This design comes from an exercise in tuning for small area on the open sky130 flow, not from production work.
Where RTL was checked, it was by simulation tests only, not by an equivalence proof against the original.
Some runs may be left out. An edit can pass the tests and still lose a function that they never use.
Only the layout flow was run in runs 2 to 4 and 10; the RTL was not checked for function there.

`design/flow/design.v`:
```
module mini16sc_cpu
  #(
    parameter WIDTH_I = 16,
    parameter WIDTH_D = 16,
    parameter DEPTH_I = 10,
    parameter DEPTH_D = 10,
    parameter DEPTH_REG = 5
    )
  (
   input                    clk,
   input                    reset,
   input                    soft_reset,
   output reg [DEPTH_I-1:0] mem_i_r_addr,
   input [WIDTH_I-1:0]      mem_i_r_data,
   output reg [DEPTH_D-1:0] mem_d_r_addr,
   input [WIDTH_D-1:0]      mem_d_r_data,
   output reg [DEPTH_D-1:0] mem_d_w_addr,
   output reg [WIDTH_D-1:0] mem_d_w_data,
   output reg               mem_d_we
   );
  localparam I_ST   = 5'h01;
  localparam I_MVC  = 5'h02;
  localparam I_BA   = 5'h03;
  localparam I_BC   = 5'h04;
  localparam I_MUL  = 5'h05;
  localparam I_SR   = 5'h06;
  localparam I_SL   = 5'h07;
  localparam I_SRA  = 5'h08;
  localparam I_ADD  = 5'h10;
  localparam I_SUB  = 5'h11;
  localparam I_AND  = 5'h12;
  localparam I_OR   = 5'h13;
  localparam I_XOR  = 5'h14;
  localparam I_MV   = 5'h15;
  localparam I_MVIL = 5'h16;
  localparam I_MVS  = 5'h17;
  localparam I_BL   = 5'h18;
  localparam I_LD   = 5'h19;
  localparam I_CNZ  = 5'h1a;
  localparam I_CNM  = 5'h1b;
  reg [15:0]  inst;
  wire [4:0]  ol_d = inst[15:11];
  wire [4:0]  ol_a = inst[10:6];
  wire        is_im = inst[5];
  wire [4:0]  op = inst[4:0];
  reg [15:0]  regfile [0:31];
  wire [511:0] rf_all;
  genvar      gr;
  generate
    for (gr = 0; gr < 32; gr = gr + 1) begin : g_rf
      assign rf_all[16*gr+15:16*gr] = regfile[gr];
    end
  endgenerate
  wire [15:0] rd, ra;
  mini16sc_rf_read u_rd (.sel(ol_d), .rf(rf_all), .q(rd));
  mini16sc_rf_read u_ra (.sel(ol_a), .rf(rf_all), .q(ra));
  wire [15:0] b = is_im ? {{11{ol_a[4]}}, ol_a} : ra;
  wire        ra_nz = |ra;
  wire        u_go = (op == I_MUL) | (op == I_SR) | (op == I_SL) | (op == I_SRA);
  wire [1:0]  u_sel = {(op == I_SRA) | (op == I_MUL), (op == I_SR) | (op == I_MUL)};
  reg         s1_v, s2_v;
  reg [1:0]   s1_k, s2_k;
  reg [15:0]  s1_d, s1_b, s2_d;
  reg [15:0]  m3, m4, m5;
  reg [15:0]  sp0, sp1, sp2, sp3;
  wire        sh_big = |s1_b[15:4];
  wire        sh_left = (s1_k == 2'd0);
  wire        sh_fill = (s1_k == 2'd2) & s1_d[15];
  wire [15:0] sh_in;
  wire [15:0] sh_out;
  wire [15:0] sh_res;
  genvar g;
  generate
    for (g = 0; g < 16; g = g + 1) begin : g_rev
      assign sh_in[g] = sh_left ? s1_d[15-g] : s1_d[g];
      assign sh_res[g] = sh_left ? sh_out[15-g] : sh_out[g];
    end
  endgenerate
  wire [31:0] sh_ext = {{16{sh_fill}}, sh_in} >> s1_b[3:0];
  assign sh_out = sh_big ? {16{sh_fill}} : sh_ext[15:0];
  wire [15:0] mul_res = s1_d * s1_b;
  always @(posedge clk) begin
    s1_v <= u_go;
    s1_k <= u_sel;
    s1_d <= rd;
    s1_b <= b;
    s2_v <= s1_v;
    s2_k <= s1_k;
    s2_d <= (s1_k == 2'd3) ? mul_res : sh_res;
    if (s2_v && s2_k == 2'd0) sp0 <= s2_d;
    if (s2_v && s2_k == 2'd1) sp1 <= s2_d;
    if (s2_v && s2_k == 2'd2) sp2 <= s2_d;
    if (s2_v && s2_k == 2'd3) m3 <= s2_d;
    m4 <= m3;
    m5 <= m4;
    sp3 <= m5;
  end
  reg [15:0] sp_r;
  always @* begin
    case (b[1:0])
      2'd0: sp_r = sp0;
      2'd1: sp_r = sp1;
      2'd2: sp_r = sp2;
      default: sp_r = sp3;
    endcase
  end
  wire [10:0] pc_inc = {1'b0, mem_i_r_addr} + 11'd1;
  wire        is_sub = op[0];
  wire [16:0] addsub_x = {rd, 1'b1} + {b ^ {16{is_sub}}, is_sub};
  wire [15:0] addsub = addsub_x[16:1];
  reg [15:0] wdata;
  always @* begin
    case (op)
      I_ADD,
      I_SUB:  wdata = addsub;
      I_AND:  wdata = rd & b;
      I_OR:   wdata = rd | b;
      I_XOR:  wdata = rd ^ b;
      I_MV:   wdata = b;
      I_MVC:  wdata = rd;
      I_MVS:  wdata = sp_r;
      I_BL:   wdata = {5'd0, pc_inc};
      I_LD:   wdata = mem_d_r_data;
      I_MVIL: wdata = {5'd0, inst[15:5]};
      I_CNZ:  wdata = {16{ra_nz}};
      I_CNM:  wdata = {16{~ra[15]}};
      default: wdata = 16'd0;
    endcase
  end
  wire       we = op[4] | ((op == I_MVC) & ra_nz);
  wire [4:0] waddr = (op == I_MVC) ? 5'd0 : (op == I_MVIL) ? 5'd1 : ol_d;
  wire do_jump = (op == I_BA) | (op == I_BL) | ((op == I_BC) & (|rd));
  always @(posedge clk) begin
    if (we)
      regfile[waddr] <= wdata;
    if (reset | soft_reset)
      mem_i_r_addr <= 10'd0;
    else if (do_jump)
      mem_i_r_addr <= ra[9:0];
    else
      mem_i_r_addr <= pc_inc[9:0];
    inst[15:5] <= mem_i_r_data[15:5];
    if (reset)
      inst[4:0] <= 5'd0;
    else
      inst[4:0] <= mem_i_r_data[4:0];
    if (op == I_LD)
      mem_d_r_addr <= ra[9:0];
    mem_d_w_addr <= rd[9:0];
    mem_d_w_data <= b;
    mem_d_we <= (op == I_ST);
  end
endmodule
module mini16sc_aoi222(input [2:0] a, input [2:0] s, output y);
  assign y = ~|(a & s);
endmodule
module mini16sc_rf_read(input [4:0] sel, input [511:0] rf, output [15:0] q);
  wire [32:0] dec;
  genvar i, j;
  generate
    for (i = 0; i < 32; i = i + 1) begin : g_dec
      assign dec[i] = (sel == i);
    end
    assign dec[32] = dec[31];
    for (j = 0; j < 16; j = j + 1) begin : g_bit
      wire [32:0] col;
      wire [10:0] y;
      for (i = 0; i < 32; i = i + 1) begin : g_col
        assign col[i] = rf[16*i+j];
      end
      assign col[32] = col[31];
      for (i = 0; i < 11; i = i + 1) begin : g_aoi
        mini16sc_aoi222 u (.a(col[3*i+2:3*i]), .s(dec[3*i+2:3*i]), .y(y[i]));
      end
      assign q[j] = ~&y;
    end
  endgenerate
endmodule
```
`design/flow/run.sh`:
```
#!/bin/bash
# synth_recipe.tcl (not shown) runs the flow's synth.tcl, then flattens the netlist and writes it again
# the make line also repeats each setting of config.mk as NAME=value (left out here)
make -C /OpenROAD-flow-scripts/flow DESIGN_CONFIG=/design/flow/config.mk WORK_HOME=/design/flow/orfs CLKGATE_MAP_FILE= SYNTH_SCRIPT=/design/flow/synth_recipe.tcl finish
```
`design/flow/config.mk`:
```
export PLATFORM = sky130hd
export DESIGN_NAME = mini16sc_cpu
export DESIGN_NICKNAME = mini16sc_cpu
export VERILOG_FILES = /design/flow/design.v
export SDC_FILE = /design/flow/constraint.sdc
export NUM_CORES = 4
export LEC_CHECK = 0
export CAP_MARGIN = 20
export CORE_MARGIN = 2
export CORE_UTILIZATION = 40
export SLEW_MARGIN = 20
export SYNTH_HIERARCHICAL = 1
```
`design/flow/constraint.sdc`:
```
create_clock -name core_clock -period 7.0 [get_ports {clk}]
set_input_delay 1.4000 -clock core_clock [delete_from_list [all_inputs] [get_ports {clk}]]
set_output_delay 1.4000 -clock core_clock [all_outputs]
set_load 0.01 [all_outputs]
```
Figure 1. Cell placement (run 1).
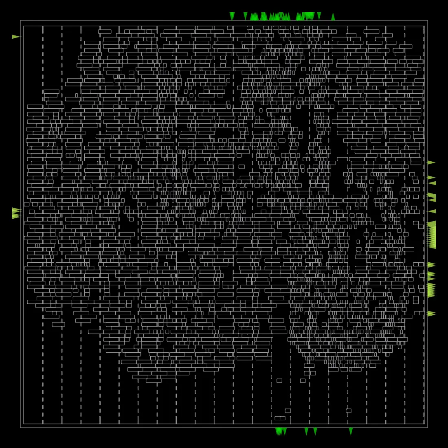
num rows: 106
area of the core region: 83,800 µm²
total of fill cells in the finished design: 7,482
Non-Filler Instances: 3,882
post-route core utilization: 47.0%

Figure 2. M1 wires (run 1).
Scale bar: 100 µm.
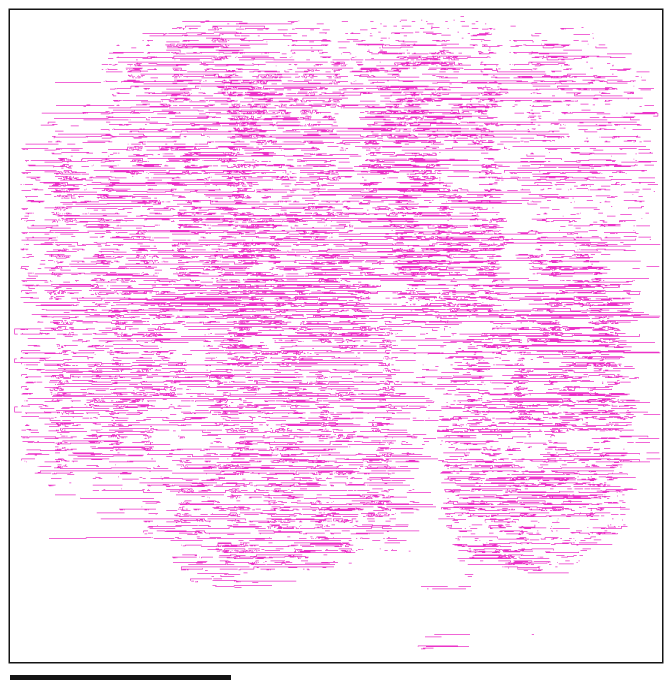
wire length on this layer: 45.8 mm
share of all routed wire: 38%
longest straight run: 86.9 µm
main direction: horizontal
nets with wire on the layer: 2,713
GR Layer Usage met1: 35.8%
total via count in the routed design: 25,525
final routed wirelength across all metal layers: 121 mm

Figure 3. Placement by cell class (run 1).
Scale bar: 100 µm.
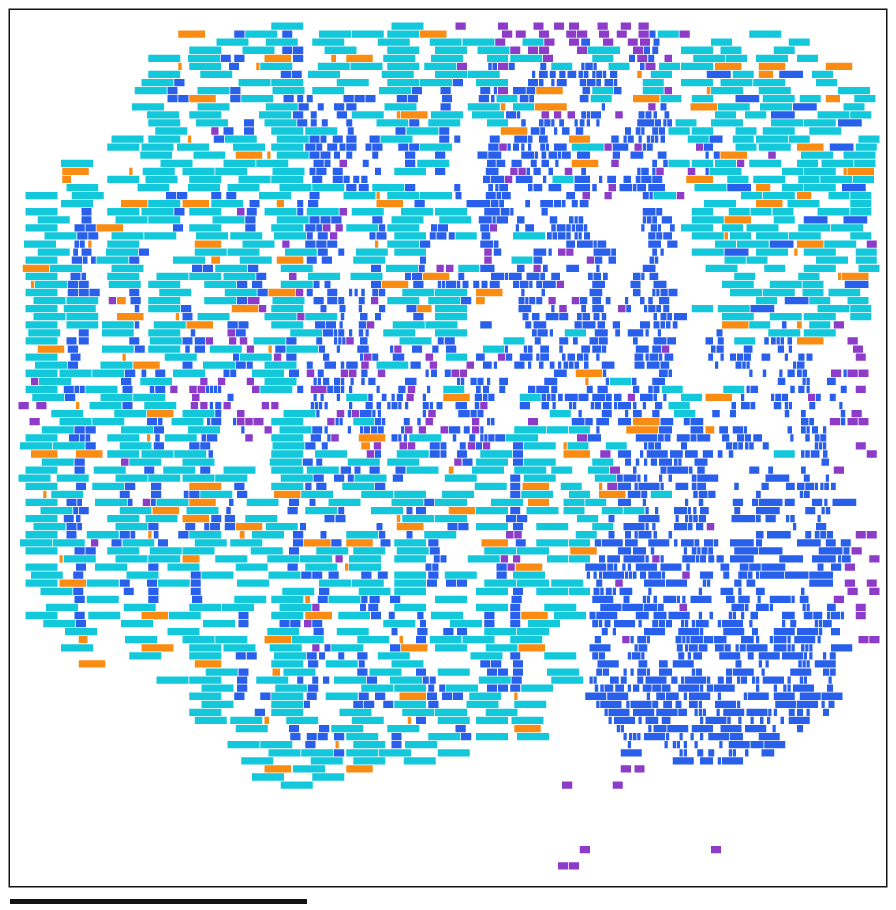
[blue] combinational and other logic | cells: 1,675 | share of their area: 36%
[orange] clock drivers and dummy loads | cells: 139 | share of their area: 6.4%
[cyan] flops | cells: 715 | share of their area: 53%
[purple] other buffers and delay cells | cells: 217 | share of their area: 4.8%
fin area: 39,400 µm²
sequential fraction of total cell area: 51.2%

## run 1: modules after synthesis, one instance, submodules excluded
| module | cells | cell area, µm² | times used | flip-flops and latches |
|---|---|---|---|---|
| mini16sc_rf_read | 111 | 602 | 2 | 0 |
| mini16sc_cpu | 1899 | 29200 | 1 | 715 |
| mini16sc_aoi222 | 1 | 10.0 | 352 | 0 |
## run 1: state kept, by name, indices dropped and copies added (netlist names)
name          count
s1_d             16
s1_v              1
sp3              16
m5               16
mem_d_r_addr     10
s2_v              1
m3               16
sp1              16
m4               16
s2_d             16
sp0              16
mem_i_r_addr     10
mem_d_we          1
inst             16
s1_k              2
regfile         512
s1_b             16
sp2              16
s2_k              2
## run 1: cells in the mapped netlist (all sizes together), types with 11 or more instances
cell type / instances / area share, %
edfxtp: 586 / 52
a222oi: 356 / 11
inv: 158 / 1.7
nor2: 150 / 1.7
dfxtp: 129 / 7.6
nand2: 128 / 1.4
ha: 97 / 3.6
fa: 80 / 4.7
and2: 77 / 1.4
nand4: 74 / 1.4
a21oi: 67 / 0.99
clkbuf: 59 / 0.65
nand3: 55 / 0.81
xnor2: 54 / 1.4
or3: 37 / 0.68
mux4: 35 / 2.3
o21ai: 29 / 0.43
mux2i: 27 / 0.80
buf: 24 / 0.41
a22oi: 23 / 0.51
nor3: 22 / 0.32
xor2: 18 / 0.47
nor2b: 16 / 0.30
nand2b: 15 / 0.28
nor4: 13 / 0.24
and3: 12 / 0.22
o211ai: 12 / 0.27
o22ai: 11 / 0.20
## run 1: cell families after synthesis
kind of cell | share of synthesized area [%]
compound gates | 14.8
simple gates | 9.42
mux | 3.23
flops | 59.5
xor+xnor | 1.86
fa+ha+maj | 8.31
buf+inv | 2.81
## run 1: through the flow
step	utilization [%]	hold slack, ps	setup slack (ps)	area [µm²]	instances
floorplan	-	310	373	33900	2473
global placement	44.1	310	679	36900	3739
detailed placement	44.1	312	799	37000	3740
CTS	47.0	311	776	39400	3879
global route	47.0	314	318	39400	3881
finish	47.0	313	509	39400	3882
## run 1: routing by layer
metal / part of all wire, % / track usage, %
met1: 38 / 35.8
met2: 45 / 42.2
met3: 12 / 6.75
met4: 5.5 / 13.0
met5: 0.054 / 0
## run 1: layout make-up
type	count	area (µm²)	share of cell area [%]
antenna	2	5.00	0.0127
multi-input combinational	1517	13000	32.9
clock buffer	99	2080	5.28
sequential	715	20200	51.2
timing repair buffer	217	1840	4.67
inverter	158	593	1.50
clock inverter	40	353	0.895
tap	1134	1420	3.60
## run 1: critical path, delay by kind of cell (launching register included)
family / cells / cell delay [ps]
fa+ha+maj: 1 / 310
xor+xnor: 1 / 170
mux: 2 / 550
compound gates: 7 / 2500
simple gates: 5 / 1620
buf+inv: 2 / 550
flops: 1 / 620
## run 1: worst max path at each step
stage | start | end | slack [ps] | cells after the start
after global placement | inst[9]$_DFF_P_ | regfile[25][14]$_DFFE_PP_ | 680 | 17
after CTS | inst[7]$_DFF_P_ | regfile[25][14]$_DFFE_PP_ | 780 | 18
after detailed placement | inst[7]$_DFF_P_ | regfile[26][14]$_DFFE_PP_ | 800 | 18
after global routing | inst[8]$_DFF_P_ | regfile[29][14]$_DFFE_PP_ | 320 | 18
after floorplan | inst[9]$_DFF_P_ | regfile[0][9]$_DFFE_PP_ | 370 | 13
final | inst[9]$_DFF_P_ | regfile[29][14]$_DFFE_PP_ | 510 | 18
==> flow_metrics.tcl, run 1 <==
set metrics [dict create \
    detailedRoute.firstIterationViolations 4982 \
    htreeDepth 3 \
    drc_errors 0 \
    slew_headroom_pct 17.8 \
    grt_remaining_overflow 0 \
    ios 82 \
    reg2reg_from "inst[9]$_DFF_P_" \
    cts_resized 0 \
    die_area_um2 87100 \
    worst_endpoint_data_arrival_time_ps 6960 \
    start_util_pct 40.4 \
    outcome "complete, no violations" \
    cts_inserted_buffers 75 \
    number_of_distinct_library_cell_variants_in_the_gate_level_netlist_after_synthesis 67 \
    clkSinkCount 715 \
    vias_per_cell 6.58 \
    end_kind "flip-flop" \
    fin_worst_skew_ps 49.8 \
    reg2regPathDepth 18 \
    final_cell_mix "586 x edfxtp_1, 356 x a222oi_1, 158 x inv_1" \
    detailedPlacementHpwl_mm 84.6 \
    clk_latency_ps 650 \
    avgSynthCellArea_um2 13.7 \
    timing.final.crit_share_pct 92.7 \
    synthFlopType "edfxtp_1" \
    min_to "sp3[14]$_DFF_P_" \
    hold_violations 0 \
    synth.yosys.seq_area_share_pct 59.5 \
    layout.cells.most_common "edfxtp_1" \
    startpoint_class_of_the_critical_path "flip-flop" \
    floorplan.die.height_um 295 \
    dr_pass1_iterations 15 \
    critical_path_required_ps 7470 \
    antenna_violations_before_repair 11 \
    critical_path.cell_chain "or3_1 > nor2_1 > buf_4 > a222oi_1 > nand4_1 > or3_1 > mux2i_1 > xnor2_1 > ha_1 > nand3_1 > o2111ai_1 > a21oi_1 > o21bai_1 > a21oi_1 > o21ai_0 > mux2i_1 > o2111ai_2 > buf_4" \
    grt_setup_unrepaired "false" \
    regToRegEndpoint "regfile[29][14]$_DFFE_PP_" \
    cts_root_buf "clkbuf_16" \
    synth.yosys.warnings 7 \
    synth.cell_area_um2 33900 \
    max_freq_ghz 0.154 \
    path_clk_slew_ps 70 \
    first_global_vias 24529 \
    numPortBuffers 81 \
    postSynthCellCount 2473 \
    cts_post_setup_buffers_inserted 0 \
    ant_nets 0 \
    criticalPathCategory "flip-flop to flip-flop" \
    grt_max_degree 34 \
    routedWlPerCell_um 31.1 \
    critical_path.max_stage_delay_ps 760 \
    fp.dieW_um 295 \
    tns_ps 0 \
    num-nets-final 2896 \
    hold_path.class "flip-flop to flip-flop" \
    syn2layout_area_growth_pct 16.3 \
    hold_depth 0 \
    finalMaxSlewViolations 0 \
    flops_latches_synth 715 \
    cts_hold_buf 0 \
    timing.max_cap.violations 0 \
    cts_buffer_depth 3 \
    worstMarginPinSlew_ps 1230 \
    grt_use_total_pct 27.2 \
    final_layout_size_suffix_gt1_share_pct 12.5 \
    grt_pass1_wl_mm 171 \
    critPathSlowestCell "o2111ai_2" \
    reg2reg_slack_ps 510 \
    critPathMaxFanout 17 \
    min_period_ps 6490 \
    hp-start "m5[14]$_DFF_P_" \
    synth_enable_flop_cells 586 \
    postSynth.asyncResetShare_pct 0 \
    clock_tree_from_tritoncts "done" \
    replace_congestion 1.06 \
]
--- run 2 (diff from run 1) ---
--- a/design/flow/design.v
+++ b/design/flow/design.v
@@ -162,5 +162,5 @@
       assign dec[i] = (sel == i);
     end
-    assign dec[32] = dec[31];
+    assign dec[32] = 1'b0;
     for (j = 0; j < 16; j = j + 1) begin : g_bit
       wire [32:0] col;
@@ -169,5 +169,5 @@
         assign col[i] = rf[16*i+j];
       end
-      assign col[32] = col[31];
+      assign col[32] = 1'b0;
       for (i = 0; i < 11; i = i + 1) begin : g_aoi
         mini16sc_aoi222 u (.a(col[3*i+2:3*i]), .s(dec[3*i+2:3*i]), .y(y[i]));
--- a/design/flow/config.mk
+++ b/design/flow/config.mk
@@ -6,7 +6,9 @@
 export NUM_CORES = 4
 export LEC_CHECK = 0
-export CAP_MARGIN = 20
+export CAP_MARGIN = 0
 export CORE_MARGIN = 2
 export CORE_UTILIZATION = 40
-export SLEW_MARGIN = 20
+export CTS_BUF_LIST = sky130_fd_sc_hd__clkbuf_4 sky130_fd_sc_hd__clkbuf_8
+export CTS_CLUSTER_SIZE = 25
+export SLEW_MARGIN = 0
 export SYNTH_HIERARCHICAL = 1
==> flow_metrics.tcl, run 2 <==
set metrics [dict create \
    criticalPathCategory "flip-flop to flip-flop" \
    synth_top_area_share_pct 51.9 \
    worst_endpoint_data_arrival_time_ps 7230 \
    synth_enable_flop_cells 586 \
    min_period_ps 6670 \
    ant_nets 0 \
    outcome "complete, no violations" \
    synth.yosys.seq_area_share_pct 59.5 \
    clkSinkCount 715 \
    cts_inserted_buffers 113 \
    final_layout_size_suffix_gt1_share_pct 14.3 \
    synth_top_area_cell "edfxtp_1" \
    postSynth.asyncResetShare_pct 0 \
    critical_path_required_ps 7560 \
    slew_headroom_pct 8.86 \
    flops_latches_synth 715 \
    startpoint_class_of_the_critical_path "flip-flop" \
    critPathSlowestCell "o2111ai_2" \
    critical_path.max_stage_delay_ps 890 \
    grt_max_degree 33 \
    detailedPlacementHpwl_mm 86.5 \
    synth.cell_area_um2 33900 \
    grt_use_total_pct 27.5 \
    synth.top_cells.by_count "586 x edfxtp_1, 356 x a222oi_1, 158 x inv_1" \
    path_clk_slew_ps 70 \
    clk_latency_ps 780 \
    detail_route.wirelength_mm 121 \
    finalMaxSlewViolations 0 \
    num-nets-final 2993 \
    core_um2 83800 \
    first_global_vias 25189 \
    tns_ps 0 \
    avgSynthCellArea_um2 13.7 \
    htreeDepth 3 \
    timing.final.crit_share_pct 95.3 \
    end_kind "flip-flop" \
    whs_ps 321 \
    largest_register_ff_count 512 \
    cts_buffer_depth 3 \
    postSynthCellCount 2475 \
    numPortBuffers 81 \
    die_area_um2 87100 \
    worstMarginPinSlew_ps 1360 \
    layout.cells.most_common "edfxtp_1" \
    fin_worst_skew_ps 61.0 \
    cts_hold_buf 0 \
    cts_post_setup_buffers_inserted 0 \
    hold_path.class "flip-flop to flip-flop" \
    replace_congestion 1.00 \
    drc_errors 0 \
    synthFlopType "edfxtp_1" \
    clock_tree_from_tritoncts "done" \
    antenna_violations_before_repair 14 \
    routedWlPerCell_um 30.2 \
    critical_path.cell_chain "nand2b_1 > nor2_1 > a222oi_1 > nand4_1 > or3_1 > a21oi_1 > xnor2_1 > ha_1 > a41oi_1 > o21ai_0 > a21oi_1 > o21bai_1 > a21oi_1 > o21ai_0 > mux2i_1 > o2111ai_2 > buf_4" \
    post_place_instance_area_um2 37100 \
    critPathMaxFanout 18 \
]
[run 2: routing by layer]
layer,GRT usage [%],wire length (µm)
met5,0,109
met4,13.4,6490
met3,5.95,13100
met2,43.2,55200
met1,36.2,46200
[run 2: Yosys stat by module, one instance, submodules excluded]
module            cells  copies in the design
mini16sc_aoi222       1                   352
mini16sc_rf_read    112                     2
mini16sc_cpu       1899                     1
[run 2: path summary, 6_finish.rpt]
kind | start | endpoint | slack, ps | cells past startpoint
worst max register to register | inst[7]$_DFF_P_ | regfile[29][14]$_DFFE_PP_ | 330 | 17
worst min-delay path | m5[2]$_DFF_P_ | sp3[2]$_DFF_P_ | 320 | 0
worst max-delay path | inst[7]$_DFF_P_ | regfile[29][14]$_DFFE_PP_ | 330 | 17
worst min register to register | m5[2]$_DFF_P_ | sp3[2]$_DFF_P_ | 320 | 0
[run 2: logic make-up after synthesis]
group / Yosys count / share of synthesized area, %
muxes: 65 / 3.23
adders and majority gates: 177 / 8.30
and+or+nand+nor: 628 / 9.42
AOI/OAI and AO/OA: 575 / 14.8
buffers and inverters: 241 / 2.81
xor gates and xnor gates: 72 / 1.86
other: 2 / 0.0222
DFF: 715 / 59.5
[run 2: cell type report]
cell class                 count  area (µm²)  area share (%)
timing repair buffer         212        1790            4.54
antenna                        7        17.5          0.0444
multi-input combinational   1581       13100            33.3
tap                         1134        1420            3.59
clock inverter                55         450            1.14
clock buffer                 153        1890            4.78
sequential                   715       20200            51.1
inverter                     158         593            1.50
[run 2: stage by stage]
| step | std cells | setup WS [ps] |
|---|---|---|
| after detailed placement | 3800 | 651 |
| after global routing | 4011 | 247 |
| final | 4015 | 332 |
| after global placement | 3800 | 745 |
| after floorplan | 2537 | 500 |
| after CTS | 4008 | 588 |
[run 2: critical path, delay by kind of cell (launching register included)]
kind / cells / cell delay [ps]
and+or+nand+nor: 4 / 1960
muxes: 1 / 160
adders and majority gates: 1 / 330
AOI/OAI and AO/OA: 9 / 3030
DFF: 1 / 490
xor gates and xnor gates: 1 / 110
buffers and inverters: 1 / 370
Figure 4. Supply network (run 2).
Pins as bars on the die edge. Tap cells in grey.
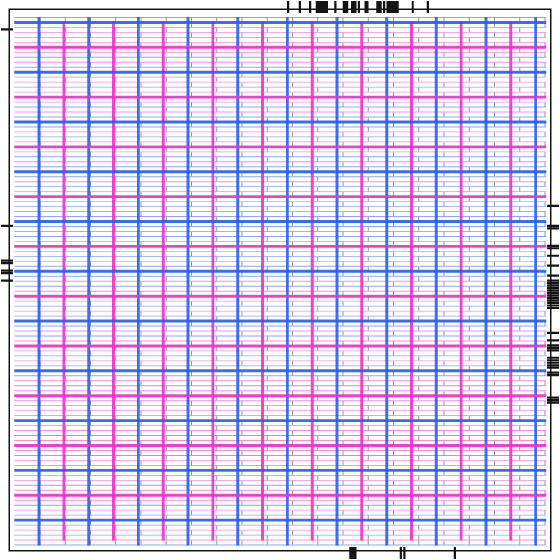
[blue] VSS
[magenta] VDD
met4 straps: 21
rows: 106
met5 straps: 21
Die Height: 295 µm
die outline width: 295 µm

Figure 5. Placement by cell class (run 2).
Scale bar: 100 µm.
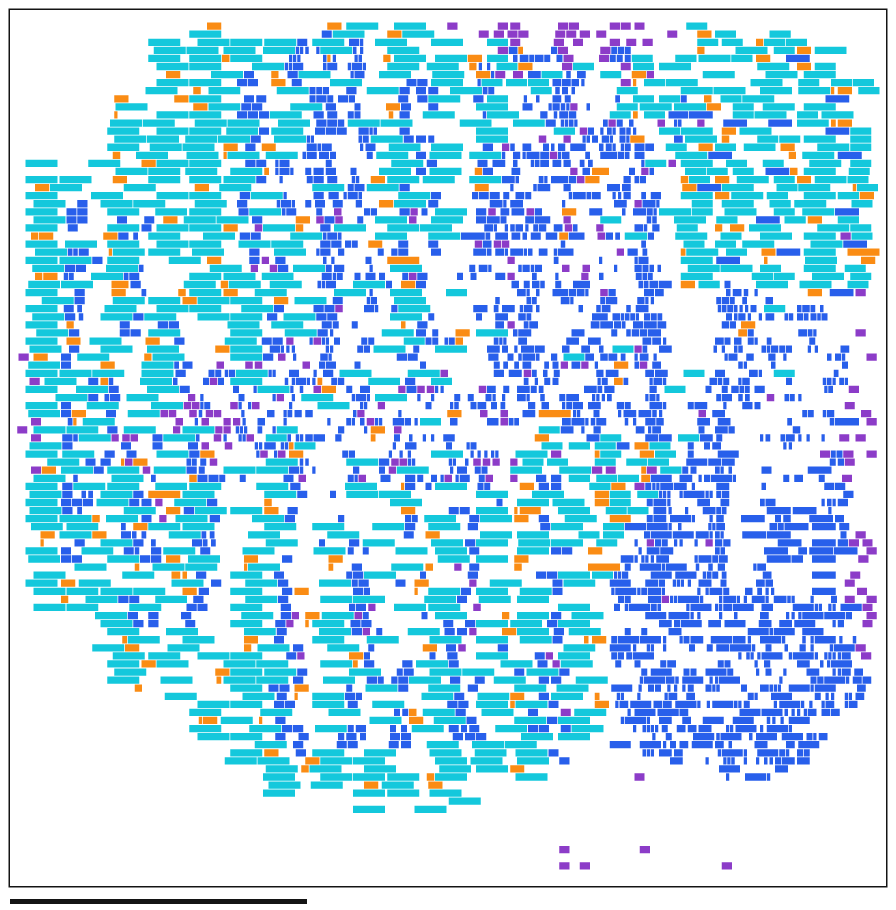
fin area: 39,500 µm²
sequential fraction of total cell area: 51.1%
post-route core utilization: 47.1%

Figure 6. Cell placement (run 2).
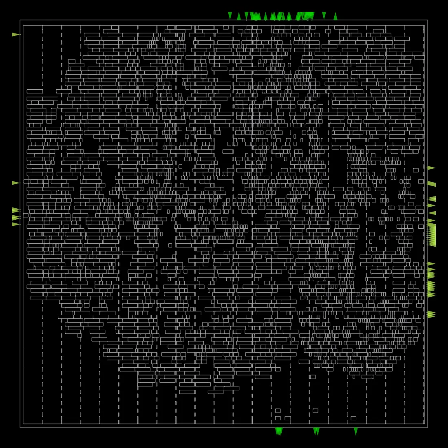
Taps Inserted: 1,134
total of fill cells in the finished design: 7,362

--- run 3 (diff from run 2) ---
--- a/design/flow/config.mk
+++ b/design/flow/config.mk
@@ -8,7 +8,8 @@
 export CAP_MARGIN = 0
 export CORE_MARGIN = 2
-export CORE_UTILIZATION = 40
+export CORE_UTILIZATION = 55
 export CTS_BUF_LIST = sky130_fd_sc_hd__clkbuf_4 sky130_fd_sc_hd__clkbuf_8
 export CTS_CLUSTER_SIZE = 25
+export GPL_TIMING_DRIVEN = 0
 export SLEW_MARGIN = 0
 export SYNTH_HIERARCHICAL = 1
==> flow_metrics.tcl, run 3 <==
set metrics [dict create \
    synth.yosys.warnings 7 \
    clkSinkCount 715 \
    synthFlopType "edfxtp_1" \
    synth_simple_gate_area_share_pct 9.42 \
    outcome "failed layout checks" \
    drc_errors 0 \
    synth_top_area_share_pct 51.9 \
    grt_remaining_overflow 0 \
    worstMarginPinSlew_ps 1530 \
    synth_top_cells_by_area "edfxtp_1 52%, a222oi_1 11%, dfxtp_1 7.6%, fa_1 4.7%, ha_1 3.6%" \
    tns_ps 0 \
    grt_setup_unrepaired "false" \
    critPathMaxFanout 16 \
    detailedRoute.firstIterationViolations 4544 \
    synth.yosys.seq_area_share_pct 59.5 \
    postSynth.asyncResetShare_pct 0 \
    compound_gate_fraction_of_synth_area_pct 14.8 \
    hold_violations 0 \
    yosysMostFrequentCell "edfxtp_1" \
    htreeDepth 3 \
    vias_per_cell 7.10 \
    dr_pass1_iterations 14 \
    first_global_vias 25119 \
    grt_max_degree 33 \
    layout.failed_checks "capacitance limit, slew limit" \
    end_kind "flip-flop" \
    num-nets-final 2999 \
    final_cell_mix "586 x edfxtp_1, 356 x a222oi_1, 158 x inv_1" \
    detailedPlacementHpwl_mm 85.2 \
    cts_inserted_buffers 112 \
    cts_root_buf "clkbuf_8" \
    start_util_pct 55.2 \
    finalMaxSlewViolations 35 \
    largest_register_ff_count 512 \
    replace_congestion 0.964 \
    path_clk_slew_ps 70 \
    min_period_ps 6780 \
    synth_top_area_cell "edfxtp_1" \
    synth_top_family_by_area "compound AO/OA/AOI/OAI gates" \
    cts_buffer_depth 3 \
    timing.max_cap.violations 4 \
    synth-adder-area-share_pct 8.30 \
    cts_hold_buf 0 \
    max_freq_ghz 0.147 \
    die_area_um2 63600 \
    slew_headroom_pct -2.70 \
    synthXorXnorAreaFrac_pct 1.86 \
    grt_pass1_wl_mm 170 \
    number_of_distinct_library_cell_variants_in_the_gate_level_netlist_after_synthesis 68 \
    layout.cells.most_common "edfxtp_1" \
    syn2layout_area_growth_pct 15.8 \
    postSynthCellCount 2475 \
    worst_endpoint_data_arrival_time_ps 7390 \
    antenna_violations_before_repair 4 \
    setup_viol 0 \
    synth_enable_flop_cells 586 \
    clock_tree_from_tritoncts "done" \
    criticalPathCategory "flip-flop to flip-flop" \
    timing.final.crit_share_pct 96.9 \
    final_layout_size_suffix_gt1_share_pct 13.8 \
    numPortBuffers 81 \
    ios 82 \
    hold_path.class "flip-flop to flip-flop" \
    startpoint_class_of_the_critical_path "flip-flop" \
    synth.area.mux_share_pct 3.23 \
    layout.cells.non_filler 3666 \
    clk_latency_ps 770 \
    synth.cell_area_um2 33900 \
    fin_worst_skew_ps 65.8 \
    synth.top_cells.by_count "586 x edfxtp_1, 356 x a222oi_1, 158 x inv_1" \
    critical_path_required_ps 7610 \
    avgSynthCellArea_um2 13.7 \
    rows 91 \
    largest_register_by_flop_count "regfile" \
    ant_nets 0 \
    dp_cells 3462 \
    whs_ps 297 \
    flops_latches_synth 715 \
]
## run 3: cell count changes in the layout (fill, tap and decap cells not counted), moves of 14 or more
cell      change
buf_8        +27
clkbuf_1     +48
buf_4       -107
buf_6        +14
nor2_2       +45
nor2_1       -45
## run 3: final timing paths
kind,start,endpoint,slack [ps],depth (start not counted)
min reg2reg,s1_v$_DFF_P_,s2_v$_DFF_P_,300,0
max reg2reg,inst[11]$_DFF_P_,regfile[16][11]$_DFFE_PP_,220,18
max,inst[11]$_DFF_P_,regfile[16][11]$_DFFE_PP_,220,18
min,s1_v$_DFF_P_,s2_v$_DFF_P_,300,0
## run 3: metrics by stage
| stage | area [µm²] | setup slack [ps] |
|---|---|---|
| detailed placement | 36900 | -683 |
| finish | 39300 | 215 |
| CTS | 39200 | 0.0462 |
| floorplan | 34100 | 500 |
| global route | 39300 | 59.8 |
| global placement | 35900 | -4650 |
## run 3: kinds of logic after synthesis
family / after synthesis
muxes: 65
DFF: 715
AOI/OAI and AO/OA: 575
other: 2
adders and majority gates: 177
xor gates and xnor gates: 72
buffers and inverters: 241
and+or+nand+nor: 628
## run 3: critical path, stage by stage (launching register included)
cell and delay (ps):
dfxtp_1 620, nand2b_1 170, clkbuf_1 530, nor2_1 480, a222oi_1 700, nand4_1 410
or3_1 710, ha_1 510, nand2_1 100, nor3_1 200, a21boi_0 350, a2111oi_2 120
nor2_1 420, o21ai_0 160, mux2_2 290, o211ai_1 280, buf_6 210, buf_4 200
buf_4 200
## run 3: layer usage
metal,vias to the layer above,GRT usage (%),wire length [µm]
met1,12901,49.3,43600
met2,1951,57.4,53700
li1,10808,-,-
met5,-,0,13
met4,2,20.7,7700
met3,372,7.74,14300
## run 3: what timing repair did
action	CTS	global route
endpoints found under the setup margin	248	155
setup buffers	1	2
pin swaps	3	3
gates resized for setup	18	18
## run 3: cell type report
cell class	count	area, µm²
Antenna cell	2	5.00
Inverter	158	593
Timing Repair Buffer	140	1590
Clock buffer	149	1880
Buffer	79	359
Clock inverter	52	367
Fill cell	4632	22100
Sequential cell	715	20200
Multi-Input combinational cell	1581	13300
Tap cell	790	988
## run 3: modules after synthesis (local to each module, per instance)
module | flops+latches | cells inside | times used | area [µm²]
mini16sc_cpu | 715 | 1899 | 1 | 29200
mini16sc_rf_read | 0 | 112 | 2 | 606
mini16sc_aoi222 | 0 | 1 | 352 | 10.0
Figure 7. Placement by cell class (run 3).
Scale bar: 100 µm.
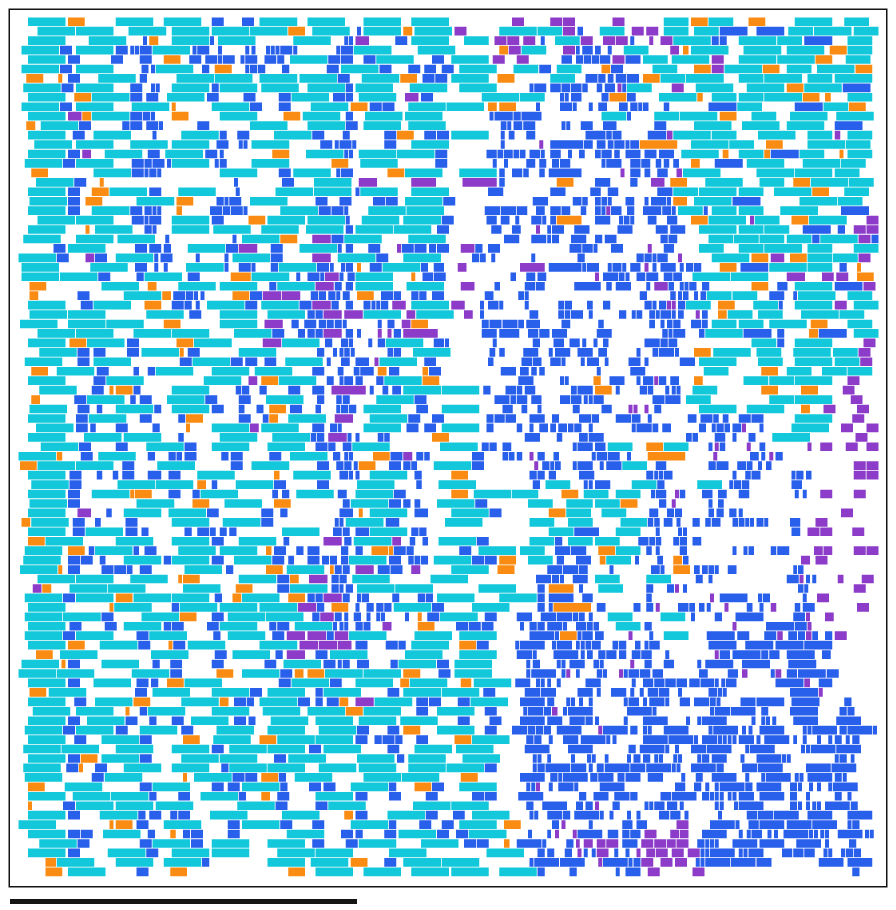
[purple] other buffers and delay cells | cells: 219 | share of their area: 5.1%
[cyan] flops | cells: 715 | share of their area: 53%
[orange] clock drivers and dummy loads | cells: 201 | share of their area: 5.9%
[blue] combinational and other logic | cells: 1,739 | share of their area: 36%
sequential fraction of total cell area: 51.4%
area of the core region: 61,400 µm²
fin area: 39,300 µm²
post-route core utilization: 64.0%

Figure 8. Supply network (run 3).
Pins as bars on the die edge. Tap cells in grey.
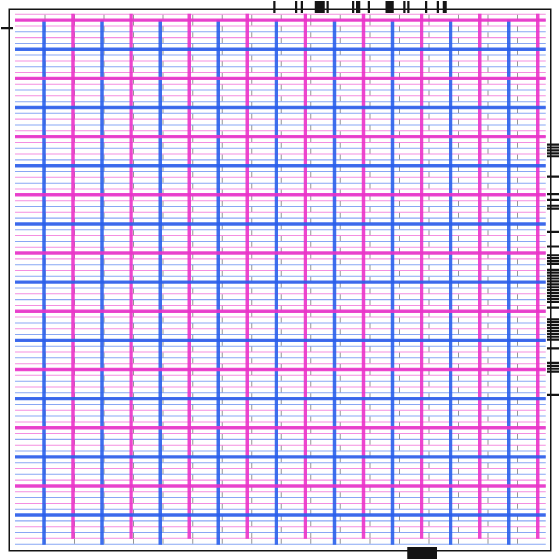
[magenta] VDD
[blue] VSS
rows: 91
tap cells: 790
signal pins: 82
met4 straps: 18
met1 rails: 92
die outline width: 252 µm
Die Height: 252 µm

Figure 9. Wiring by layer (run 3).
Scale bar: 100 µm. Two of the layers only.
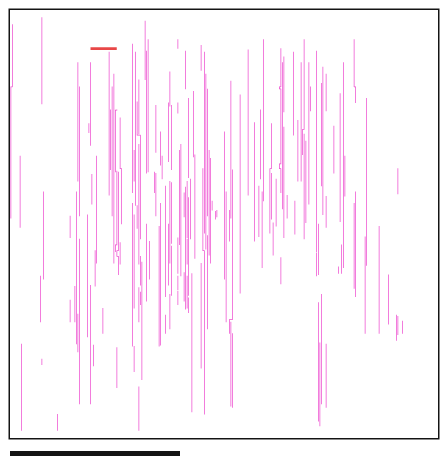
[red] metal 5 | wire length: 13.8 µm
[magenta] metal 4 | wire length: 7,700 µm
GR Util All Layers: 37.1%
final routed wirelength across all metal layers: 119 mm
total via count in the routed design: 26,034
average wire length per cell after detail routing: 32.6 µm

--- run 4 (diff from run 3) ---
--- a/design/flow/design.v
+++ b/design/flow/design.v
@@ -106,12 +106,9 @@
   end
   wire [10:0] pc_inc = {1'b0, mem_i_r_addr} + 11'd1;
-  wire        is_sub = op[0];
-  wire [16:0] addsub_x = {rd, 1'b1} + {b ^ {16{is_sub}}, is_sub};
-  wire [15:0] addsub = addsub_x[16:1];
   reg [15:0] wdata;
   always @* begin
     case (op)
-      I_ADD,
-      I_SUB:  wdata = addsub;
+      I_ADD:  wdata = rd + b;
+      I_SUB:  wdata = rd - b;
       I_AND:  wdata = rd & b;
       I_OR:   wdata = rd | b;
@@ -140,9 +137,8 @@
     else
       mem_i_r_addr <= pc_inc[9:0];
-    inst[15:5] <= mem_i_r_data[15:5];
     if (reset)
-      inst[4:0] <= 5'd0;
+      inst <= 16'd0;
     else
-      inst[4:0] <= mem_i_r_data[4:0];
+      inst <= mem_i_r_data;
     if (op == I_LD)
       mem_d_r_addr <= ra[9:0];
==> design/flow/config.mk (replaced) <==
export PLATFORM = sky130hd
export DESIGN_NAME = mini16sc_cpu
export DESIGN_NICKNAME = mini16sc_cpu
export VERILOG_FILES = /design/flow/design.v
export SDC_FILE = /design/flow/constraint.sdc
export NUM_CORES = 4
export LEC_CHECK = 0
export CAP_MARGIN = 20
export CORE_MARGIN = 2
export CORE_UTILIZATION = 40
export SLEW_MARGIN = 20
export SYNTH_HIERARCHICAL = 1
==> flow_metrics.tcl, run 4 <==
set metrics [dict create \
    critPathBufInv 2 \
    timing.final.crit_share_pct 95.0 \
    clk_latency_ps 650 \
    critical_path.cell_chain "nand2b_1 > nor2_1 > a222oi_1 > nand4_1 > or3_1 > mux2_2 > inv_1 > ha_1 > o21ai_0 > ha_1 > nor2b_1 > o31a_1 > o21a_1 > a21oi_1 > o21ai_1 > o21ai_0 > xnor2_1 > a211o_1 > buf_4" \
    outcome "complete, no violations" \
    yosysMostFrequentCell "edfxtp_1" \
    finalMaxSlewViolations 0 \
    grtUsageMet2_pct 42.4 \
    avgSynthCellArea_um2 13.4 \
    final_cell_mix "586 x edfxtp_1, 375 x a222oi_1, 162 x nor2_1" \
    die_area_um2 87700 \
    critPathSlowestCell "a222oi_1" \
    clkSinkCount 715 \
    synth.cell_area_um2 34100 \
    cts_post_setup_buffers_inserted 0 \
    stdcell_area_um2 39900 \
    post_place_instance_area_um2 37300 \
    first_global_vias 24842 \
    fp.dieW_um 296 \
    min_period_ps 6650 \
    syn2layout_area_growth_pct 16.8 \
    synth.yosys.seq_area_share_pct 59.1 \
    end_kind "flip-flop" \
    max_freq_ghz 0.150 \
    clock_tree_from_tritoncts "done" \
    floorplan.die.height_um 296 \
    largest_register_by_flop_count "regfile" \
    setup_viol 0 \
    criticalPathCategory "flip-flop to flip-flop" \
    postSynthCellCount 2550 \
    grt_max_degree 38 \
    critical-path-top-delay-family "compound AO/OA/AOI/OAI gates" \
    slew_headroom_pct 23.8 \
    antenna_violations_before_repair 3 \
    synth_enable_flop_cells 586 \
    place_ws_ps 600 \
    largest_register_ff_count 512 \
    path_clk_slew_ps 70 \
    detailedPlacementHpwl_mm 86.0 \
    worst_endpoint_data_arrival_time_ps 6960 \
    num-nets-final 3035 \
    fin_worst_skew_ps 37.5 \
    use_met1_pct 36.6 \
    postLayoutSetupSlackWorst_ps 351 \
    regArea_um2 20200 \
    multi_input_area_um2 13300 \
    synth_top_area_share_pct 51.5 \
    grt_pass1_wl_mm 172 \
    cts_resized 0 \
    final_layout_size_suffix_gt1_share_pct 11.6 \
    vias_per_cell 6.45 \
    tns_ps 0 \
    number_of_distinct_library_cell_variants_in_the_gate_level_netlist_after_synthesis 75 \
    flops_latches_synth 715 \
    synthFlopType "edfxtp_1" \
    cts_inserted_buffers 75 \
    ios 82 \
    grt_setup_unrepaired "false" \
    timing.max_cap.violations 0 \
    postSynth.asyncResetShare_pct 0 \
    cts_buffer_depth 3 \
    cts_hold_buf 0 \
    nFillCells 7572 \
    worstMarginPinSlew_ps 1140 \
    layout.cells.most_common "edfxtp_1" \
    hold_path.class "flip-flop to flip-flop" \
    globalRouteMet3Util_pct 6.01 \
    cts_root_buf "clkbuf_16" \
    dr_pass1_iterations 15 \
    start_util_pct 40.2 \
    critical_path_required_ps 7310 \
    synth.top_cells.by_count "586 x edfxtp_1, 375 x a222oi_1, 173 x nor2_1" \
    detailedRoute.firstIterationViolations 4973 \
    htreeDepth 3 \
    busiest_layer "met2" \
    startpoint_class_of_the_critical_path "flip-flop" \
    drc_errors 0 \
    synth_top_cells_by_area "edfxtp_1 52%, a222oi_1 11%, dfxtp_1 7.6%, fa_1 4.7%, ha_1 3.7%" \
    grt_remaining_overflow 0 \
    ant_nets 0 \
    critPathMaxFanout 32 \
    hold_violations 0 \
    synth.yosys.warnings 7 \
    numPortBuffers 81 \
    synth_top_area_cell "edfxtp_1" \
]
-- run 4: final timing paths --
path	cells past startpoint	startpoint	slack (ps)	to
setup / recovery	19	inst[6]$_SDFF_PP0_	350	regfile[23][11]$_DFFE_PP_
hold / removal	0	m4[10]$_DFF_P_	330	m5[10]$_DFF_P_
setup reg to reg	19	inst[6]$_SDFF_PP0_	350	regfile[23][11]$_DFFE_PP_
hold reg to reg	0	m4[10]$_DFF_P_	330	m5[10]$_DFF_P_
-- run 4: metrics by stage --
step           std cells  hold WS, ps
3_3_place_gp        3882          311
5_1_grt             4023          332
2_1_floorplan       2612          310
3_5_place_dp        3883          312
6_report            4025          326
4_1_cts             4021          326
-- run 4: area by class of cell --
class,count,share of cell area [%]
Antenna cell,3,0.0188
Timing Repair Buffer,218,4.60
Inverter,155,1.46
Multi-Input combinational cell,1652,33.4
Clock buffer,90,5.08
Clock inverter,48,1.23
Tap cell,1144,3.59
Sequential cell,715,50.6
-- run 4: logic make-up (layout without fill, tap and decap cells) --
group	count (synthesis)	after routing	share of synthesized area [%]
adder cells (fa/ha/maj)	183	183	8.49
buffers and inverters	245	511	2.87
other	2	67	0.0220
multiplexers	39	39	1.86
AND/OR/NAND/NOR	671	671	9.94
XOR/XNOR	73	73	1.91
flip-flops	715	715	59.1
AO/OA/AOI/OAI	622	622	15.8
-- run 4: routing by layer --
metal  vias to the layer above  wire (µm)
met5                         -          7
met4                         2       5440
met3                       228      13000
met2                      1677      55100
met1                     13071      47400
li1                      10980          -
-- run 4: worst reg2reg max path: cells and delay by family, from the launching register on --
family / cells / cell delay (ps)
compound gates: 8 / 2460
simple gates: 5 / 1850
fa+ha+maj: 2 / 570
flops: 1 / 480
buf+inv: 2 / 440
mux: 1 / 370
xor+xnor: 1 / 120
-- run 4: per-module statistics from Yosys, one instance, submodules excluded --
module / cell area (µm²) / cells inside / flops+latches / copies in the design
mini16sc_cpu: 29400 / 1974 / 715 / 1
mini16sc_rf_read: 606 / 112 / 0 / 2
mini16sc_aoi222: 10.0 / 1 / 0 / 352
Figure 10. M1 wires (run 4).
Scale bar: 100 µm.
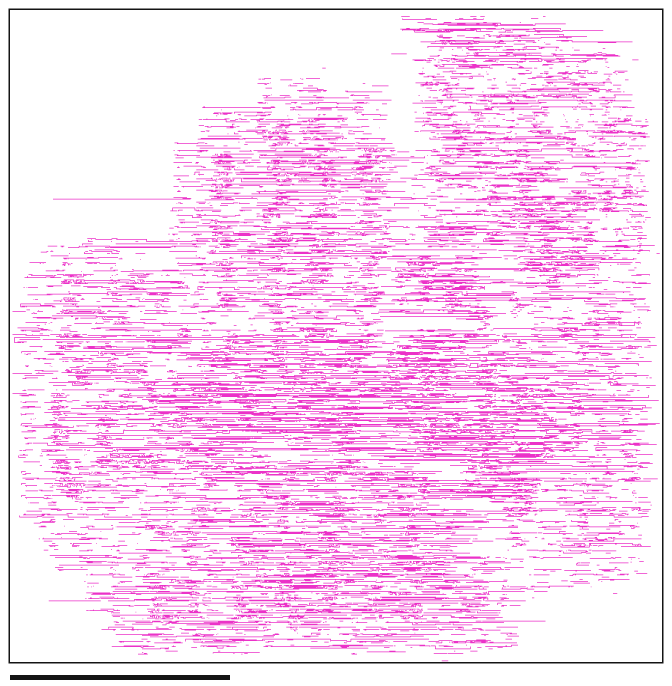
longest straight run: 88.8 µm
main direction: horizontal
final routed wirelength across all metal layers: 121 mm
total via count in the routed design: 25,958

Figure 11. Wiring by layer (run 4).
Scale bar: 100 µm. Two of the layers only.
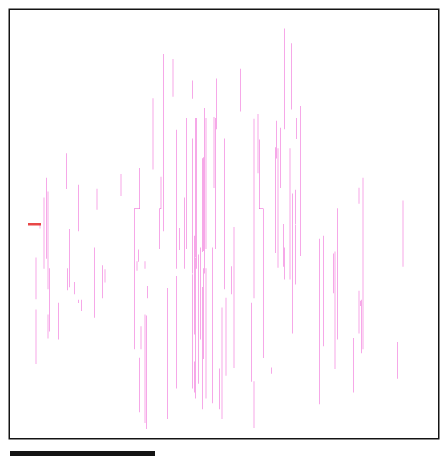
[magenta] metal 4 | wire length: 5,440 µm
[red] metal 5 | wire length: 7.40 µm
average wire length per cell after detail routing: 30.0 µm
GR Util All Layers: 27.2%

Figure 12. Placement by cell class (run 4).
Scale bar: 100 µm.
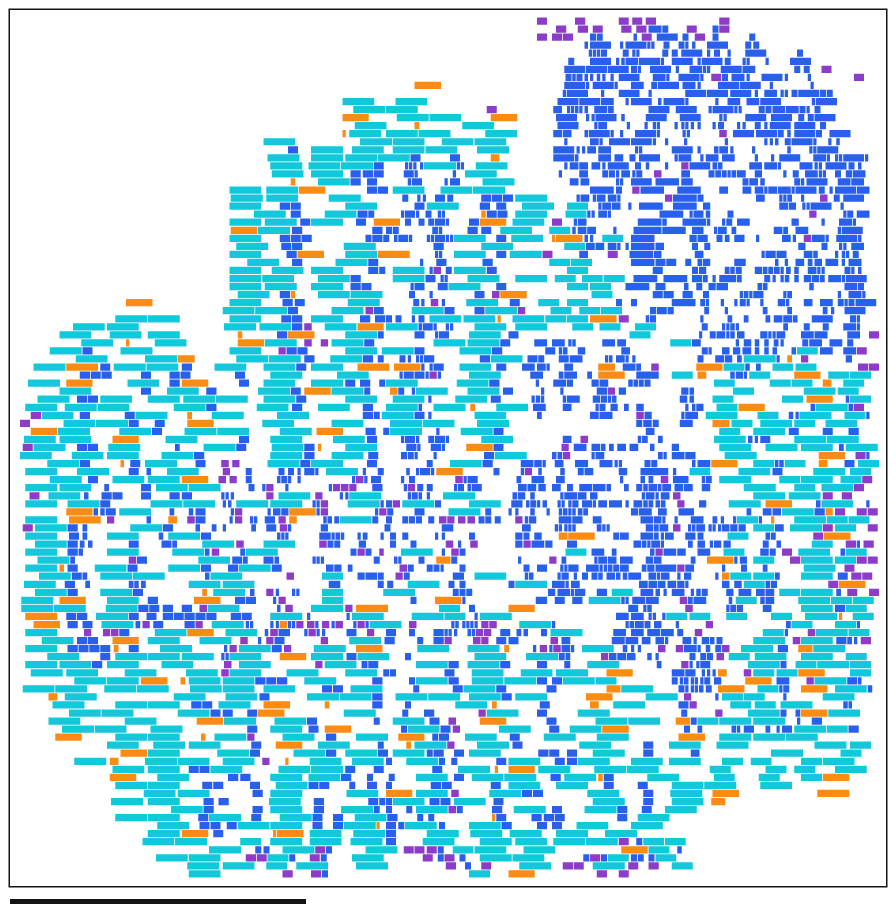
[cyan] flops | cells: 715 | share of their area: 52%
[orange] clock drivers and dummy loads | cells: 138 | share of their area: 6.6%
[purple] other buffers and delay cells | cells: 218 | share of their area: 4.8%
[blue] combinational and other logic | cells: 1,807 | share of their area: 36%
area of the core region: 84,900 µm²
num rows: 107
post-route core utilization: 47.0%
sequential fraction of total cell area: 50.6%

--- run 5 (diff from run 4) ---
--- a/design/flow/design.v
+++ b/design/flow/design.v
@@ -106,9 +106,12 @@
   end
   wire [10:0] pc_inc = {1'b0, mem_i_r_addr} + 11'd1;
+  wire        is_sub = op[0];
+  wire [16:0] addsub_x = {rd, 1'b1} + {b ^ {16{is_sub}}, is_sub};
+  wire [15:0] addsub = addsub_x[16:1];
   reg [15:0] wdata;
   always @* begin
     case (op)
-      I_ADD:  wdata = rd + b;
-      I_SUB:  wdata = rd - b;
+      I_ADD,
+      I_SUB:  wdata = addsub;
       I_AND:  wdata = rd & b;
       I_OR:   wdata = rd | b;
@@ -137,8 +140,9 @@
     else
       mem_i_r_addr <= pc_inc[9:0];
+    inst[15:5] <= mem_i_r_data[15:5];
     if (reset)
-      inst <= 16'd0;
+      inst[4:0] <= 5'd0;
     else
-      inst <= mem_i_r_data;
+      inst[4:0] <= mem_i_r_data[4:0];
     if (op == I_LD)
       mem_d_r_addr <= ra[9:0];
@@ -158,5 +162,5 @@
       assign dec[i] = (sel == i);
     end
-    assign dec[32] = 1'b0;
+    assign dec[32] = dec[31];
     for (j = 0; j < 16; j = j + 1) begin : g_bit
       wire [32:0] col;
@@ -165,5 +169,5 @@
         assign col[i] = rf[16*i+j];
       end
-      assign col[32] = 1'b0;
+      assign col[32] = col[31];
       for (i = 0; i < 11; i = i + 1) begin : g_aoi
         mini16sc_aoi222 u (.a(col[3*i+2:3*i]), .s(dec[3*i+2:3*i]), .y(y[i]));
==> design/flow/flow/run.sh (new file) <==
#!/bin/bash
# The standard layout, with clock tree synthesis told not to add dummy
# loads (the standard flow's arguments otherwise)
set -euo pipefail
export CTS_ARGS="-sink_clustering_enable -repair_clock_nets -dont_use_dummy_load"
bash standard.sh > standard_flow.log 2>&1
==> design/flow/standard.sh (new file) <==
#!/bin/bash
# synth_recipe.tcl (not shown) runs the flow's synth.tcl, then flattens the netlist and writes it again
# the make line also repeats each setting of config.mk as NAME=value (left out here)
make -C /OpenROAD-flow-scripts/flow DESIGN_CONFIG=/design/flow/config.mk WORK_HOME=/design/flow/orfs CLKGATE_MAP_FILE= SYNTH_SCRIPT=/design/flow/synth_recipe.tcl "${@:-finish}"
--- a/design/flow/config.mk
+++ b/design/flow/config.mk
@@ -8,5 +8,6 @@
 export CAP_MARGIN = 20
 export CORE_MARGIN = 2
-export CORE_UTILIZATION = 40
+export CORE_UTILIZATION = 50
+export GPL_TIMING_DRIVEN = 0
 export SLEW_MARGIN = 20
 export SYNTH_HIERARCHICAL = 1
removed: design/flow/run.sh
==> flow_metrics.tcl, run 5 <==
set metrics [dict create \
    detailedPlacementHpwl_mm 86.6 \
    whs_ps 277 \
    reg2regPathDepth 18 \
    dr_pass1_iterations 13 \
    synth.top_cells.by_count "586 x edfxtp_1, 356 x a222oi_1, 158 x inv_1" \
    htreeDepth 3 \
    setup_viol 3 \
    num-nets-final 2933 \
    slew_headroom_pct 20.7 \
    cts_hold_buf 0 \
    final_layout_size_suffix_gt1_share_pct 13.7 \
    synth_enable_flop_cells 586 \
    layout.failed_checks "setup timing" \
    synth_top_area_share_pct 51.9 \
    hp-start "m5[5]$_DFF_P_" \
    grt_pass1_wl_mm 170 \
    hold_violations 0 \
    number_of_distinct_library_cell_variants_in_the_gate_level_netlist_after_synthesis 67 \
    regToRegEndpoint "regfile[4][11]$_DFFE_PP_" \
    grt_max_degree 33 \
    worst_endpoint_data_arrival_time_ps 7470 \
    floorplan.die.height_um 264 \
    hold_path.class "flip-flop to flip-flop" \
    antenna_violations_before_repair 5 \
    largest_register_by_flop_count "regfile" \
    finalMaxSlewViolations 0 \
    cts_root_buf "clkbuf_16" \
    outcome "failed layout checks" \
    fp.dieW_um 264 \
    globalRouteMet3Util_pct 8.46 \
    dp_cells 3521 \
    ant_nets 0 \
    clk_latency_ps 630 \
    layout.cells.non_filler 3594 \
    postSynthCellCount 2473 \
    synth.yosys.seq_area_share_pct 59.5 \
    end_kind "flip-flop" \
    grt_setup_unrepaired "false" \
    timing.final.crit_share_pct 101 \
    cts_buffer_depth 3 \
    postLayoutSetupSlackWorst_ps -66.6 \
    stdcell_area_um2 39300 \
    numPortBuffers 81 \
    flops_latches_synth 715 \
]
==> run 5: cell count changes after synthesis, moves of 10 or more <==
cell,previous run,this run
a211oi_1,22,10
a21oi_1,52,67
a222oi_1,375,356
clkbuf_1,69,59
mux2i_1,17,27
mux4_2,18,35
nor2_1,173,150
nor2b_1,33,16
o21ai_0,52,27
==> run 5: critical path, stage by stage, from the launching register on <==
cell and delay, ps:
dfxtp_1 670, nand2b_1 580, nor2_2 320, a222oi_1 990
nand4_1 390, or3_1 730, ha_1 510, nand2_1 100
nor3_1 260, a21boi_0 400, a2111oi_2 130, nor2_1 370
o21ai_0 150, mux2_2 290, o211ai_1 170, buf_4 180
buf_4 200, buf_4 190, buf_4 190
==> run 5: modules after synthesis, one instance, submodules excluded <==
module / area, µm² / copies in the design / flops+latches / cells inside
mini16sc_rf_read: 602 / 2 / 0 / 111
mini16sc_aoi222: 10.0 / 352 / 0 / 1
mini16sc_cpu: 29200 / 1 / 715 / 1899
==> run 5: layout make-up <==
cell class	instances	area (µm²)
Buffer	77	353
Timing Repair Buffer	176	1990
Antenna cell	2	5.00
Sequential cell	715	20200
Tap cell	873	1090
Multi-Input combinational cell	1517	13200
Fill cell	5343	27800
Clock buffer	76	1900
Inverter	158	593
==> run 5: stage by stage <==
step	utilization (%)
floorplan	-
global placement	53.3
detailed placement	55.6
CTS	58.4
global route	58.5
finish	58.5
==> run 5: worst max-delay path by stage <==
| stage | endpoint | cells past startpoint | start |
|---|---|---|---|
| after floorplan | regfile[0][9]$_DFFE_PP_ | 13 | inst[9]$_DFF_P_ |
| after global placement | regfile[0][9]$_DFFE_PP_ | 13 | inst[6]$_DFF_P_ |
| final | regfile[4][11]$_DFFE_PP_ | 18 | inst[11]$_DFF_P_ |
| after CTS | regfile[3][14]$_DFFE_PP_ | 19 | inst[6]$_DFF_P_ |
| after global routing | regfile[4][11]$_DFFE_PP_ | 19 | inst[12]$_DFF_P_ |
| after detailed placement | regfile[16][12]$_DFFE_PP_ | 19 | inst[6]$_DFF_P_ |
==> run 5: logic make-up (layout without fill, tap and decap cells) <==
group	Yosys count	count (layout)	share of synthesized area, %
other cells	0	2	0
compound gates	575	575	14.8
fa+ha+maj	177	177	8.31
mux	65	65	3.23
simple gates	628	628	9.42
buf+inv	241	487	2.81
flops	715	715	59.5
xor+xnor	72	72	1.86
==> run 5: what timing repair did <==
action	CTS	global route
pin swaps	3	11
gates resized for setup	18	18
setup buffers	0	1
endpoints found under the setup margin	377	94
==> run 5: per-layer routing <==
metal	share of wire [%]	vias to the layer above	wire length, µm
met5	0.032	-	38
met4	5.8	6	6870
met3	12	303	14300
met2	46	1717	54500
met1	36	12708	43400
li1	-	10663	-
Figure 13. Placement by cell class (run 5).
Scale bar: 100 µm.
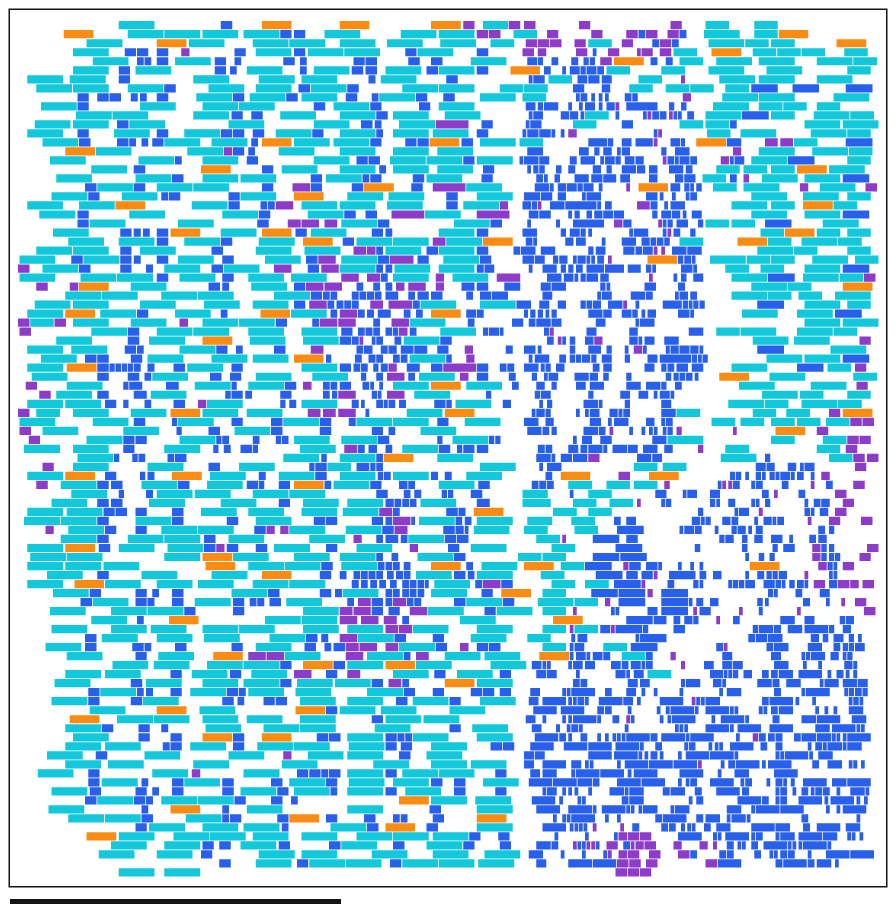
[blue] combinational and other logic | cells: 1,675 | share of their area: 36%
[cyan] flops | cells: 715 | share of their area: 53%
[purple] other buffers and delay cells | cells: 253 | share of their area: 6.1%
[orange] clock drivers | cells: 76 | share of their area: 5.0%
post-route core utilization: 58.5%
area of the core region: 67,200 µm²
num rows: 95

Figure 14. M1 wires (run 5).
Scale bar: 100 µm.
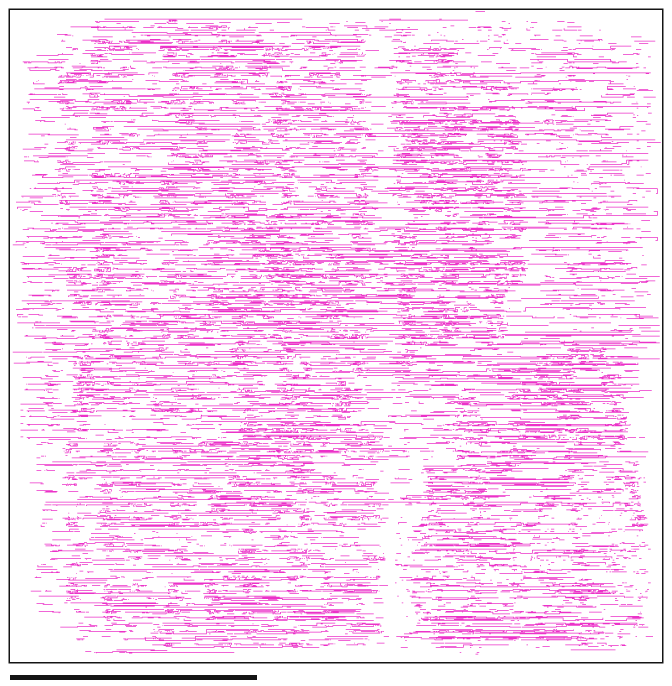
main direction: horizontal
longest straight run: 105 µm
nets with wire on the layer: 2,760
final routed wirelength across all metal layers: 119 mm
GR Layer Usage met1: 43.5%
total via count in the routed design: 25,397

Figure 15. Wiring by layer (run 5).
Scale bar: 100 µm. Two of the layers only.
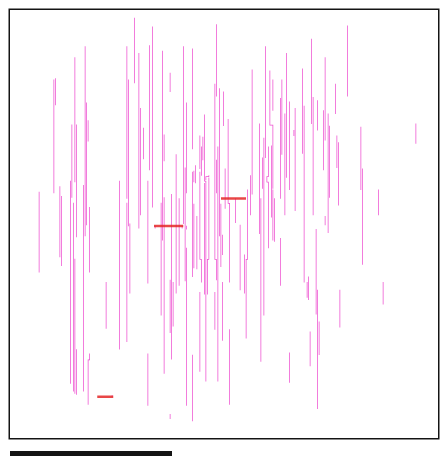
[red] metal 5 | wire length: 38.6 µm
[magenta] metal 4 | wire length: 6,870 µm
average wire length per cell after detail routing: 33.1 µm
GR Util All Layers: 33.6%

--- run 6 (diff from run 5) ---
--- a/design/flow/config.mk
+++ b/design/flow/config.mk
@@ -8,6 +8,5 @@
 export CAP_MARGIN = 20
 export CORE_MARGIN = 2
-export CORE_UTILIZATION = 50
-export GPL_TIMING_DRIVEN = 0
+export CORE_UTILIZATION = 40
 export SLEW_MARGIN = 20
 export SYNTH_HIERARCHICAL = 1
==> flow_metrics.tcl, run 6 <==
set metrics [dict create \
    outcome "complete, no violations" \
    vias_per_cell 6.66 \
    postLayoutSetupSlackWorst_ps 495 \
    number_of_distinct_library_cell_variants_in_the_gate_level_netlist_after_synthesis 67 \
    critical_path.cell_chain "or3_1 > nor2_1 > buf_4 > a222oi_1 > nand4_1 > or3_1 > mux2i_1 > xnor2_1 > ha_1 > nand3_1 > o2111ai_1 > a21oi_1 > o21bai_1 > a21oi_1 > o21ai_0 > mux2i_1 > o2111ai_2 > buf_4" \
    synth_top_area_share_pct 51.9 \
    drc_errors 0 \
    replace_congestion 1.06 \
    detailedPlacementHpwl_mm 84.6 \
    synth.yosys.seq_area_share_pct 59.5 \
    avgSynthCellArea_um2 13.7 \
    timing.max_cap.violations 0 \
    synth.top_cells.by_count "586 x edfxtp_1, 356 x a222oi_1, 158 x inv_1" \
    finalMaxSlewViolations 0 \
    critical_path.max_stage_delay_ps 780 \
    layout.cells.most_common "edfxtp_1" \
    slew_headroom_pct 18.5 \
    min_period_ps 6510 \
    nFillCells 7503 \
    die_area_um2 87100 \
    synth_top_cells_by_area "edfxtp_1 52%, a222oi_1 11%, dfxtp_1 7.6%, fa_1 4.7%, ha_1 3.6%" \
    globalRouteMet3Util_pct 6.65 \
    synthFlopType "edfxtp_1" \
    criticalPathCategory "flip-flop to flip-flop" \
    synth_top_area_cell "edfxtp_1" \
    final_layout_size_suffix_gt1_share_pct 11.6 \
    clock_tree_from_tritoncts "done" \
    grt_max_degree 34 \
    regToRegEndpoint "regfile[19][14]$_DFFE_PP_" \
    cts_post_setup_buffers_inserted 0 \
    grtUsageMet2_pct 42.3 \
    path_clk_slew_ps 70 \
    reg2regPathDepth 18 \
    detailedRoute.firstIterationViolations 4993 \
    fin_worst_skew_ps 99.3 \
    reg2reg_slack_ps 490 \
    synth_enable_flop_cells 586 \
    critPathSlowestCell "o2111ai_2" \
    worstMarginPinSlew_ps 1220 \
    end_kind "flip-flop" \
    dr_pass1_iterations 22 \
    critPathMaxFanout 17 \
    grt_pass1_wl_mm 171 \
    setup_viol 0 \
    final_cell_mix "586 x edfxtp_1, 356 x a222oi_1, 158 x inv_1" \
    ios 82 \
    reg2reg_from "inst[9]$_DFF_P_" \
    cts_inserted_buffers 75 \
    postSynthCellCount 2473 \
    ant_nets 0 \
    tns_ps 0 \
    yosysMostFrequentCell "edfxtp_1" \
    synth.yosys.warnings 7 \
    largest_register_ff_count 512 \
    first_global_vias 24413 \
    busiest_layer "met2" \
    place_ws_ps 799 \
    grt_remaining_overflow 0 \
    timing.final.crit_share_pct 92.9 \
    startpoint_class_of_the_critical_path "flip-flop" \
    start_util_pct 40.4 \
    fp.dieW_um 295 \
    worstSetupStartpoint "inst[9]$_DFF_P_" \
    synth.cell_area_um2 33900 \
    htreeDepth 3 \
    critical_path_required_ps 7450 \
    max_freq_ghz 0.154 \
    hold_violations 0 \
    largest_register_by_flop_count "regfile" \
    clk_latency_ps 650 \
    numPortBuffers 81 \
    syn2layout_area_growth_pct 14.7 \
    flops_latches_synth 715 \
    floorplan.die.height_um 295 \
    postSynth.asyncResetShare_pct 0 \
    hold_path.class "flip-flop to flip-flop" \
    grt_setup_unrepaired "false" \
    clkSinkCount 715 \
    endpoint "regfile[19][14]$_DFFE_PP_" \
    cts_hold_buf 0 \
    cts_buffer_depth 3 \
    cts_root_buf "clkbuf_16" \
    num-nets-final 2896 \
    antenna_violations_before_repair 13 \
    worst_endpoint_data_arrival_time_ps 6960 \
    cts_resized 0 \
]
==> run 6: cell counts after synthesis <==
No cell type changed its count.
==> run 6: cells by family after synthesis <==
group                      share of synthesized area (%)
and+or+nand+nor                                     9.42
muxes                                               3.23
DFF                                                 59.5
buffers and inverters                               2.81
adders and majority gates                           8.31
xor gates and xnor gates                            1.86
AOI/OAI and AO/OA                                   14.8
==> run 6: per-stage QoR <==
stage | hold slack, ps | std cells | instance area, µm² | utilization [%]
floorplan | 310 | 2473 | 33900 | -
global placement | 310 | 3739 | 36900 | 44.1
detailed placement | 312 | 3740 | 37000 | 44.1
CTS | 274 | 3815 | 38800 | 46.3
global route | 276 | 3817 | 38900 | 46.4
finish | 277 | 3819 | 38900 | 46.4
==> run 6: worst max-delay path: cells and delay by family (launching register included) <==
kind                     cells  cell delay, ps
AO/OA/AOI/OAI                7            2550
XOR/XNOR                     1             170
adder cells (fa/ha/maj)      1             310
buffers and inverters        2             540
flip-flops                   1             630
multiplexers                 2             530
AND/OR/NAND/NOR              5            1600
==> run 6: area by class of cell <==
cell class | count | area, µm² | share of cell area [%]
antenna | 3 | 7.51 | 0.0193
clock buffer | 75 | 1880 | 4.83
inverter | 158 | 593 | 1.53
multi-input combinational | 1517 | 13000 | 33.3
sequential | 715 | 20200 | 51.9
tap | 1134 | 1420 | 3.65
timing repair buffer | 217 | 1840 | 4.74
==> run 6: how the worst min path moves through the flow <==
stage	from	end	slack, ps	cells after the start
global route	m5[14]$_DFF_P_	sp3[14]$_DFF_P_	280	0
global placement	m4[9]$_DFF_P_	m5[9]$_DFF_P_	310	0
floorplan	m4[0]$_DFF_P_	m5[0]$_DFF_P_	310	0
CTS	m5[14]$_DFF_P_	sp3[14]$_DFF_P_	270	0
detailed placement	m4[10]$_DFF_P_	m5[10]$_DFF_P_	310	0
finish	m5[14]$_DFF_P_	sp3[14]$_DFF_P_	280	0
==> run 6: layer usage <==
| layer | vias to the layer above | share of wire, % |
|---|---|---|
| met5 | - | 0.061 |
| met4 | 12 | 5.3 |
| met3 | 299 | 12 |
| met2 | 1743 | 45 |
| met1 | 12795 | 38 |
| li1 | 10588 | - |
==> run 6: per-module statistics from Yosys, one instance, submodules excluded <==
module	cell area [µm²]	cells inside	copies in the design
mini16sc_aoi222	10.0	1	352
mini16sc_cpu	29200	1899	1
mini16sc_rf_read	602	111	2
Figure 16. Placement by cell class (run 6).
Scale bar: 100 µm.
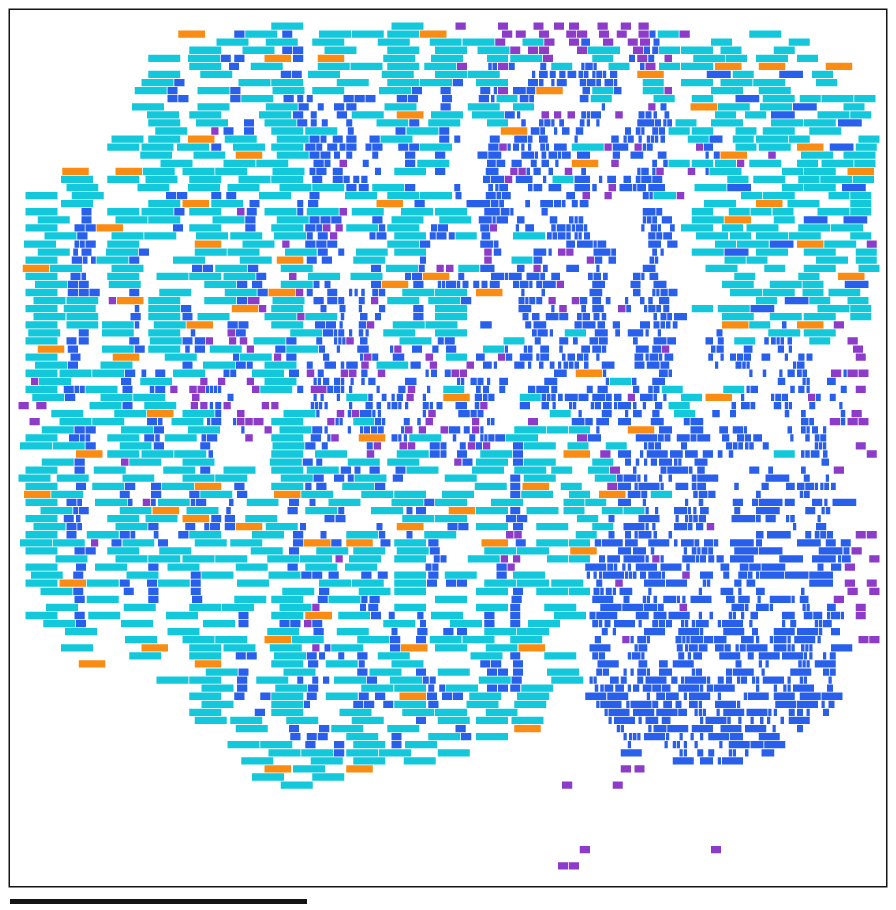
num rows: 106
sequential fraction of total cell area: 51.9%
area of the core region: 83,800 µm²
fin area: 38,900 µm²
post-route core utilization: 46.4%

Figure 17. Wiring by layer (run 6).
Scale bar: 100 µm. Two of the layers only.
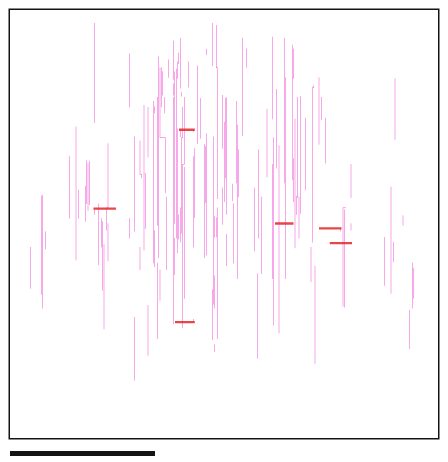
[red] metal 5 | wire length: 73.6 µm
[magenta] metal 4 | wire length: 6,410 µm
GR Util All Layers: 27.1%
final routed wirelength across all metal layers: 120 mm
average wire length per cell after detail routing: 31.5 µm

Figure 18. M1 wires (run 6).
Scale bar: 100 µm.
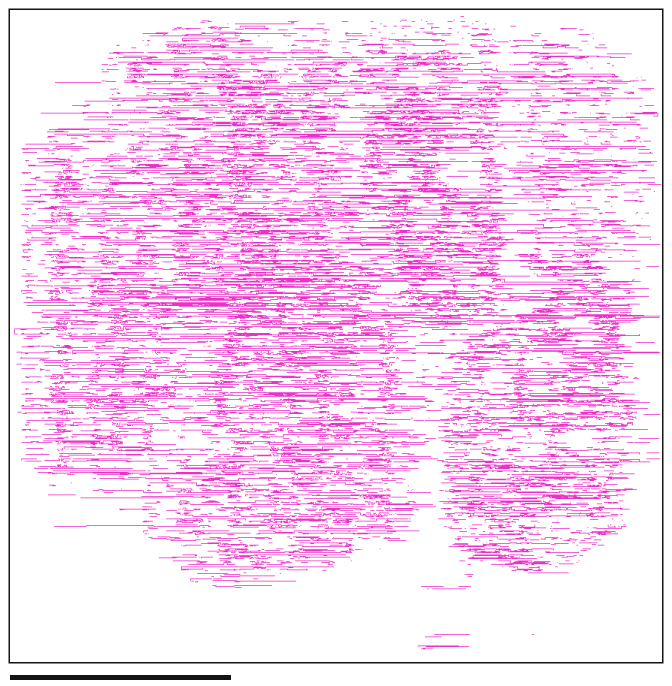
total via count in the routed design: 25,437
GR Layer Usage met1: 35.7%

--- run 7 (diff from run 6) ---
==> design/flow/flow/run.sh (replaced) <==
#!/bin/bash
# The standard layout, with clock tree synthesis told not to add dummy
# loads and to drive larger clusters of flip-flops from each leaf buffer
set -euo pipefail
export CTS_ARGS="-sink_clustering_enable -repair_clock_nets -dont_use_dummy_load -sink_clustering_size 20 -sink_clustering_max_diameter 120"
bash standard.sh > standard_flow.log 2>&1
==> flow_metrics.tcl, run 7 <==
set metrics [dict create \
    outcome "complete, no violations" \
    hold_violations 0 \
    largest_register_by_flop_count "regfile" \
    critical_path_required_ps 7440 \
    postSynth.asyncResetShare_pct 0 \
    reg2regPathDepth 18 \
    ios 82 \
    drc_errors 0 \
    final_cell_mix "586 x edfxtp_1, 356 x a222oi_1, 158 x inv_1" \
    hold_path.class "flip-flop to flip-flop" \
    timing.max_cap.violations 0 \
    synth_top_area_cell "edfxtp_1" \
    setup_viol 0 \
    layout.cells.most_common "edfxtp_1" \
    first_global_vias 24269 \
    clock_tree_from_tritoncts "done" \
    rows 106 \
    ant_nets 0 \
    synth.yosys.warnings 7 \
    synthFlopType "edfxtp_1" \
    grt_remaining_overflow 0 \
    htreeDepth 2 \
    slew_headroom_pct 19.6 \
    cts_hold_buf 0 \
    dr_pass1_iterations 19 \
    wirelength_met1_mm 45.0 \
    cts_root_buf "clkbuf_16" \
    cts_inserted_buffers 41 \
    tns_ps 0 \
    final_layout_size_suffix_gt1_share_pct 10.5 \
    yosysMostFrequentCell "edfxtp_1" \
    detailedRoute.firstIterationViolations 5118 \
    avgSynthCellArea_um2 13.7 \
    highest_layer "met5" \
    startpoint_class_of_the_critical_path "flip-flop" \
    antenna_violations_before_repair 10 \
    vias_per_cell 6.66 \
    clk_latency_ps 620 \
    regArea_um2 20200 \
    worstMarginPinSlew_ps 1200 \
    fin_worst_skew_ps 77.2 \
    finalMaxSlewViolations 0 \
    numPortBuffers 81 \
    min_period_ps 6470 \
    clkSinkCount 715 \
    criticalPathCategory "flip-flop to flip-flop" \
    cts_post_setup_buffers_inserted 0 \
    synth_enable_flop_cells 586 \
    synth.top_cells.by_count "586 x edfxtp_1, 356 x a222oi_1, 158 x inv_1" \
]
run 7: critical path: stages, from the launching register on:
cell	delay (ps)
dfxtp_1	580
or3_1	310
nor2_1	100
buf_4	210
a222oi_1	570
nand4_1	440
or3_1	650
mux2i_2	260
xnor2_1	150
ha_1	280
a21oi_1	230
o2111ai_1	260
a21oi_1	310
o21bai_1	100
a21oi_1	360
o21ai_0	180
mux2i_1	150
o2111ai_2	790
buf_4	350
run 7: logic make-up after synthesis:
logic type               Yosys count  share of synthesized area, %
AO/OA/AOI/OAI                    575                          14.8
XOR/XNOR                          72                          1.86
adder cells (fa/ha/maj)          177                          8.31
buffers and inverters            241                          2.81
flip-flops                       715                          59.5
multiplexers                      65                          3.23
AND/OR/NAND/NOR                  628                          9.42
run 7: layout make-up:
type                       count  share of cell area, %
antenna                        1                0.00658
timing repair buffer         218                   4.88
clock buffer                  41                   2.70
sequential                   715                   53.1
tap                         1134                   3.73
inverter                     158                   1.56
multi-input combinational   1517                   34.1
run 7: layer usage:
| metal | global-route usage, % | up-vias |
|---|---|---|
| met3 | 5.92 | 318 |
| met1 | 35.7 | 12600 |
| met2 | 42.0 | 1769 |
| met5 | 0 | - |
| li1 | - | 10516 |
| met4 | 12.3 | 8 |
run 7: worst paths after layout:
| path | slack, ps | start | endpoint |
|---|---|---|---|
| min | 330 | m4[4]$_DFF_P_ | m5[4]$_DFF_P_ |
| max | 530 | inst[10]$_DFF_P_ | regfile[29][14]$_DFFE_PP_ |
| max reg2reg | 530 | inst[10]$_DFF_P_ | regfile[29][14]$_DFFE_PP_ |
| min reg2reg | 330 | m4[4]$_DFF_P_ | m5[4]$_DFF_P_ |
run 7: Yosys stat by module (local to each module, per instance):
module            cells inside  flip-flops and latches  copies in the design
mini16sc_cpu              1899                     715                     1
mini16sc_rf_read           111                       0                     2
mini16sc_aoi222              1                       0                   352
run 7: stage by stage:
| step | hold slack (ps) | cells | area (µm²) | utilization, % | setup slack [ps] |
|---|---|---|---|---|---|
| detailed placement | 312 | 3740 | 37000 | 44.1 | 799 |
| finish | 329 | 3784 | 38000 | 45.4 | 530 |
| global route | 338 | 3783 | 38000 | 45.4 | 329 |
| CTS | 329 | 3781 | 38000 | 45.3 | 781 |
| global placement | 310 | 3739 | 36900 | 44.1 | 679 |
| floorplan | 310 | 2473 | 33900 | - | 373 |
Figure 19. Wiring by layer (run 7).
Scale bar: 100 µm. Two of the layers only.
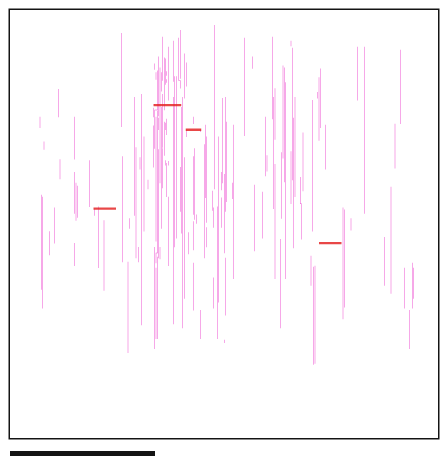
[magenta] metal 4 | wire length: 6,440 µm
[red] metal 5 | wire length: 54.3 µm
total via count in the routed design: 25,211
GR Util All Layers: 26.8%
final routed wirelength across all metal layers: 119 mm
average wire length per cell after detail routing: 31.5 µm

Figure 20. Supply network (run 7).
Pins as bars on the die edge. Tap cells in grey.
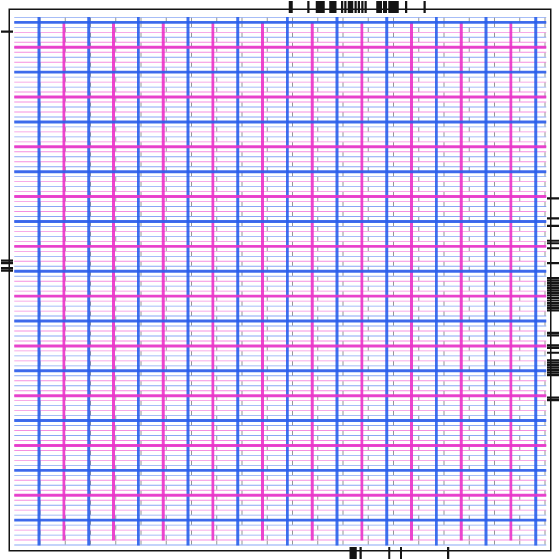
[magenta] VDD
[blue] VSS
met1 rails: 107
signal pins: 82
Die Height: 295 µm

Figure 21. Placement by cell class (run 7).
Scale bar: 100 µm.
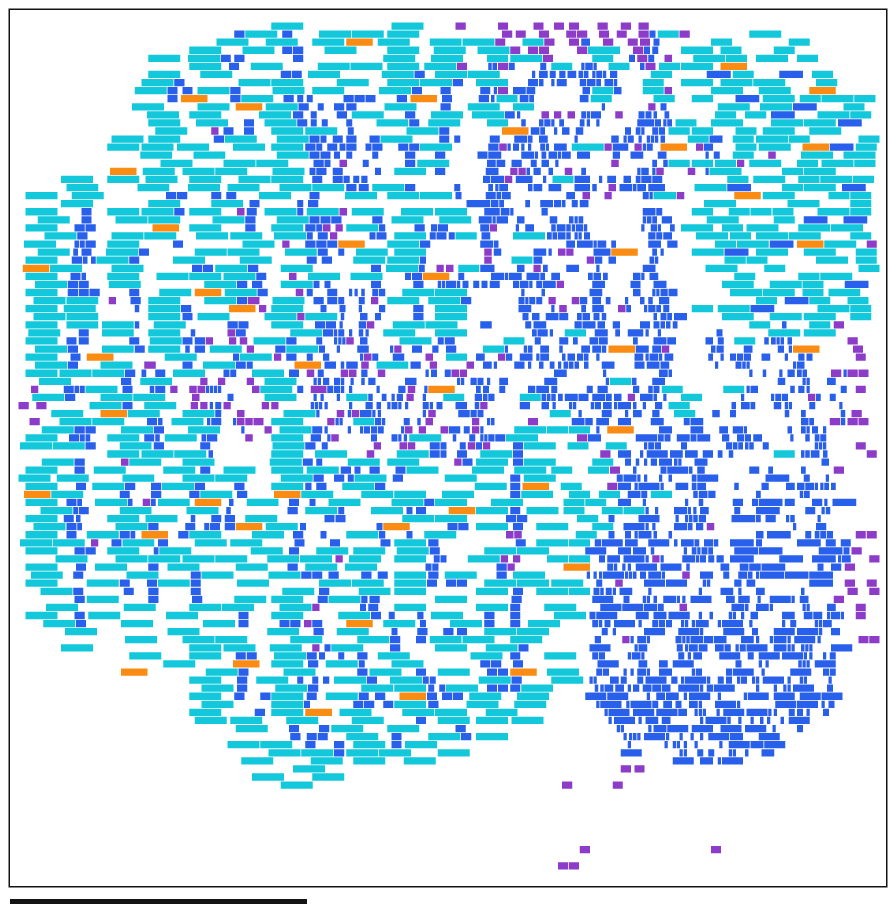
[purple] other buffers and delay cells | cells: 218 | share of their area: 5.1%
[orange] clock drivers | cells: 41 | share of their area: 2.8%
[blue] combinational and other logic | cells: 1,675 | share of their area: 37%
[cyan] flops | cells: 715 | share of their area: 55%
fin area: 38,000 µm²
sequential fraction of total cell area: 53.1%

--- run 8 (diff from run 7) ---
==> design/flow/flow/run.sh (replaced) <==
#!/bin/bash
# The standard layout, with clock tree synthesis told not to add dummy
# loads and to drive larger clusters of flip-flops from each leaf buffer
set -euo pipefail
export CTS_ARGS="-sink_clustering_enable -repair_clock_nets -dont_use_dummy_load -sink_clustering_size 24 -sink_clustering_max_diameter 130"
bash standard.sh > standard_flow.log 2>&1
--- a/design/flow/config.mk
+++ b/design/flow/config.mk
@@ -6,7 +6,7 @@
 export NUM_CORES = 4
 export LEC_CHECK = 0
-export CAP_MARGIN = 20
+export CAP_MARGIN = 10
 export CORE_MARGIN = 2
 export CORE_UTILIZATION = 40
-export SLEW_MARGIN = 20
+export SLEW_MARGIN = 10
 export SYNTH_HIERARCHICAL = 1
==> flow_metrics.tcl, run 8 <==
set metrics [dict create \
    critPathBufInv 2 \
    min_to "m5[14]$_DFF_P_" \
    critical-path-top-delay-family "compound AO/OA/AOI/OAI gates" \
    core_um2 83800 \
    layout.cells.most_common "edfxtp_1" \
    cts_root_buf "clkbuf_16" \
    detailedRoute.firstIterationViolations 5296 \
    max_freq_ghz 0.153 \
    num-nets-final 2856 \
    outcome "complete, no violations" \
    htreeDepth 2 \
    hold_violations 0 \
    numPortBuffers 81 \
    cts_post_setup_buffers_inserted 0 \
    postSynth.asyncResetShare_pct 0 \
    floorplan.die.height_um 295 \
    yosysMostFrequentCell "edfxtp_1" \
    worstMarginPinSlew_ps 1220 \
    largest_register_by_flop_count "regfile" \
    drc_errors 0 \
    timing.final.crit_share_pct 93.3 \
    largest_register_ff_count 512 \
    first_global_vias 24319 \
    final_cell_mix "586 x edfxtp_1, 356 x a222oi_1, 158 x inv_1" \
    fin_worst_skew_ps 88.9 \
    reg2reg_slack_ps 470 \
    synth_top_area_cell "edfxtp_1" \
    synth.cell_area_um2 33900 \
    critPathSlowestCell "o2111ai_2" \
    busiest_layer "met2" \
    grt_remaining_overflow 0 \
    timing.max_cap.violations 0 \
    vias_per_cell 6.65 \
    critical_path.max_stage_delay_ps 790 \
    synthFlopType "edfxtp_1" \
    cts_resized 0 \
    number_of_distinct_library_cell_variants_in_the_gate_level_netlist_after_synthesis 67 \
    die_area_um2 87100 \
    dr_pass1_iterations 15 \
    setup_viol 0 \
    clkSinkCount 715 \
    hold_path.class "flip-flop to flip-flop" \
    cts_buffer_depth 3 \
    synth_enable_flop_cells 586 \
    synth_top_area_share_pct 51.9 \
    path_depth 18 \
    postSynthCellCount 2473 \
    finalMaxSlewViolations 0 \
    final_layout_size_suffix_gt1_share_pct 10.2 \
    ant_nets 0 \
    globalRouteMet3Util_pct 6.25 \
    reg2regPathDepth 18 \
    hp-start "m4[14]$_DFF_P_" \
    cts_hold_buf 0 \
    synth_top_cells_by_area "edfxtp_1 52%, a222oi_1 11%, dfxtp_1 7.6%, fa_1 4.7%, ha_1 3.6%" \
    ios 82 \
    avgSynthCellArea_um2 13.7 \
    end_kind "flip-flop" \
    synth.top_cells.by_count "586 x edfxtp_1, 356 x a222oi_1, 158 x inv_1" \
    min_period_ps 6530 \
    syn2layout_area_growth_pct 11.7 \
    synth.yosys.seq_area_share_pct 59.5 \
    grtUsageMet2_pct 42.7 \
    slew_headroom_pct 18.6 \
    startpoint_class_of_the_critical_path "flip-flop" \
    reg2reg_from "inst[8]$_DFF_P_" \
    clock_tree_from_tritoncts "done" \
    critical_path.cell_chain "or3_1 > nor2_1 > buf_4 > a222oi_1 > nand4_1 > or3_1 > mux2i_1 > xnor2_1 > ha_1 > nand3_1 > o2111ai_1 > a21oi_1 > o21bai_1 > a21oi_1 > o21ai_0 > mux2i_1 > o2111ai_2 > buf_4" \
    rows 106 \
    synth.yosys.warnings 7 \
    regToRegEndpoint "regfile[18][14]$_DFFE_PP_" \
    tns_ps 0 \
    critical_path_required_ps 7420 \
    antenna_violations_before_repair 9 \
    clk_latency_ps 600 \
    replace_congestion 1.06 \
    criticalPathCategory "flip-flop to flip-flop" \
    cts_inserted_buffers 36 \
]
run 8: layout make-up:
| class | instances | area, µm² | area share, % |
|---|---|---|---|
| flip-flops and latches | 715 | 20200 | 53.3 |
| multi-input cells | 1517 | 12900 | 34.1 |
| repair buffers | 216 | 1830 | 4.83 |
| well taps | 1134 | 1420 | 3.75 |
| clock buffers | 36 | 901 | 2.38 |
| inverters | 158 | 593 | 1.57 |
| diodes | 2 | 5.00 | 0.0132 |
run 8: modules after synthesis, one instance, submodules excluded:
module,flops+latches,times used,cells inside,cell area [µm²]
mini16sc_cpu,715,1,1899,29200
mini16sc_aoi222,0,352,1,10.0
mini16sc_rf_read,0,2,111,602
run 8: metrics by stage:
step                      cell area [µm²]  instances  hold WS [ps]  utilization, %  setup WS [ps]
after global routing                37800       3776           343            45.2            250
final                               37900       3778           327            45.2            468
after CTS                           37800       3776           333            45.1            550
after detailed placement            36900       3740           312            44.1            599
after floorplan                     33900       2473           310               -            373
after global placement              36900       3739           310            44.1            679
run 8: how the worst max path moves through the flow:
| stage | end | slack, ps | startpoint |
|---|---|---|---|
| finish | regfile[18][14]$_DFFE_PP_ | 470 | inst[8]$_DFF_P_ |
| global route | regfile[23][14]$_DFFE_PP_ | 250 | inst[10]$_DFF_P_ |
| CTS | regfile[23][14]$_DFFE_PP_ | 550 | inst[9]$_DFF_P_ |
| detailed placement | regfile[26][14]$_DFFE_PP_ | 600 | inst[9]$_DFF_P_ |
| global placement | regfile[25][14]$_DFFE_PP_ | 680 | inst[9]$_DFF_P_ |
| floorplan | regfile[0][9]$_DFFE_PP_ | 370 | inst[9]$_DFF_P_ |
run 8: worst reg2reg max path, cell delays in order (launching register included):
cell	delay (ps)
dfxtp_1	630
or3_1	300
nor2_1	100
buf_4	210
a222oi_1	610
nand4_1	470
or3_1	610
mux2i_1	390
xnor2_1	170
ha_1	300
nand3_1	110
o2111ai_1	220
a21oi_1	320
o21bai_1	100
a21oi_1	350
o21ai_0	170
mux2i_1	150
o2111ai_2	790
buf_4	370
run 8: cell families after synthesis:
family	Yosys count	share of synthesized area, %
flip-flops	715	59.5
AND/OR/NAND/NOR	628	9.42
AO/OA/AOI/OAI	575	14.8
buffers and inverters	241	2.81
adder cells (fa/ha/maj)	177	8.31
XOR/XNOR	72	1.86
multiplexers	65	3.23
run 8: layer usage:
layer,routed length [µm],vias up
met2,54200,1763
met5,27,-
met3,14000,287
met4,5860,4
met1,44900,12591
li1,-,10494
Figure 22. Cell placement (run 8).
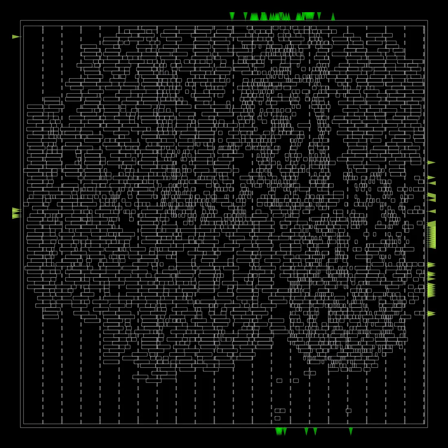
post-route core utilization: 45.2%
sequential fraction of total cell area: 53.3%
total of fill cells in the finished design: 7,541
Non-Filler Instances: 3,778
sequential cell count: 715

Figure 23. M1 wires (run 8).
Scale bar: 100 µm.
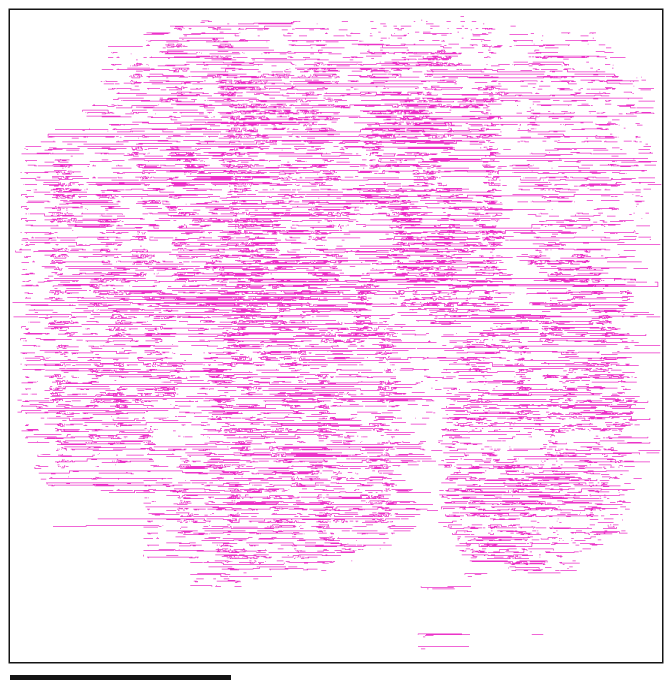
total via count in the routed design: 25,139
final routed wirelength across all metal layers: 119 mm
GR Layer Usage met1: 35.5%

Figure 24. Wiring by layer (run 8).
Scale bar: 100 µm. Two of the layers only.
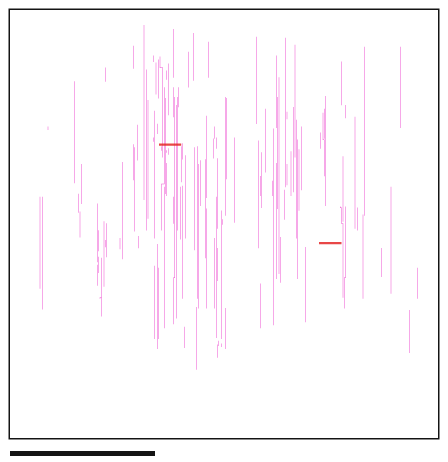
[red] metal 5 | wire length: 27.6 µm
[magenta] metal 4 | wire length: 5,860 µm
GR Util All Layers: 26.9%
average wire length per cell after detail routing: 31.5 µm

--- run 9 (diff from run 8) ---
--- a/design/flow/config.mk
+++ b/design/flow/config.mk
@@ -6,7 +6,7 @@
 export NUM_CORES = 4
 export LEC_CHECK = 0
-export CAP_MARGIN = 10
+export CAP_MARGIN = 0
 export CORE_MARGIN = 2
 export CORE_UTILIZATION = 40
-export SLEW_MARGIN = 10
+export SLEW_MARGIN = 0
 export SYNTH_HIERARCHICAL = 1
==> flow_metrics.tcl, run 9 <==
set metrics [dict create \
    outcome "complete, no violations" \
    highest_layer "met5" \
    grt_use_total_pct 26.9 \
    synth_enable_flop_cells 586 \
    drc_errors 0 \
    clock_tree_from_tritoncts "done" \
    wirelength_met1_mm 44.6 \
    postSynth.asyncResetShare_pct 0 \
    tns_ps 0 \
    slew_headroom_pct 9.30 \
    core_um2 83800 \
    cts_inserted_buffers 36 \
    ant_nets 0 \
    synth.cell_area_um2 33900 \
    synthFlopType "edfxtp_1" \
    die_area_um2 87100 \
    grt_remaining_overflow 0 \
    cts_buffer_depth 3 \
    worstMarginPinSlew_ps 1360 \
    rows 106 \
    timing.final.crit_share_pct 96.1 \
    reg2reg_from "inst[9]$_DFF_P_" \
    syn2layout_area_growth_pct 11.7 \
    antenna_violations_before_repair 6 \
    min_period_ps 6730 \
    number_of_distinct_library_cell_variants_in_the_gate_level_netlist_after_synthesis 67 \
    ios 82 \
    yosysMostFrequentCell "edfxtp_1" \
    num-nets-final 2856 \
    timing.max_cap.violations 0 \
    vias_per_cell 6.66 \
    clkSinkCount 715 \
    critical_path_required_ps 7430 \
    hp-start "m4[10]$_DFF_P_" \
    synth.yosys.seq_area_share_pct 59.5 \
    cts_root_buf "clkbuf_16" \
    largest_register_ff_count 512 \
    layout.cells.most_common "edfxtp_1" \
    synth_top_area_share_pct 51.9 \
    regToRegEndpoint "regfile[26][14]$_DFFE_PP_" \
    criticalPathCategory "flip-flop to flip-flop" \
    replace_congestion 1.06 \
    avgSynthCellArea_um2 13.7 \
    hold_path.class "flip-flop to flip-flop" \
    setup_viol 0 \
    max_freq_ghz 0.149 \
]
## run 9: cell counts after synthesis
No cell type changed its count.
## run 9: per-stage QoR
stage                     instance area [µm²]  std cells  setup WS, ps
after global placement                  36900       3739           679
final                                   37800       3780           271
after CTS                               37800       3775           547
after floorplan                         33900       2473           373
after detailed placement                36900       3739           590
after global routing                    37800       3776          79.4
## run 9: kinds of logic (layout without fill, tap and decap cells)
family	Yosys count	count (layout)	share of synthesized area (%)
compound gates	575	575	14.8
xor+xnor	72	72	1.86
fa+ha+maj	177	177	8.31
buf+inv	241	410	2.81
flops	715	715	59.5
mux	65	65	3.23
other cells	0	4	0
simple gates	628	628	9.42
## run 9: layout make-up
class                   instances  area [µm²]  share of cell area, %
well taps                    1134        1420                   3.75
multi-input cells            1517       12900                   34.1
inverters                     158         593                   1.57
repair buffers                216        1820                   4.82
clock buffers                  36         901                   2.38
flip-flops and latches        715       20200                   53.3
diodes                          4        10.0                 0.0265
## run 9: worst max path at each step
stage	startpoint	endpoint	slack, ps	cells after the start
6_report	inst[9]$_DFF_P_	regfile[26][14]$_DFFE_PP_	270	17
5_1_grt	inst[9]$_DFF_P_	regfile[31][14]$_DFFE_PP_	80	17
4_1_cts	inst[9]$_DFF_P_	regfile[26][14]$_DFFE_PP_	550	17
3_5_place_dp	inst[9]$_DFF_P_	regfile[26][14]$_DFFE_PP_	590	17
3_3_place_gp	inst[9]$_DFF_P_	regfile[25][14]$_DFFE_PP_	680	17
2_1_floorplan	inst[9]$_DFF_P_	regfile[0][9]$_DFFE_PP_	370	13
## run 9: per-module statistics from Yosys (local to each module, per instance)
module,flip-flops and latches,times used,area (µm²)
mini16sc_cpu,715,1,29200
mini16sc_rf_read,0,2,602
mini16sc_aoi222,0,352,10.0
## run 9: routing by layer
metal,global-route usage (%),vias up
met5,0,-
met1,35.6,12652
met4,11.7,6
li1,-,10500
met3,6.11,263
met2,42.6,1737
## run 9: critical path, cell delays in order (launching register included)
cell and delay, ps:
dfxtp_1 630, or3b_4 470, nor2_1 980, a222oi_1 340, nand4_1 390, or3_1 370
mux2i_2 150, xnor2_1 150, ha_1 320, a21oi_1 250, o2111ai_1 250, a21oi_1 300
o21bai_1 110, a21oi_1 350, o21ai_0 180, mux2i_1 150, o2111ai_2 800, buf_4 350
Figure 25. Cell placement (run 9).
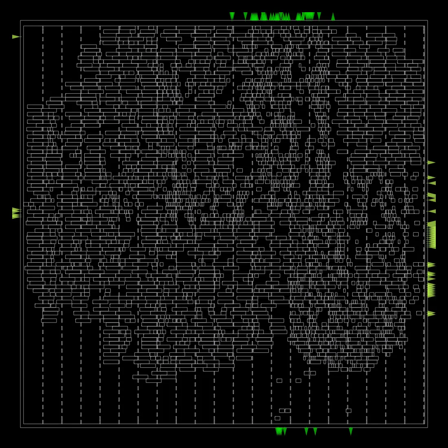
post-route core utilization: 45.1%
total of fill cells in the finished design: 7,519
Non-Filler Instances: 3,780

Figure 26. M1 wires (run 9).
Scale bar: 100 µm.
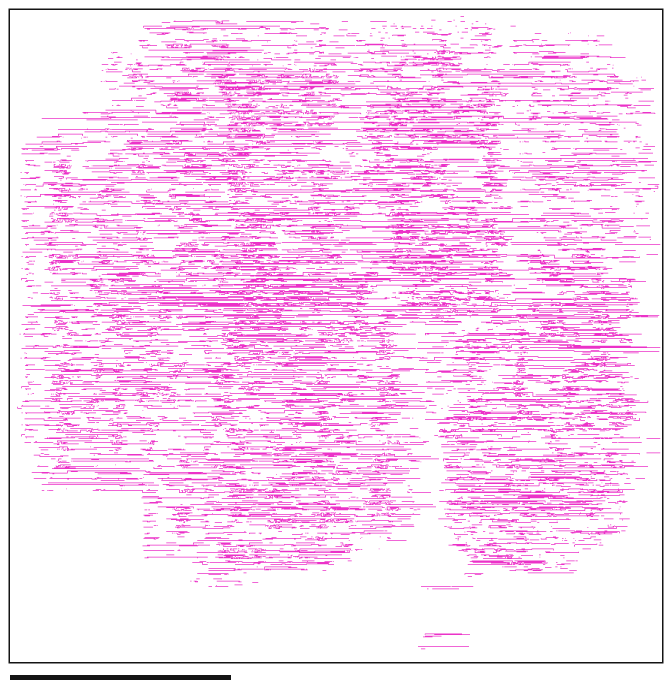
final routed wirelength across all metal layers: 119 mm
GR Layer Usage met1: 35.6%
total via count in the routed design: 25,158

Figure 27. Placement by cell class (run 9).
Scale bar: 100 µm.
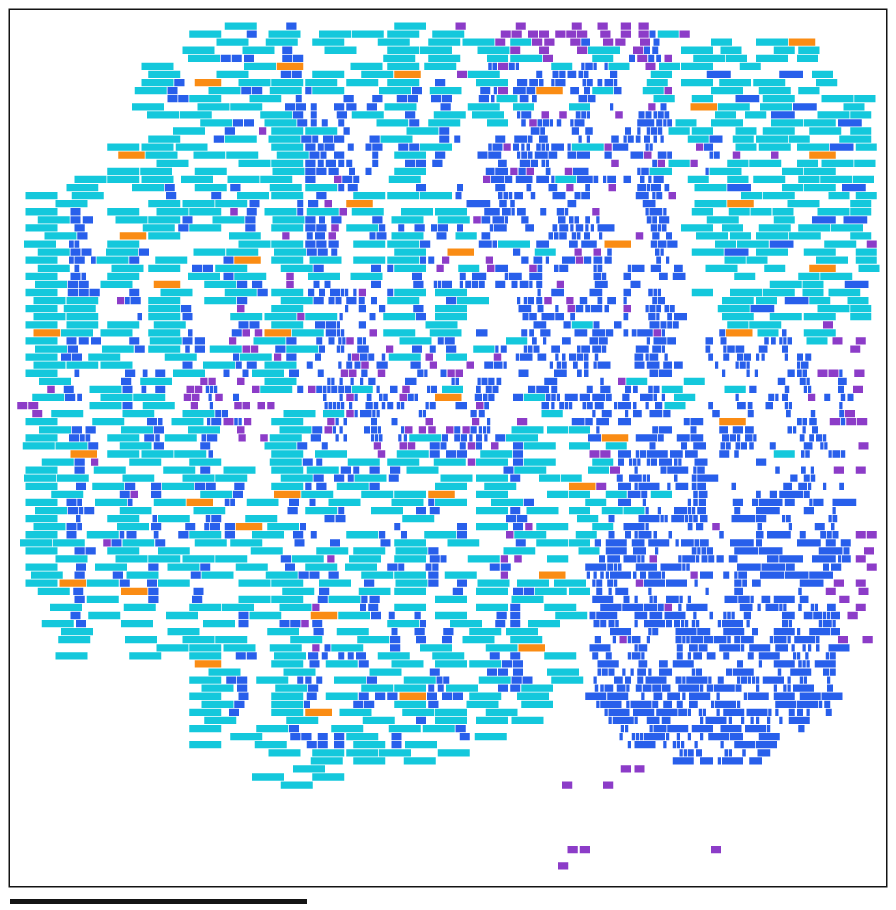
[blue] combinational and other logic | cells: 1,675 | share of their area: 37%
[orange] clock drivers | cells: 36 | share of their area: 2.5%
[cyan] flops | cells: 715 | share of their area: 55%
[purple] other buffers and delay cells | cells: 216 | share of their area: 5.0%
sequential fraction of total cell area: 53.3%
fin area: 37,800 µm²

--- run 10 (diff from run 9) ---
--- a/design/flow/design.v
+++ b/design/flow/design.v
@@ -45,14 +45,6 @@
   wire [4:0]  op = inst[4:0];
   reg [15:0]  regfile [0:31];
-  wire [511:0] rf_all;
-  genvar      gr;
-  generate
-    for (gr = 0; gr < 32; gr = gr + 1) begin : g_rf
-      assign rf_all[16*gr+15:16*gr] = regfile[gr];
-    end
-  endgenerate
-  wire [15:0] rd, ra;
-  mini16sc_rf_read u_rd (.sel(ol_d), .rf(rf_all), .q(rd));
-  mini16sc_rf_read u_ra (.sel(ol_a), .rf(rf_all), .q(ra));
+  wire [15:0] rd = regfile[ol_d];
+  wire [15:0] ra = regfile[ol_a];
   wire [15:0] b = is_im ? {{11{ol_a[4]}}, ol_a} : ra;
   wire        ra_nz = |ra;
@@ -106,12 +98,9 @@
   end
   wire [10:0] pc_inc = {1'b0, mem_i_r_addr} + 11'd1;
-  wire        is_sub = op[0];
-  wire [16:0] addsub_x = {rd, 1'b1} + {b ^ {16{is_sub}}, is_sub};
-  wire [15:0] addsub = addsub_x[16:1];
   reg [15:0] wdata;
   always @* begin
     case (op)
-      I_ADD,
-      I_SUB:  wdata = addsub;
+      I_ADD:  wdata = rd + b;
+      I_SUB:  wdata = rd - b;
       I_AND:  wdata = rd & b;
       I_OR:   wdata = rd | b;
@@ -140,9 +129,8 @@
     else
       mem_i_r_addr <= pc_inc[9:0];
-    inst[15:5] <= mem_i_r_data[15:5];
     if (reset)
-      inst[4:0] <= 5'd0;
+      inst <= 16'd0;
     else
-      inst[4:0] <= mem_i_r_data[4:0];
+      inst <= mem_i_r_data;
     if (op == I_LD)
       mem_d_r_addr <= ra[9:0];
@@ -152,27 +140,2 @@
   end
 endmodule
-module mini16sc_aoi222(input [2:0] a, input [2:0] s, output y);
-  assign y = ~|(a & s);
-endmodule
-module mini16sc_rf_read(input [4:0] sel, input [511:0] rf, output [15:0] q);
-  wire [32:0] dec;
-  genvar i, j;
-  generate
-    for (i = 0; i < 32; i = i + 1) begin : g_dec
-      assign dec[i] = (sel == i);
-    end
-    assign dec[32] = dec[31];
-    for (j = 0; j < 16; j = j + 1) begin : g_bit
-      wire [32:0] col;
-      wire [10:0] y;
-      for (i = 0; i < 32; i = i + 1) begin : g_col
-        assign col[i] = rf[16*i+j];
-      end
-      assign col[32] = col[31];
-      for (i = 0; i < 11; i = i + 1) begin : g_aoi
-        mini16sc_aoi222 u (.a(col[3*i+2:3*i]), .s(dec[3*i+2:3*i]), .y(y[i]));
-      end
-      assign q[j] = ~&y;
-    end
-  endgenerate
-endmodule
==> design/flow/run.sh (new file) <==
#!/bin/bash
# synth_recipe.tcl (not shown) runs the flow's synth.tcl, then flattens the netlist and writes it again
# the make line also repeats each setting of config.mk as NAME=value (left out here)
make -C /OpenROAD-flow-scripts/flow DESIGN_CONFIG=/design/flow/config.mk WORK_HOME=/design/flow/orfs CLKGATE_MAP_FILE= SYNTH_SCRIPT=/design/flow/synth_recipe.tcl finish
--- a/design/flow/config.mk
+++ b/design/flow/config.mk
@@ -6,7 +6,6 @@
 export NUM_CORES = 4
 export LEC_CHECK = 0
-export CAP_MARGIN = 0
+export CAP_MARGIN = 20
 export CORE_MARGIN = 2
 export CORE_UTILIZATION = 40
-export SLEW_MARGIN = 0
-export SYNTH_HIERARCHICAL = 1
+export SLEW_MARGIN = 20
removed: design/flow/flow/run.sh
removed: design/flow/standard.sh
==> flow_metrics.tcl, run 10 <==
set metrics [dict create \
    outcome "complete, no violations" \
    worstMarginPinSlew_ps 1260 \
    largest_register_ff_count 512 \
    critical-path-top-delay-family "simple AND/OR/NAND/NOR gates" \
    synth_top_area_share_pct 46.1 \
    cts_inserted_buffers 74 \
    ant_nets 0 \
    syn2layout_area_growth_pct 13.8 \
    vias_per_cell 6.10 \
    detail_route.wirelength_mm 123 \
    synth_enable_flop_cells 586 \
    core_um2 94700 \
    grt_remaining_overflow 0 \
    postSynth.asyncResetShare_pct 0 \
    critical_path.cell_chain "buf_12 > buf_12 > mux4_2 > nand2_1 > a21o_1 > nand4_1 > a21o_1 > nand2_1 > nand2_1 > nor2_1 > a21oi_1 > xnor2_1 > ha_1 > or2_2 > a21oi_1 > inv_1 > a31oi_1 > o21ai_0 > xnor2_1 > a21oi_1 > a41oi_1 > nand3_1 > buf_4" \
    cts_root_buf "clkbuf_16" \
    die_area_um2 97900 \
    criticalPathCategory "flip-flop to flip-flop" \
    max_freq_ghz 0.152 \
    synth.yosys.seq_area_share_pct 52.9 \
    cts_buffer_depth 3 \
    critical_path_required_ps 7340 \
    antenna_violations_before_repair 2 \
    path_depth 23 \
    number_of_distinct_library_cell_variants_in_the_gate_level_netlist_after_synthesis 74 \
    setup_viol 0 \
    dp_cells 3977 \
    slew_headroom_pct 15.5 \
    ios 82 \
    numPortBuffers 81 \
    drc_errors 0 \
    critical_path.max_stage_delay_ps 650 \
    synthFlopType "edfxtp_1" \
    critPathBufInv 4 \
    layout.cells.most_common "edfxtp_1" \
    num-nets-final 3005 \
    timing.max_cap.violations 0 \
    timing.final.crit_share_pct 94.0 \
    hold_path.class "flip-flop to flip-flop" \
    synth.cell_area_um2 38200 \
    tns_ps 0 \
    min_period_ps 6580 \
]
## run 10: per-stage QoR
step           hold slack (ps)  setup WS, ps  util [%]  area, µm²
3_3_place_gp               310           585      43.1      40800
6_report                   328           421      45.8      43400
2_1_floorplan              310           857         -      38200
3_5_place_dp               313           590      43.1      40800
5_1_grt                    331           132      45.8      43400
4_1_cts                    328           539      45.8      43400
## run 10: area by class of cell
type	instances	area (µm²)	area share (%)
diodes	3	7.51	0.0173
clock inverters	41	552	1.27
repair buffers	186	1640	3.77
well taps	1265	1580	3.65
inverters	176	661	1.52
flip-flops and latches	715	20200	46.5
multi-input cells	1635	16800	38.6
clock buffers	97	2010	4.63
## run 10: worst reg2reg max path, stage by stage (launching register included)
cell and delay [ps]:
dfxtp_4 650, buf_12 310, buf_12 450, mux4_2 730
nand2_1 90, a21o_1 110, nand4_1 530, a21o_1 400
nand2_1 70, nand2_1 90, nor2_1 230, a21oi_1 120
xnor2_1 170, ha_1 350, or2_2 300, a21oi_1 170
inv_1 90, a31oi_1 230, o21ai_0 160, xnor2_1 200
a21oi_1 60, a41oi_1 210, nand3_1 200, buf_4 350
## run 10: path summary, 6_finish.rpt
path / from / to
max: inst[6]$_SDFF_PP0_ / regfile[21][15]$_DFFE_PP_
min: m4[15]$_DFF_P_ / m5[15]$_DFF_P_
max reg2reg: inst[6]$_SDFF_PP0_ / regfile[21][15]$_DFFE_PP_
min reg2reg: m4[15]$_DFF_P_ / m5[15]$_DFF_P_
## run 10: per-layer routing
layer,global-route usage (%),wire length [µm]
met5,0,0
met4,11.1,5860
met3,4.14,10100
met2,39.5,57500
met1,34.0,49700
## run 10: cells by family (layout without fill, tap and decap cells)
| group | count (synthesis) | count (layout) | share of synthesized area [%] |
|---|---|---|---|
| AO/OA/AOI/OAI | 377 | 377 | 6.82 |
| XOR/XNOR | 72 | 72 | 1.65 |
| adder cells (fa/ha/maj) | 182 | 182 | 7.56 |
| buffers and inverters | 360 | 500 | 4.00 |
| flip-flops | 715 | 715 | 52.9 |
| multiplexers | 470 | 470 | 20.3 |
| other | 0 | 3 | 0 |
| AND/OR/NAND/NOR | 534 | 534 | 6.83 |
Figure 28. Cell placement (run 10).
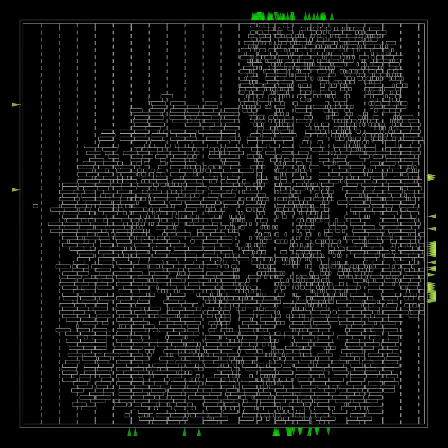
num rows: 113
sequential fraction of total cell area: 46.5%
Non-Filler Instances: 4,118

Figure 29. Placement by cell class (run 10).
Scale bar: 100 µm.
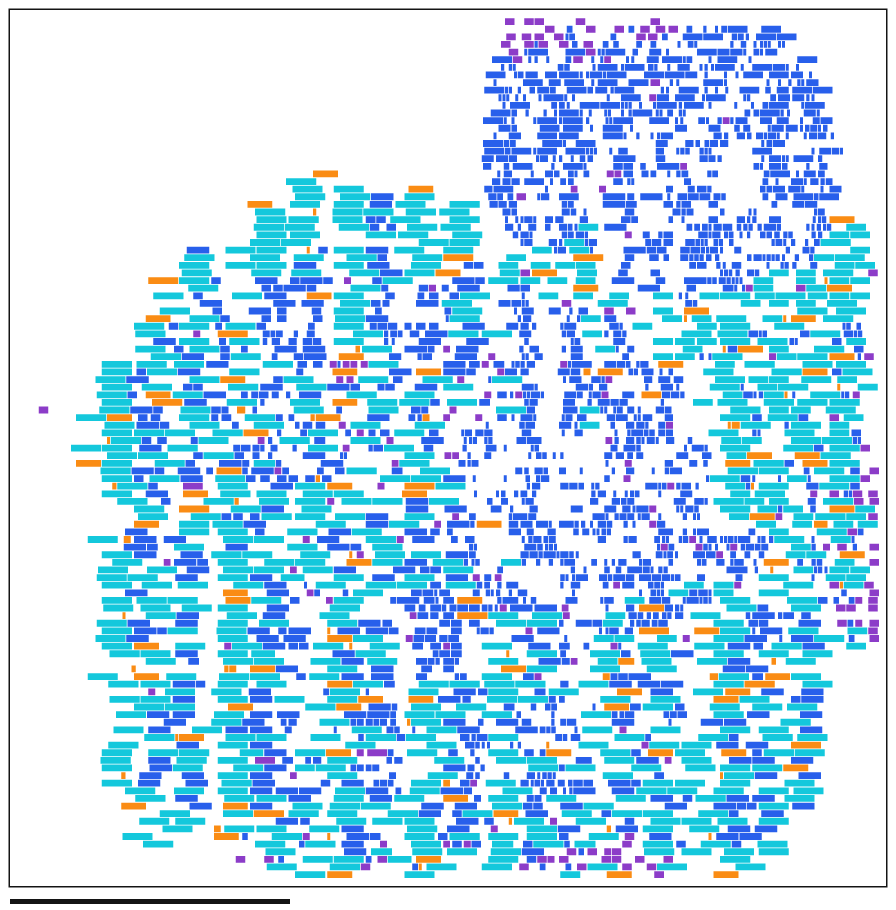
fin area: 43,400 µm²
post-route core utilization: 45.8%

Figure 30. Wiring by layer (run 10).
Scale bar: 100 µm. Two of the layers only.
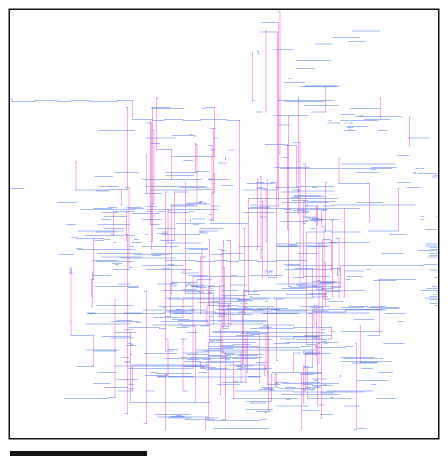
[blue] metal 3 | wire length: 10,100 µm
[magenta] metal 4 | wire length: 5,860 µm
GR Util All Layers: 25.0%
total via count in the routed design: 25,100


==> screenshots <==
M1 wires.
Scale bar: 100 µm.
image #1
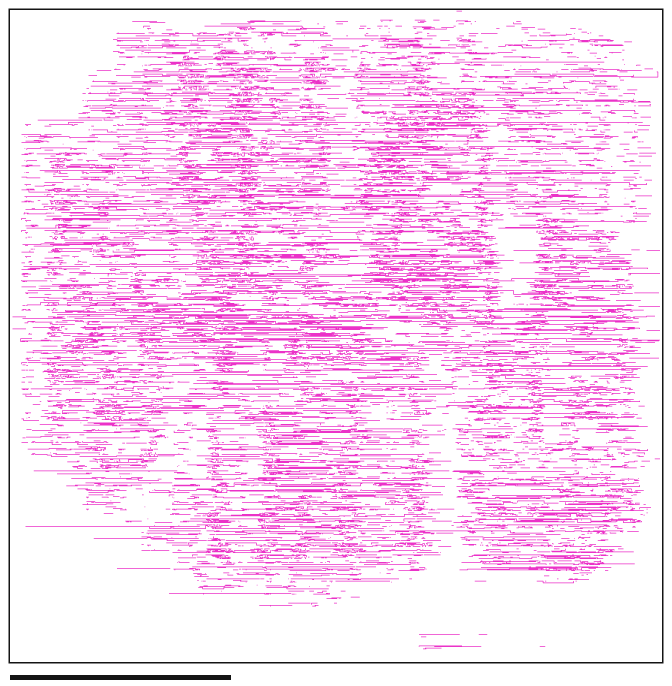
image #2
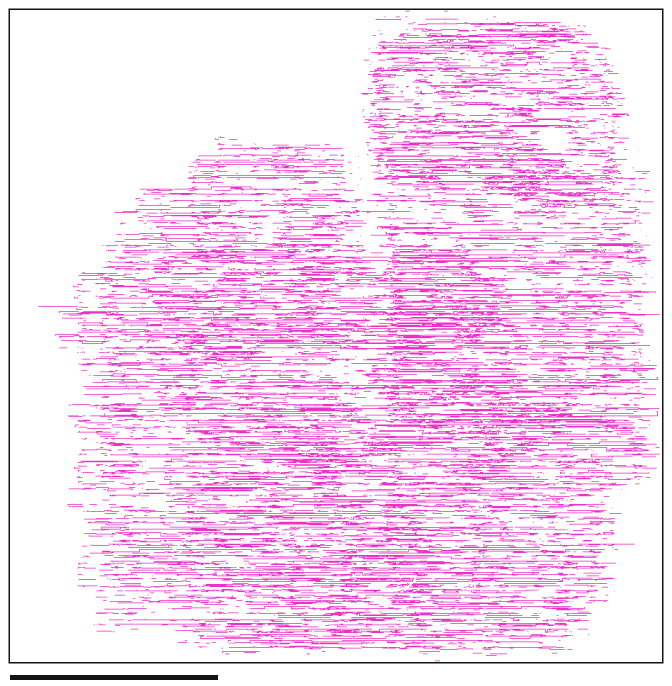
image #3
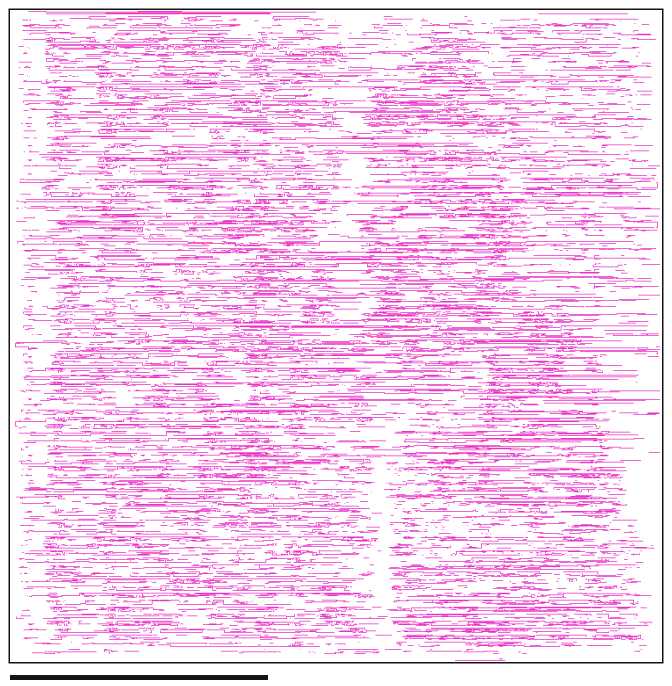
Of these, smallest die: image #3
- image #3 = run 3
- image #2 = run 10
- image #1 = run 2

[afterwards: timing with drivers on the ports]
How much do the figures lean on ideal ports? The routed layouts below were timed once more, with nothing changed but the port constraints.
Step 1: set_driving_cell puts a clkbuf_16 on clk and a buf_2 on each other input, an assumption about the parent block.
Step 2 also shifts input and output timing later by t, the mid clock arrival at the registers, as if the neighbouring blocks saw the same clock.
a / b / c = ideal / step 1 / step 2; a / b = the first two.
| run | t (ns) | setup WS [ns] | latest minus earliest clock arrival (ns) | worst data-port slew with drivers (ns) |
|---|---|---|---|---|
| run 1 | 0.695 | 0.509 / 0.509 / 0.509 | 0.051 / 0.052 | 0.13 |
| run 2 | 0.814 | 0.332 / 0.332 / 0.332 | 0.062 / 0.061 | 0.12 |
| run 3 | 0.796 | 0.215 / 0.215 / 0.215 | 0.067 / 0.068 | 0.04 |
| run 4 | 0.690 | 0.351 / 0.351 / 0.351 | 0.037 / 0.038 | 0.10 |
| run 5 | 0.660 | -0.067 / -0.067 / -0.067 | 0.080 / 0.080 | 0.10 |
| run 6 | 0.670 | 0.495 / 0.495 / 0.495 | 0.100 / 0.100 | 0.14 |
| run 7 | 0.646 | 0.530 / 0.530 / 0.530 | 0.077 / 0.078 | 0.12 |
| run 8 | 0.629 | 0.468 / 0.468 / 0.468 | 0.091 / 0.091 | 0.14 |
| run 9 | 0.632 | 0.271 / 0.271 / 0.271 | 0.108 / 0.108 | 0.14 |
| run 10 | 0.694 | 0.421 / 0.421 / 0.421 | 0.027 / 0.027 | 0.12 |
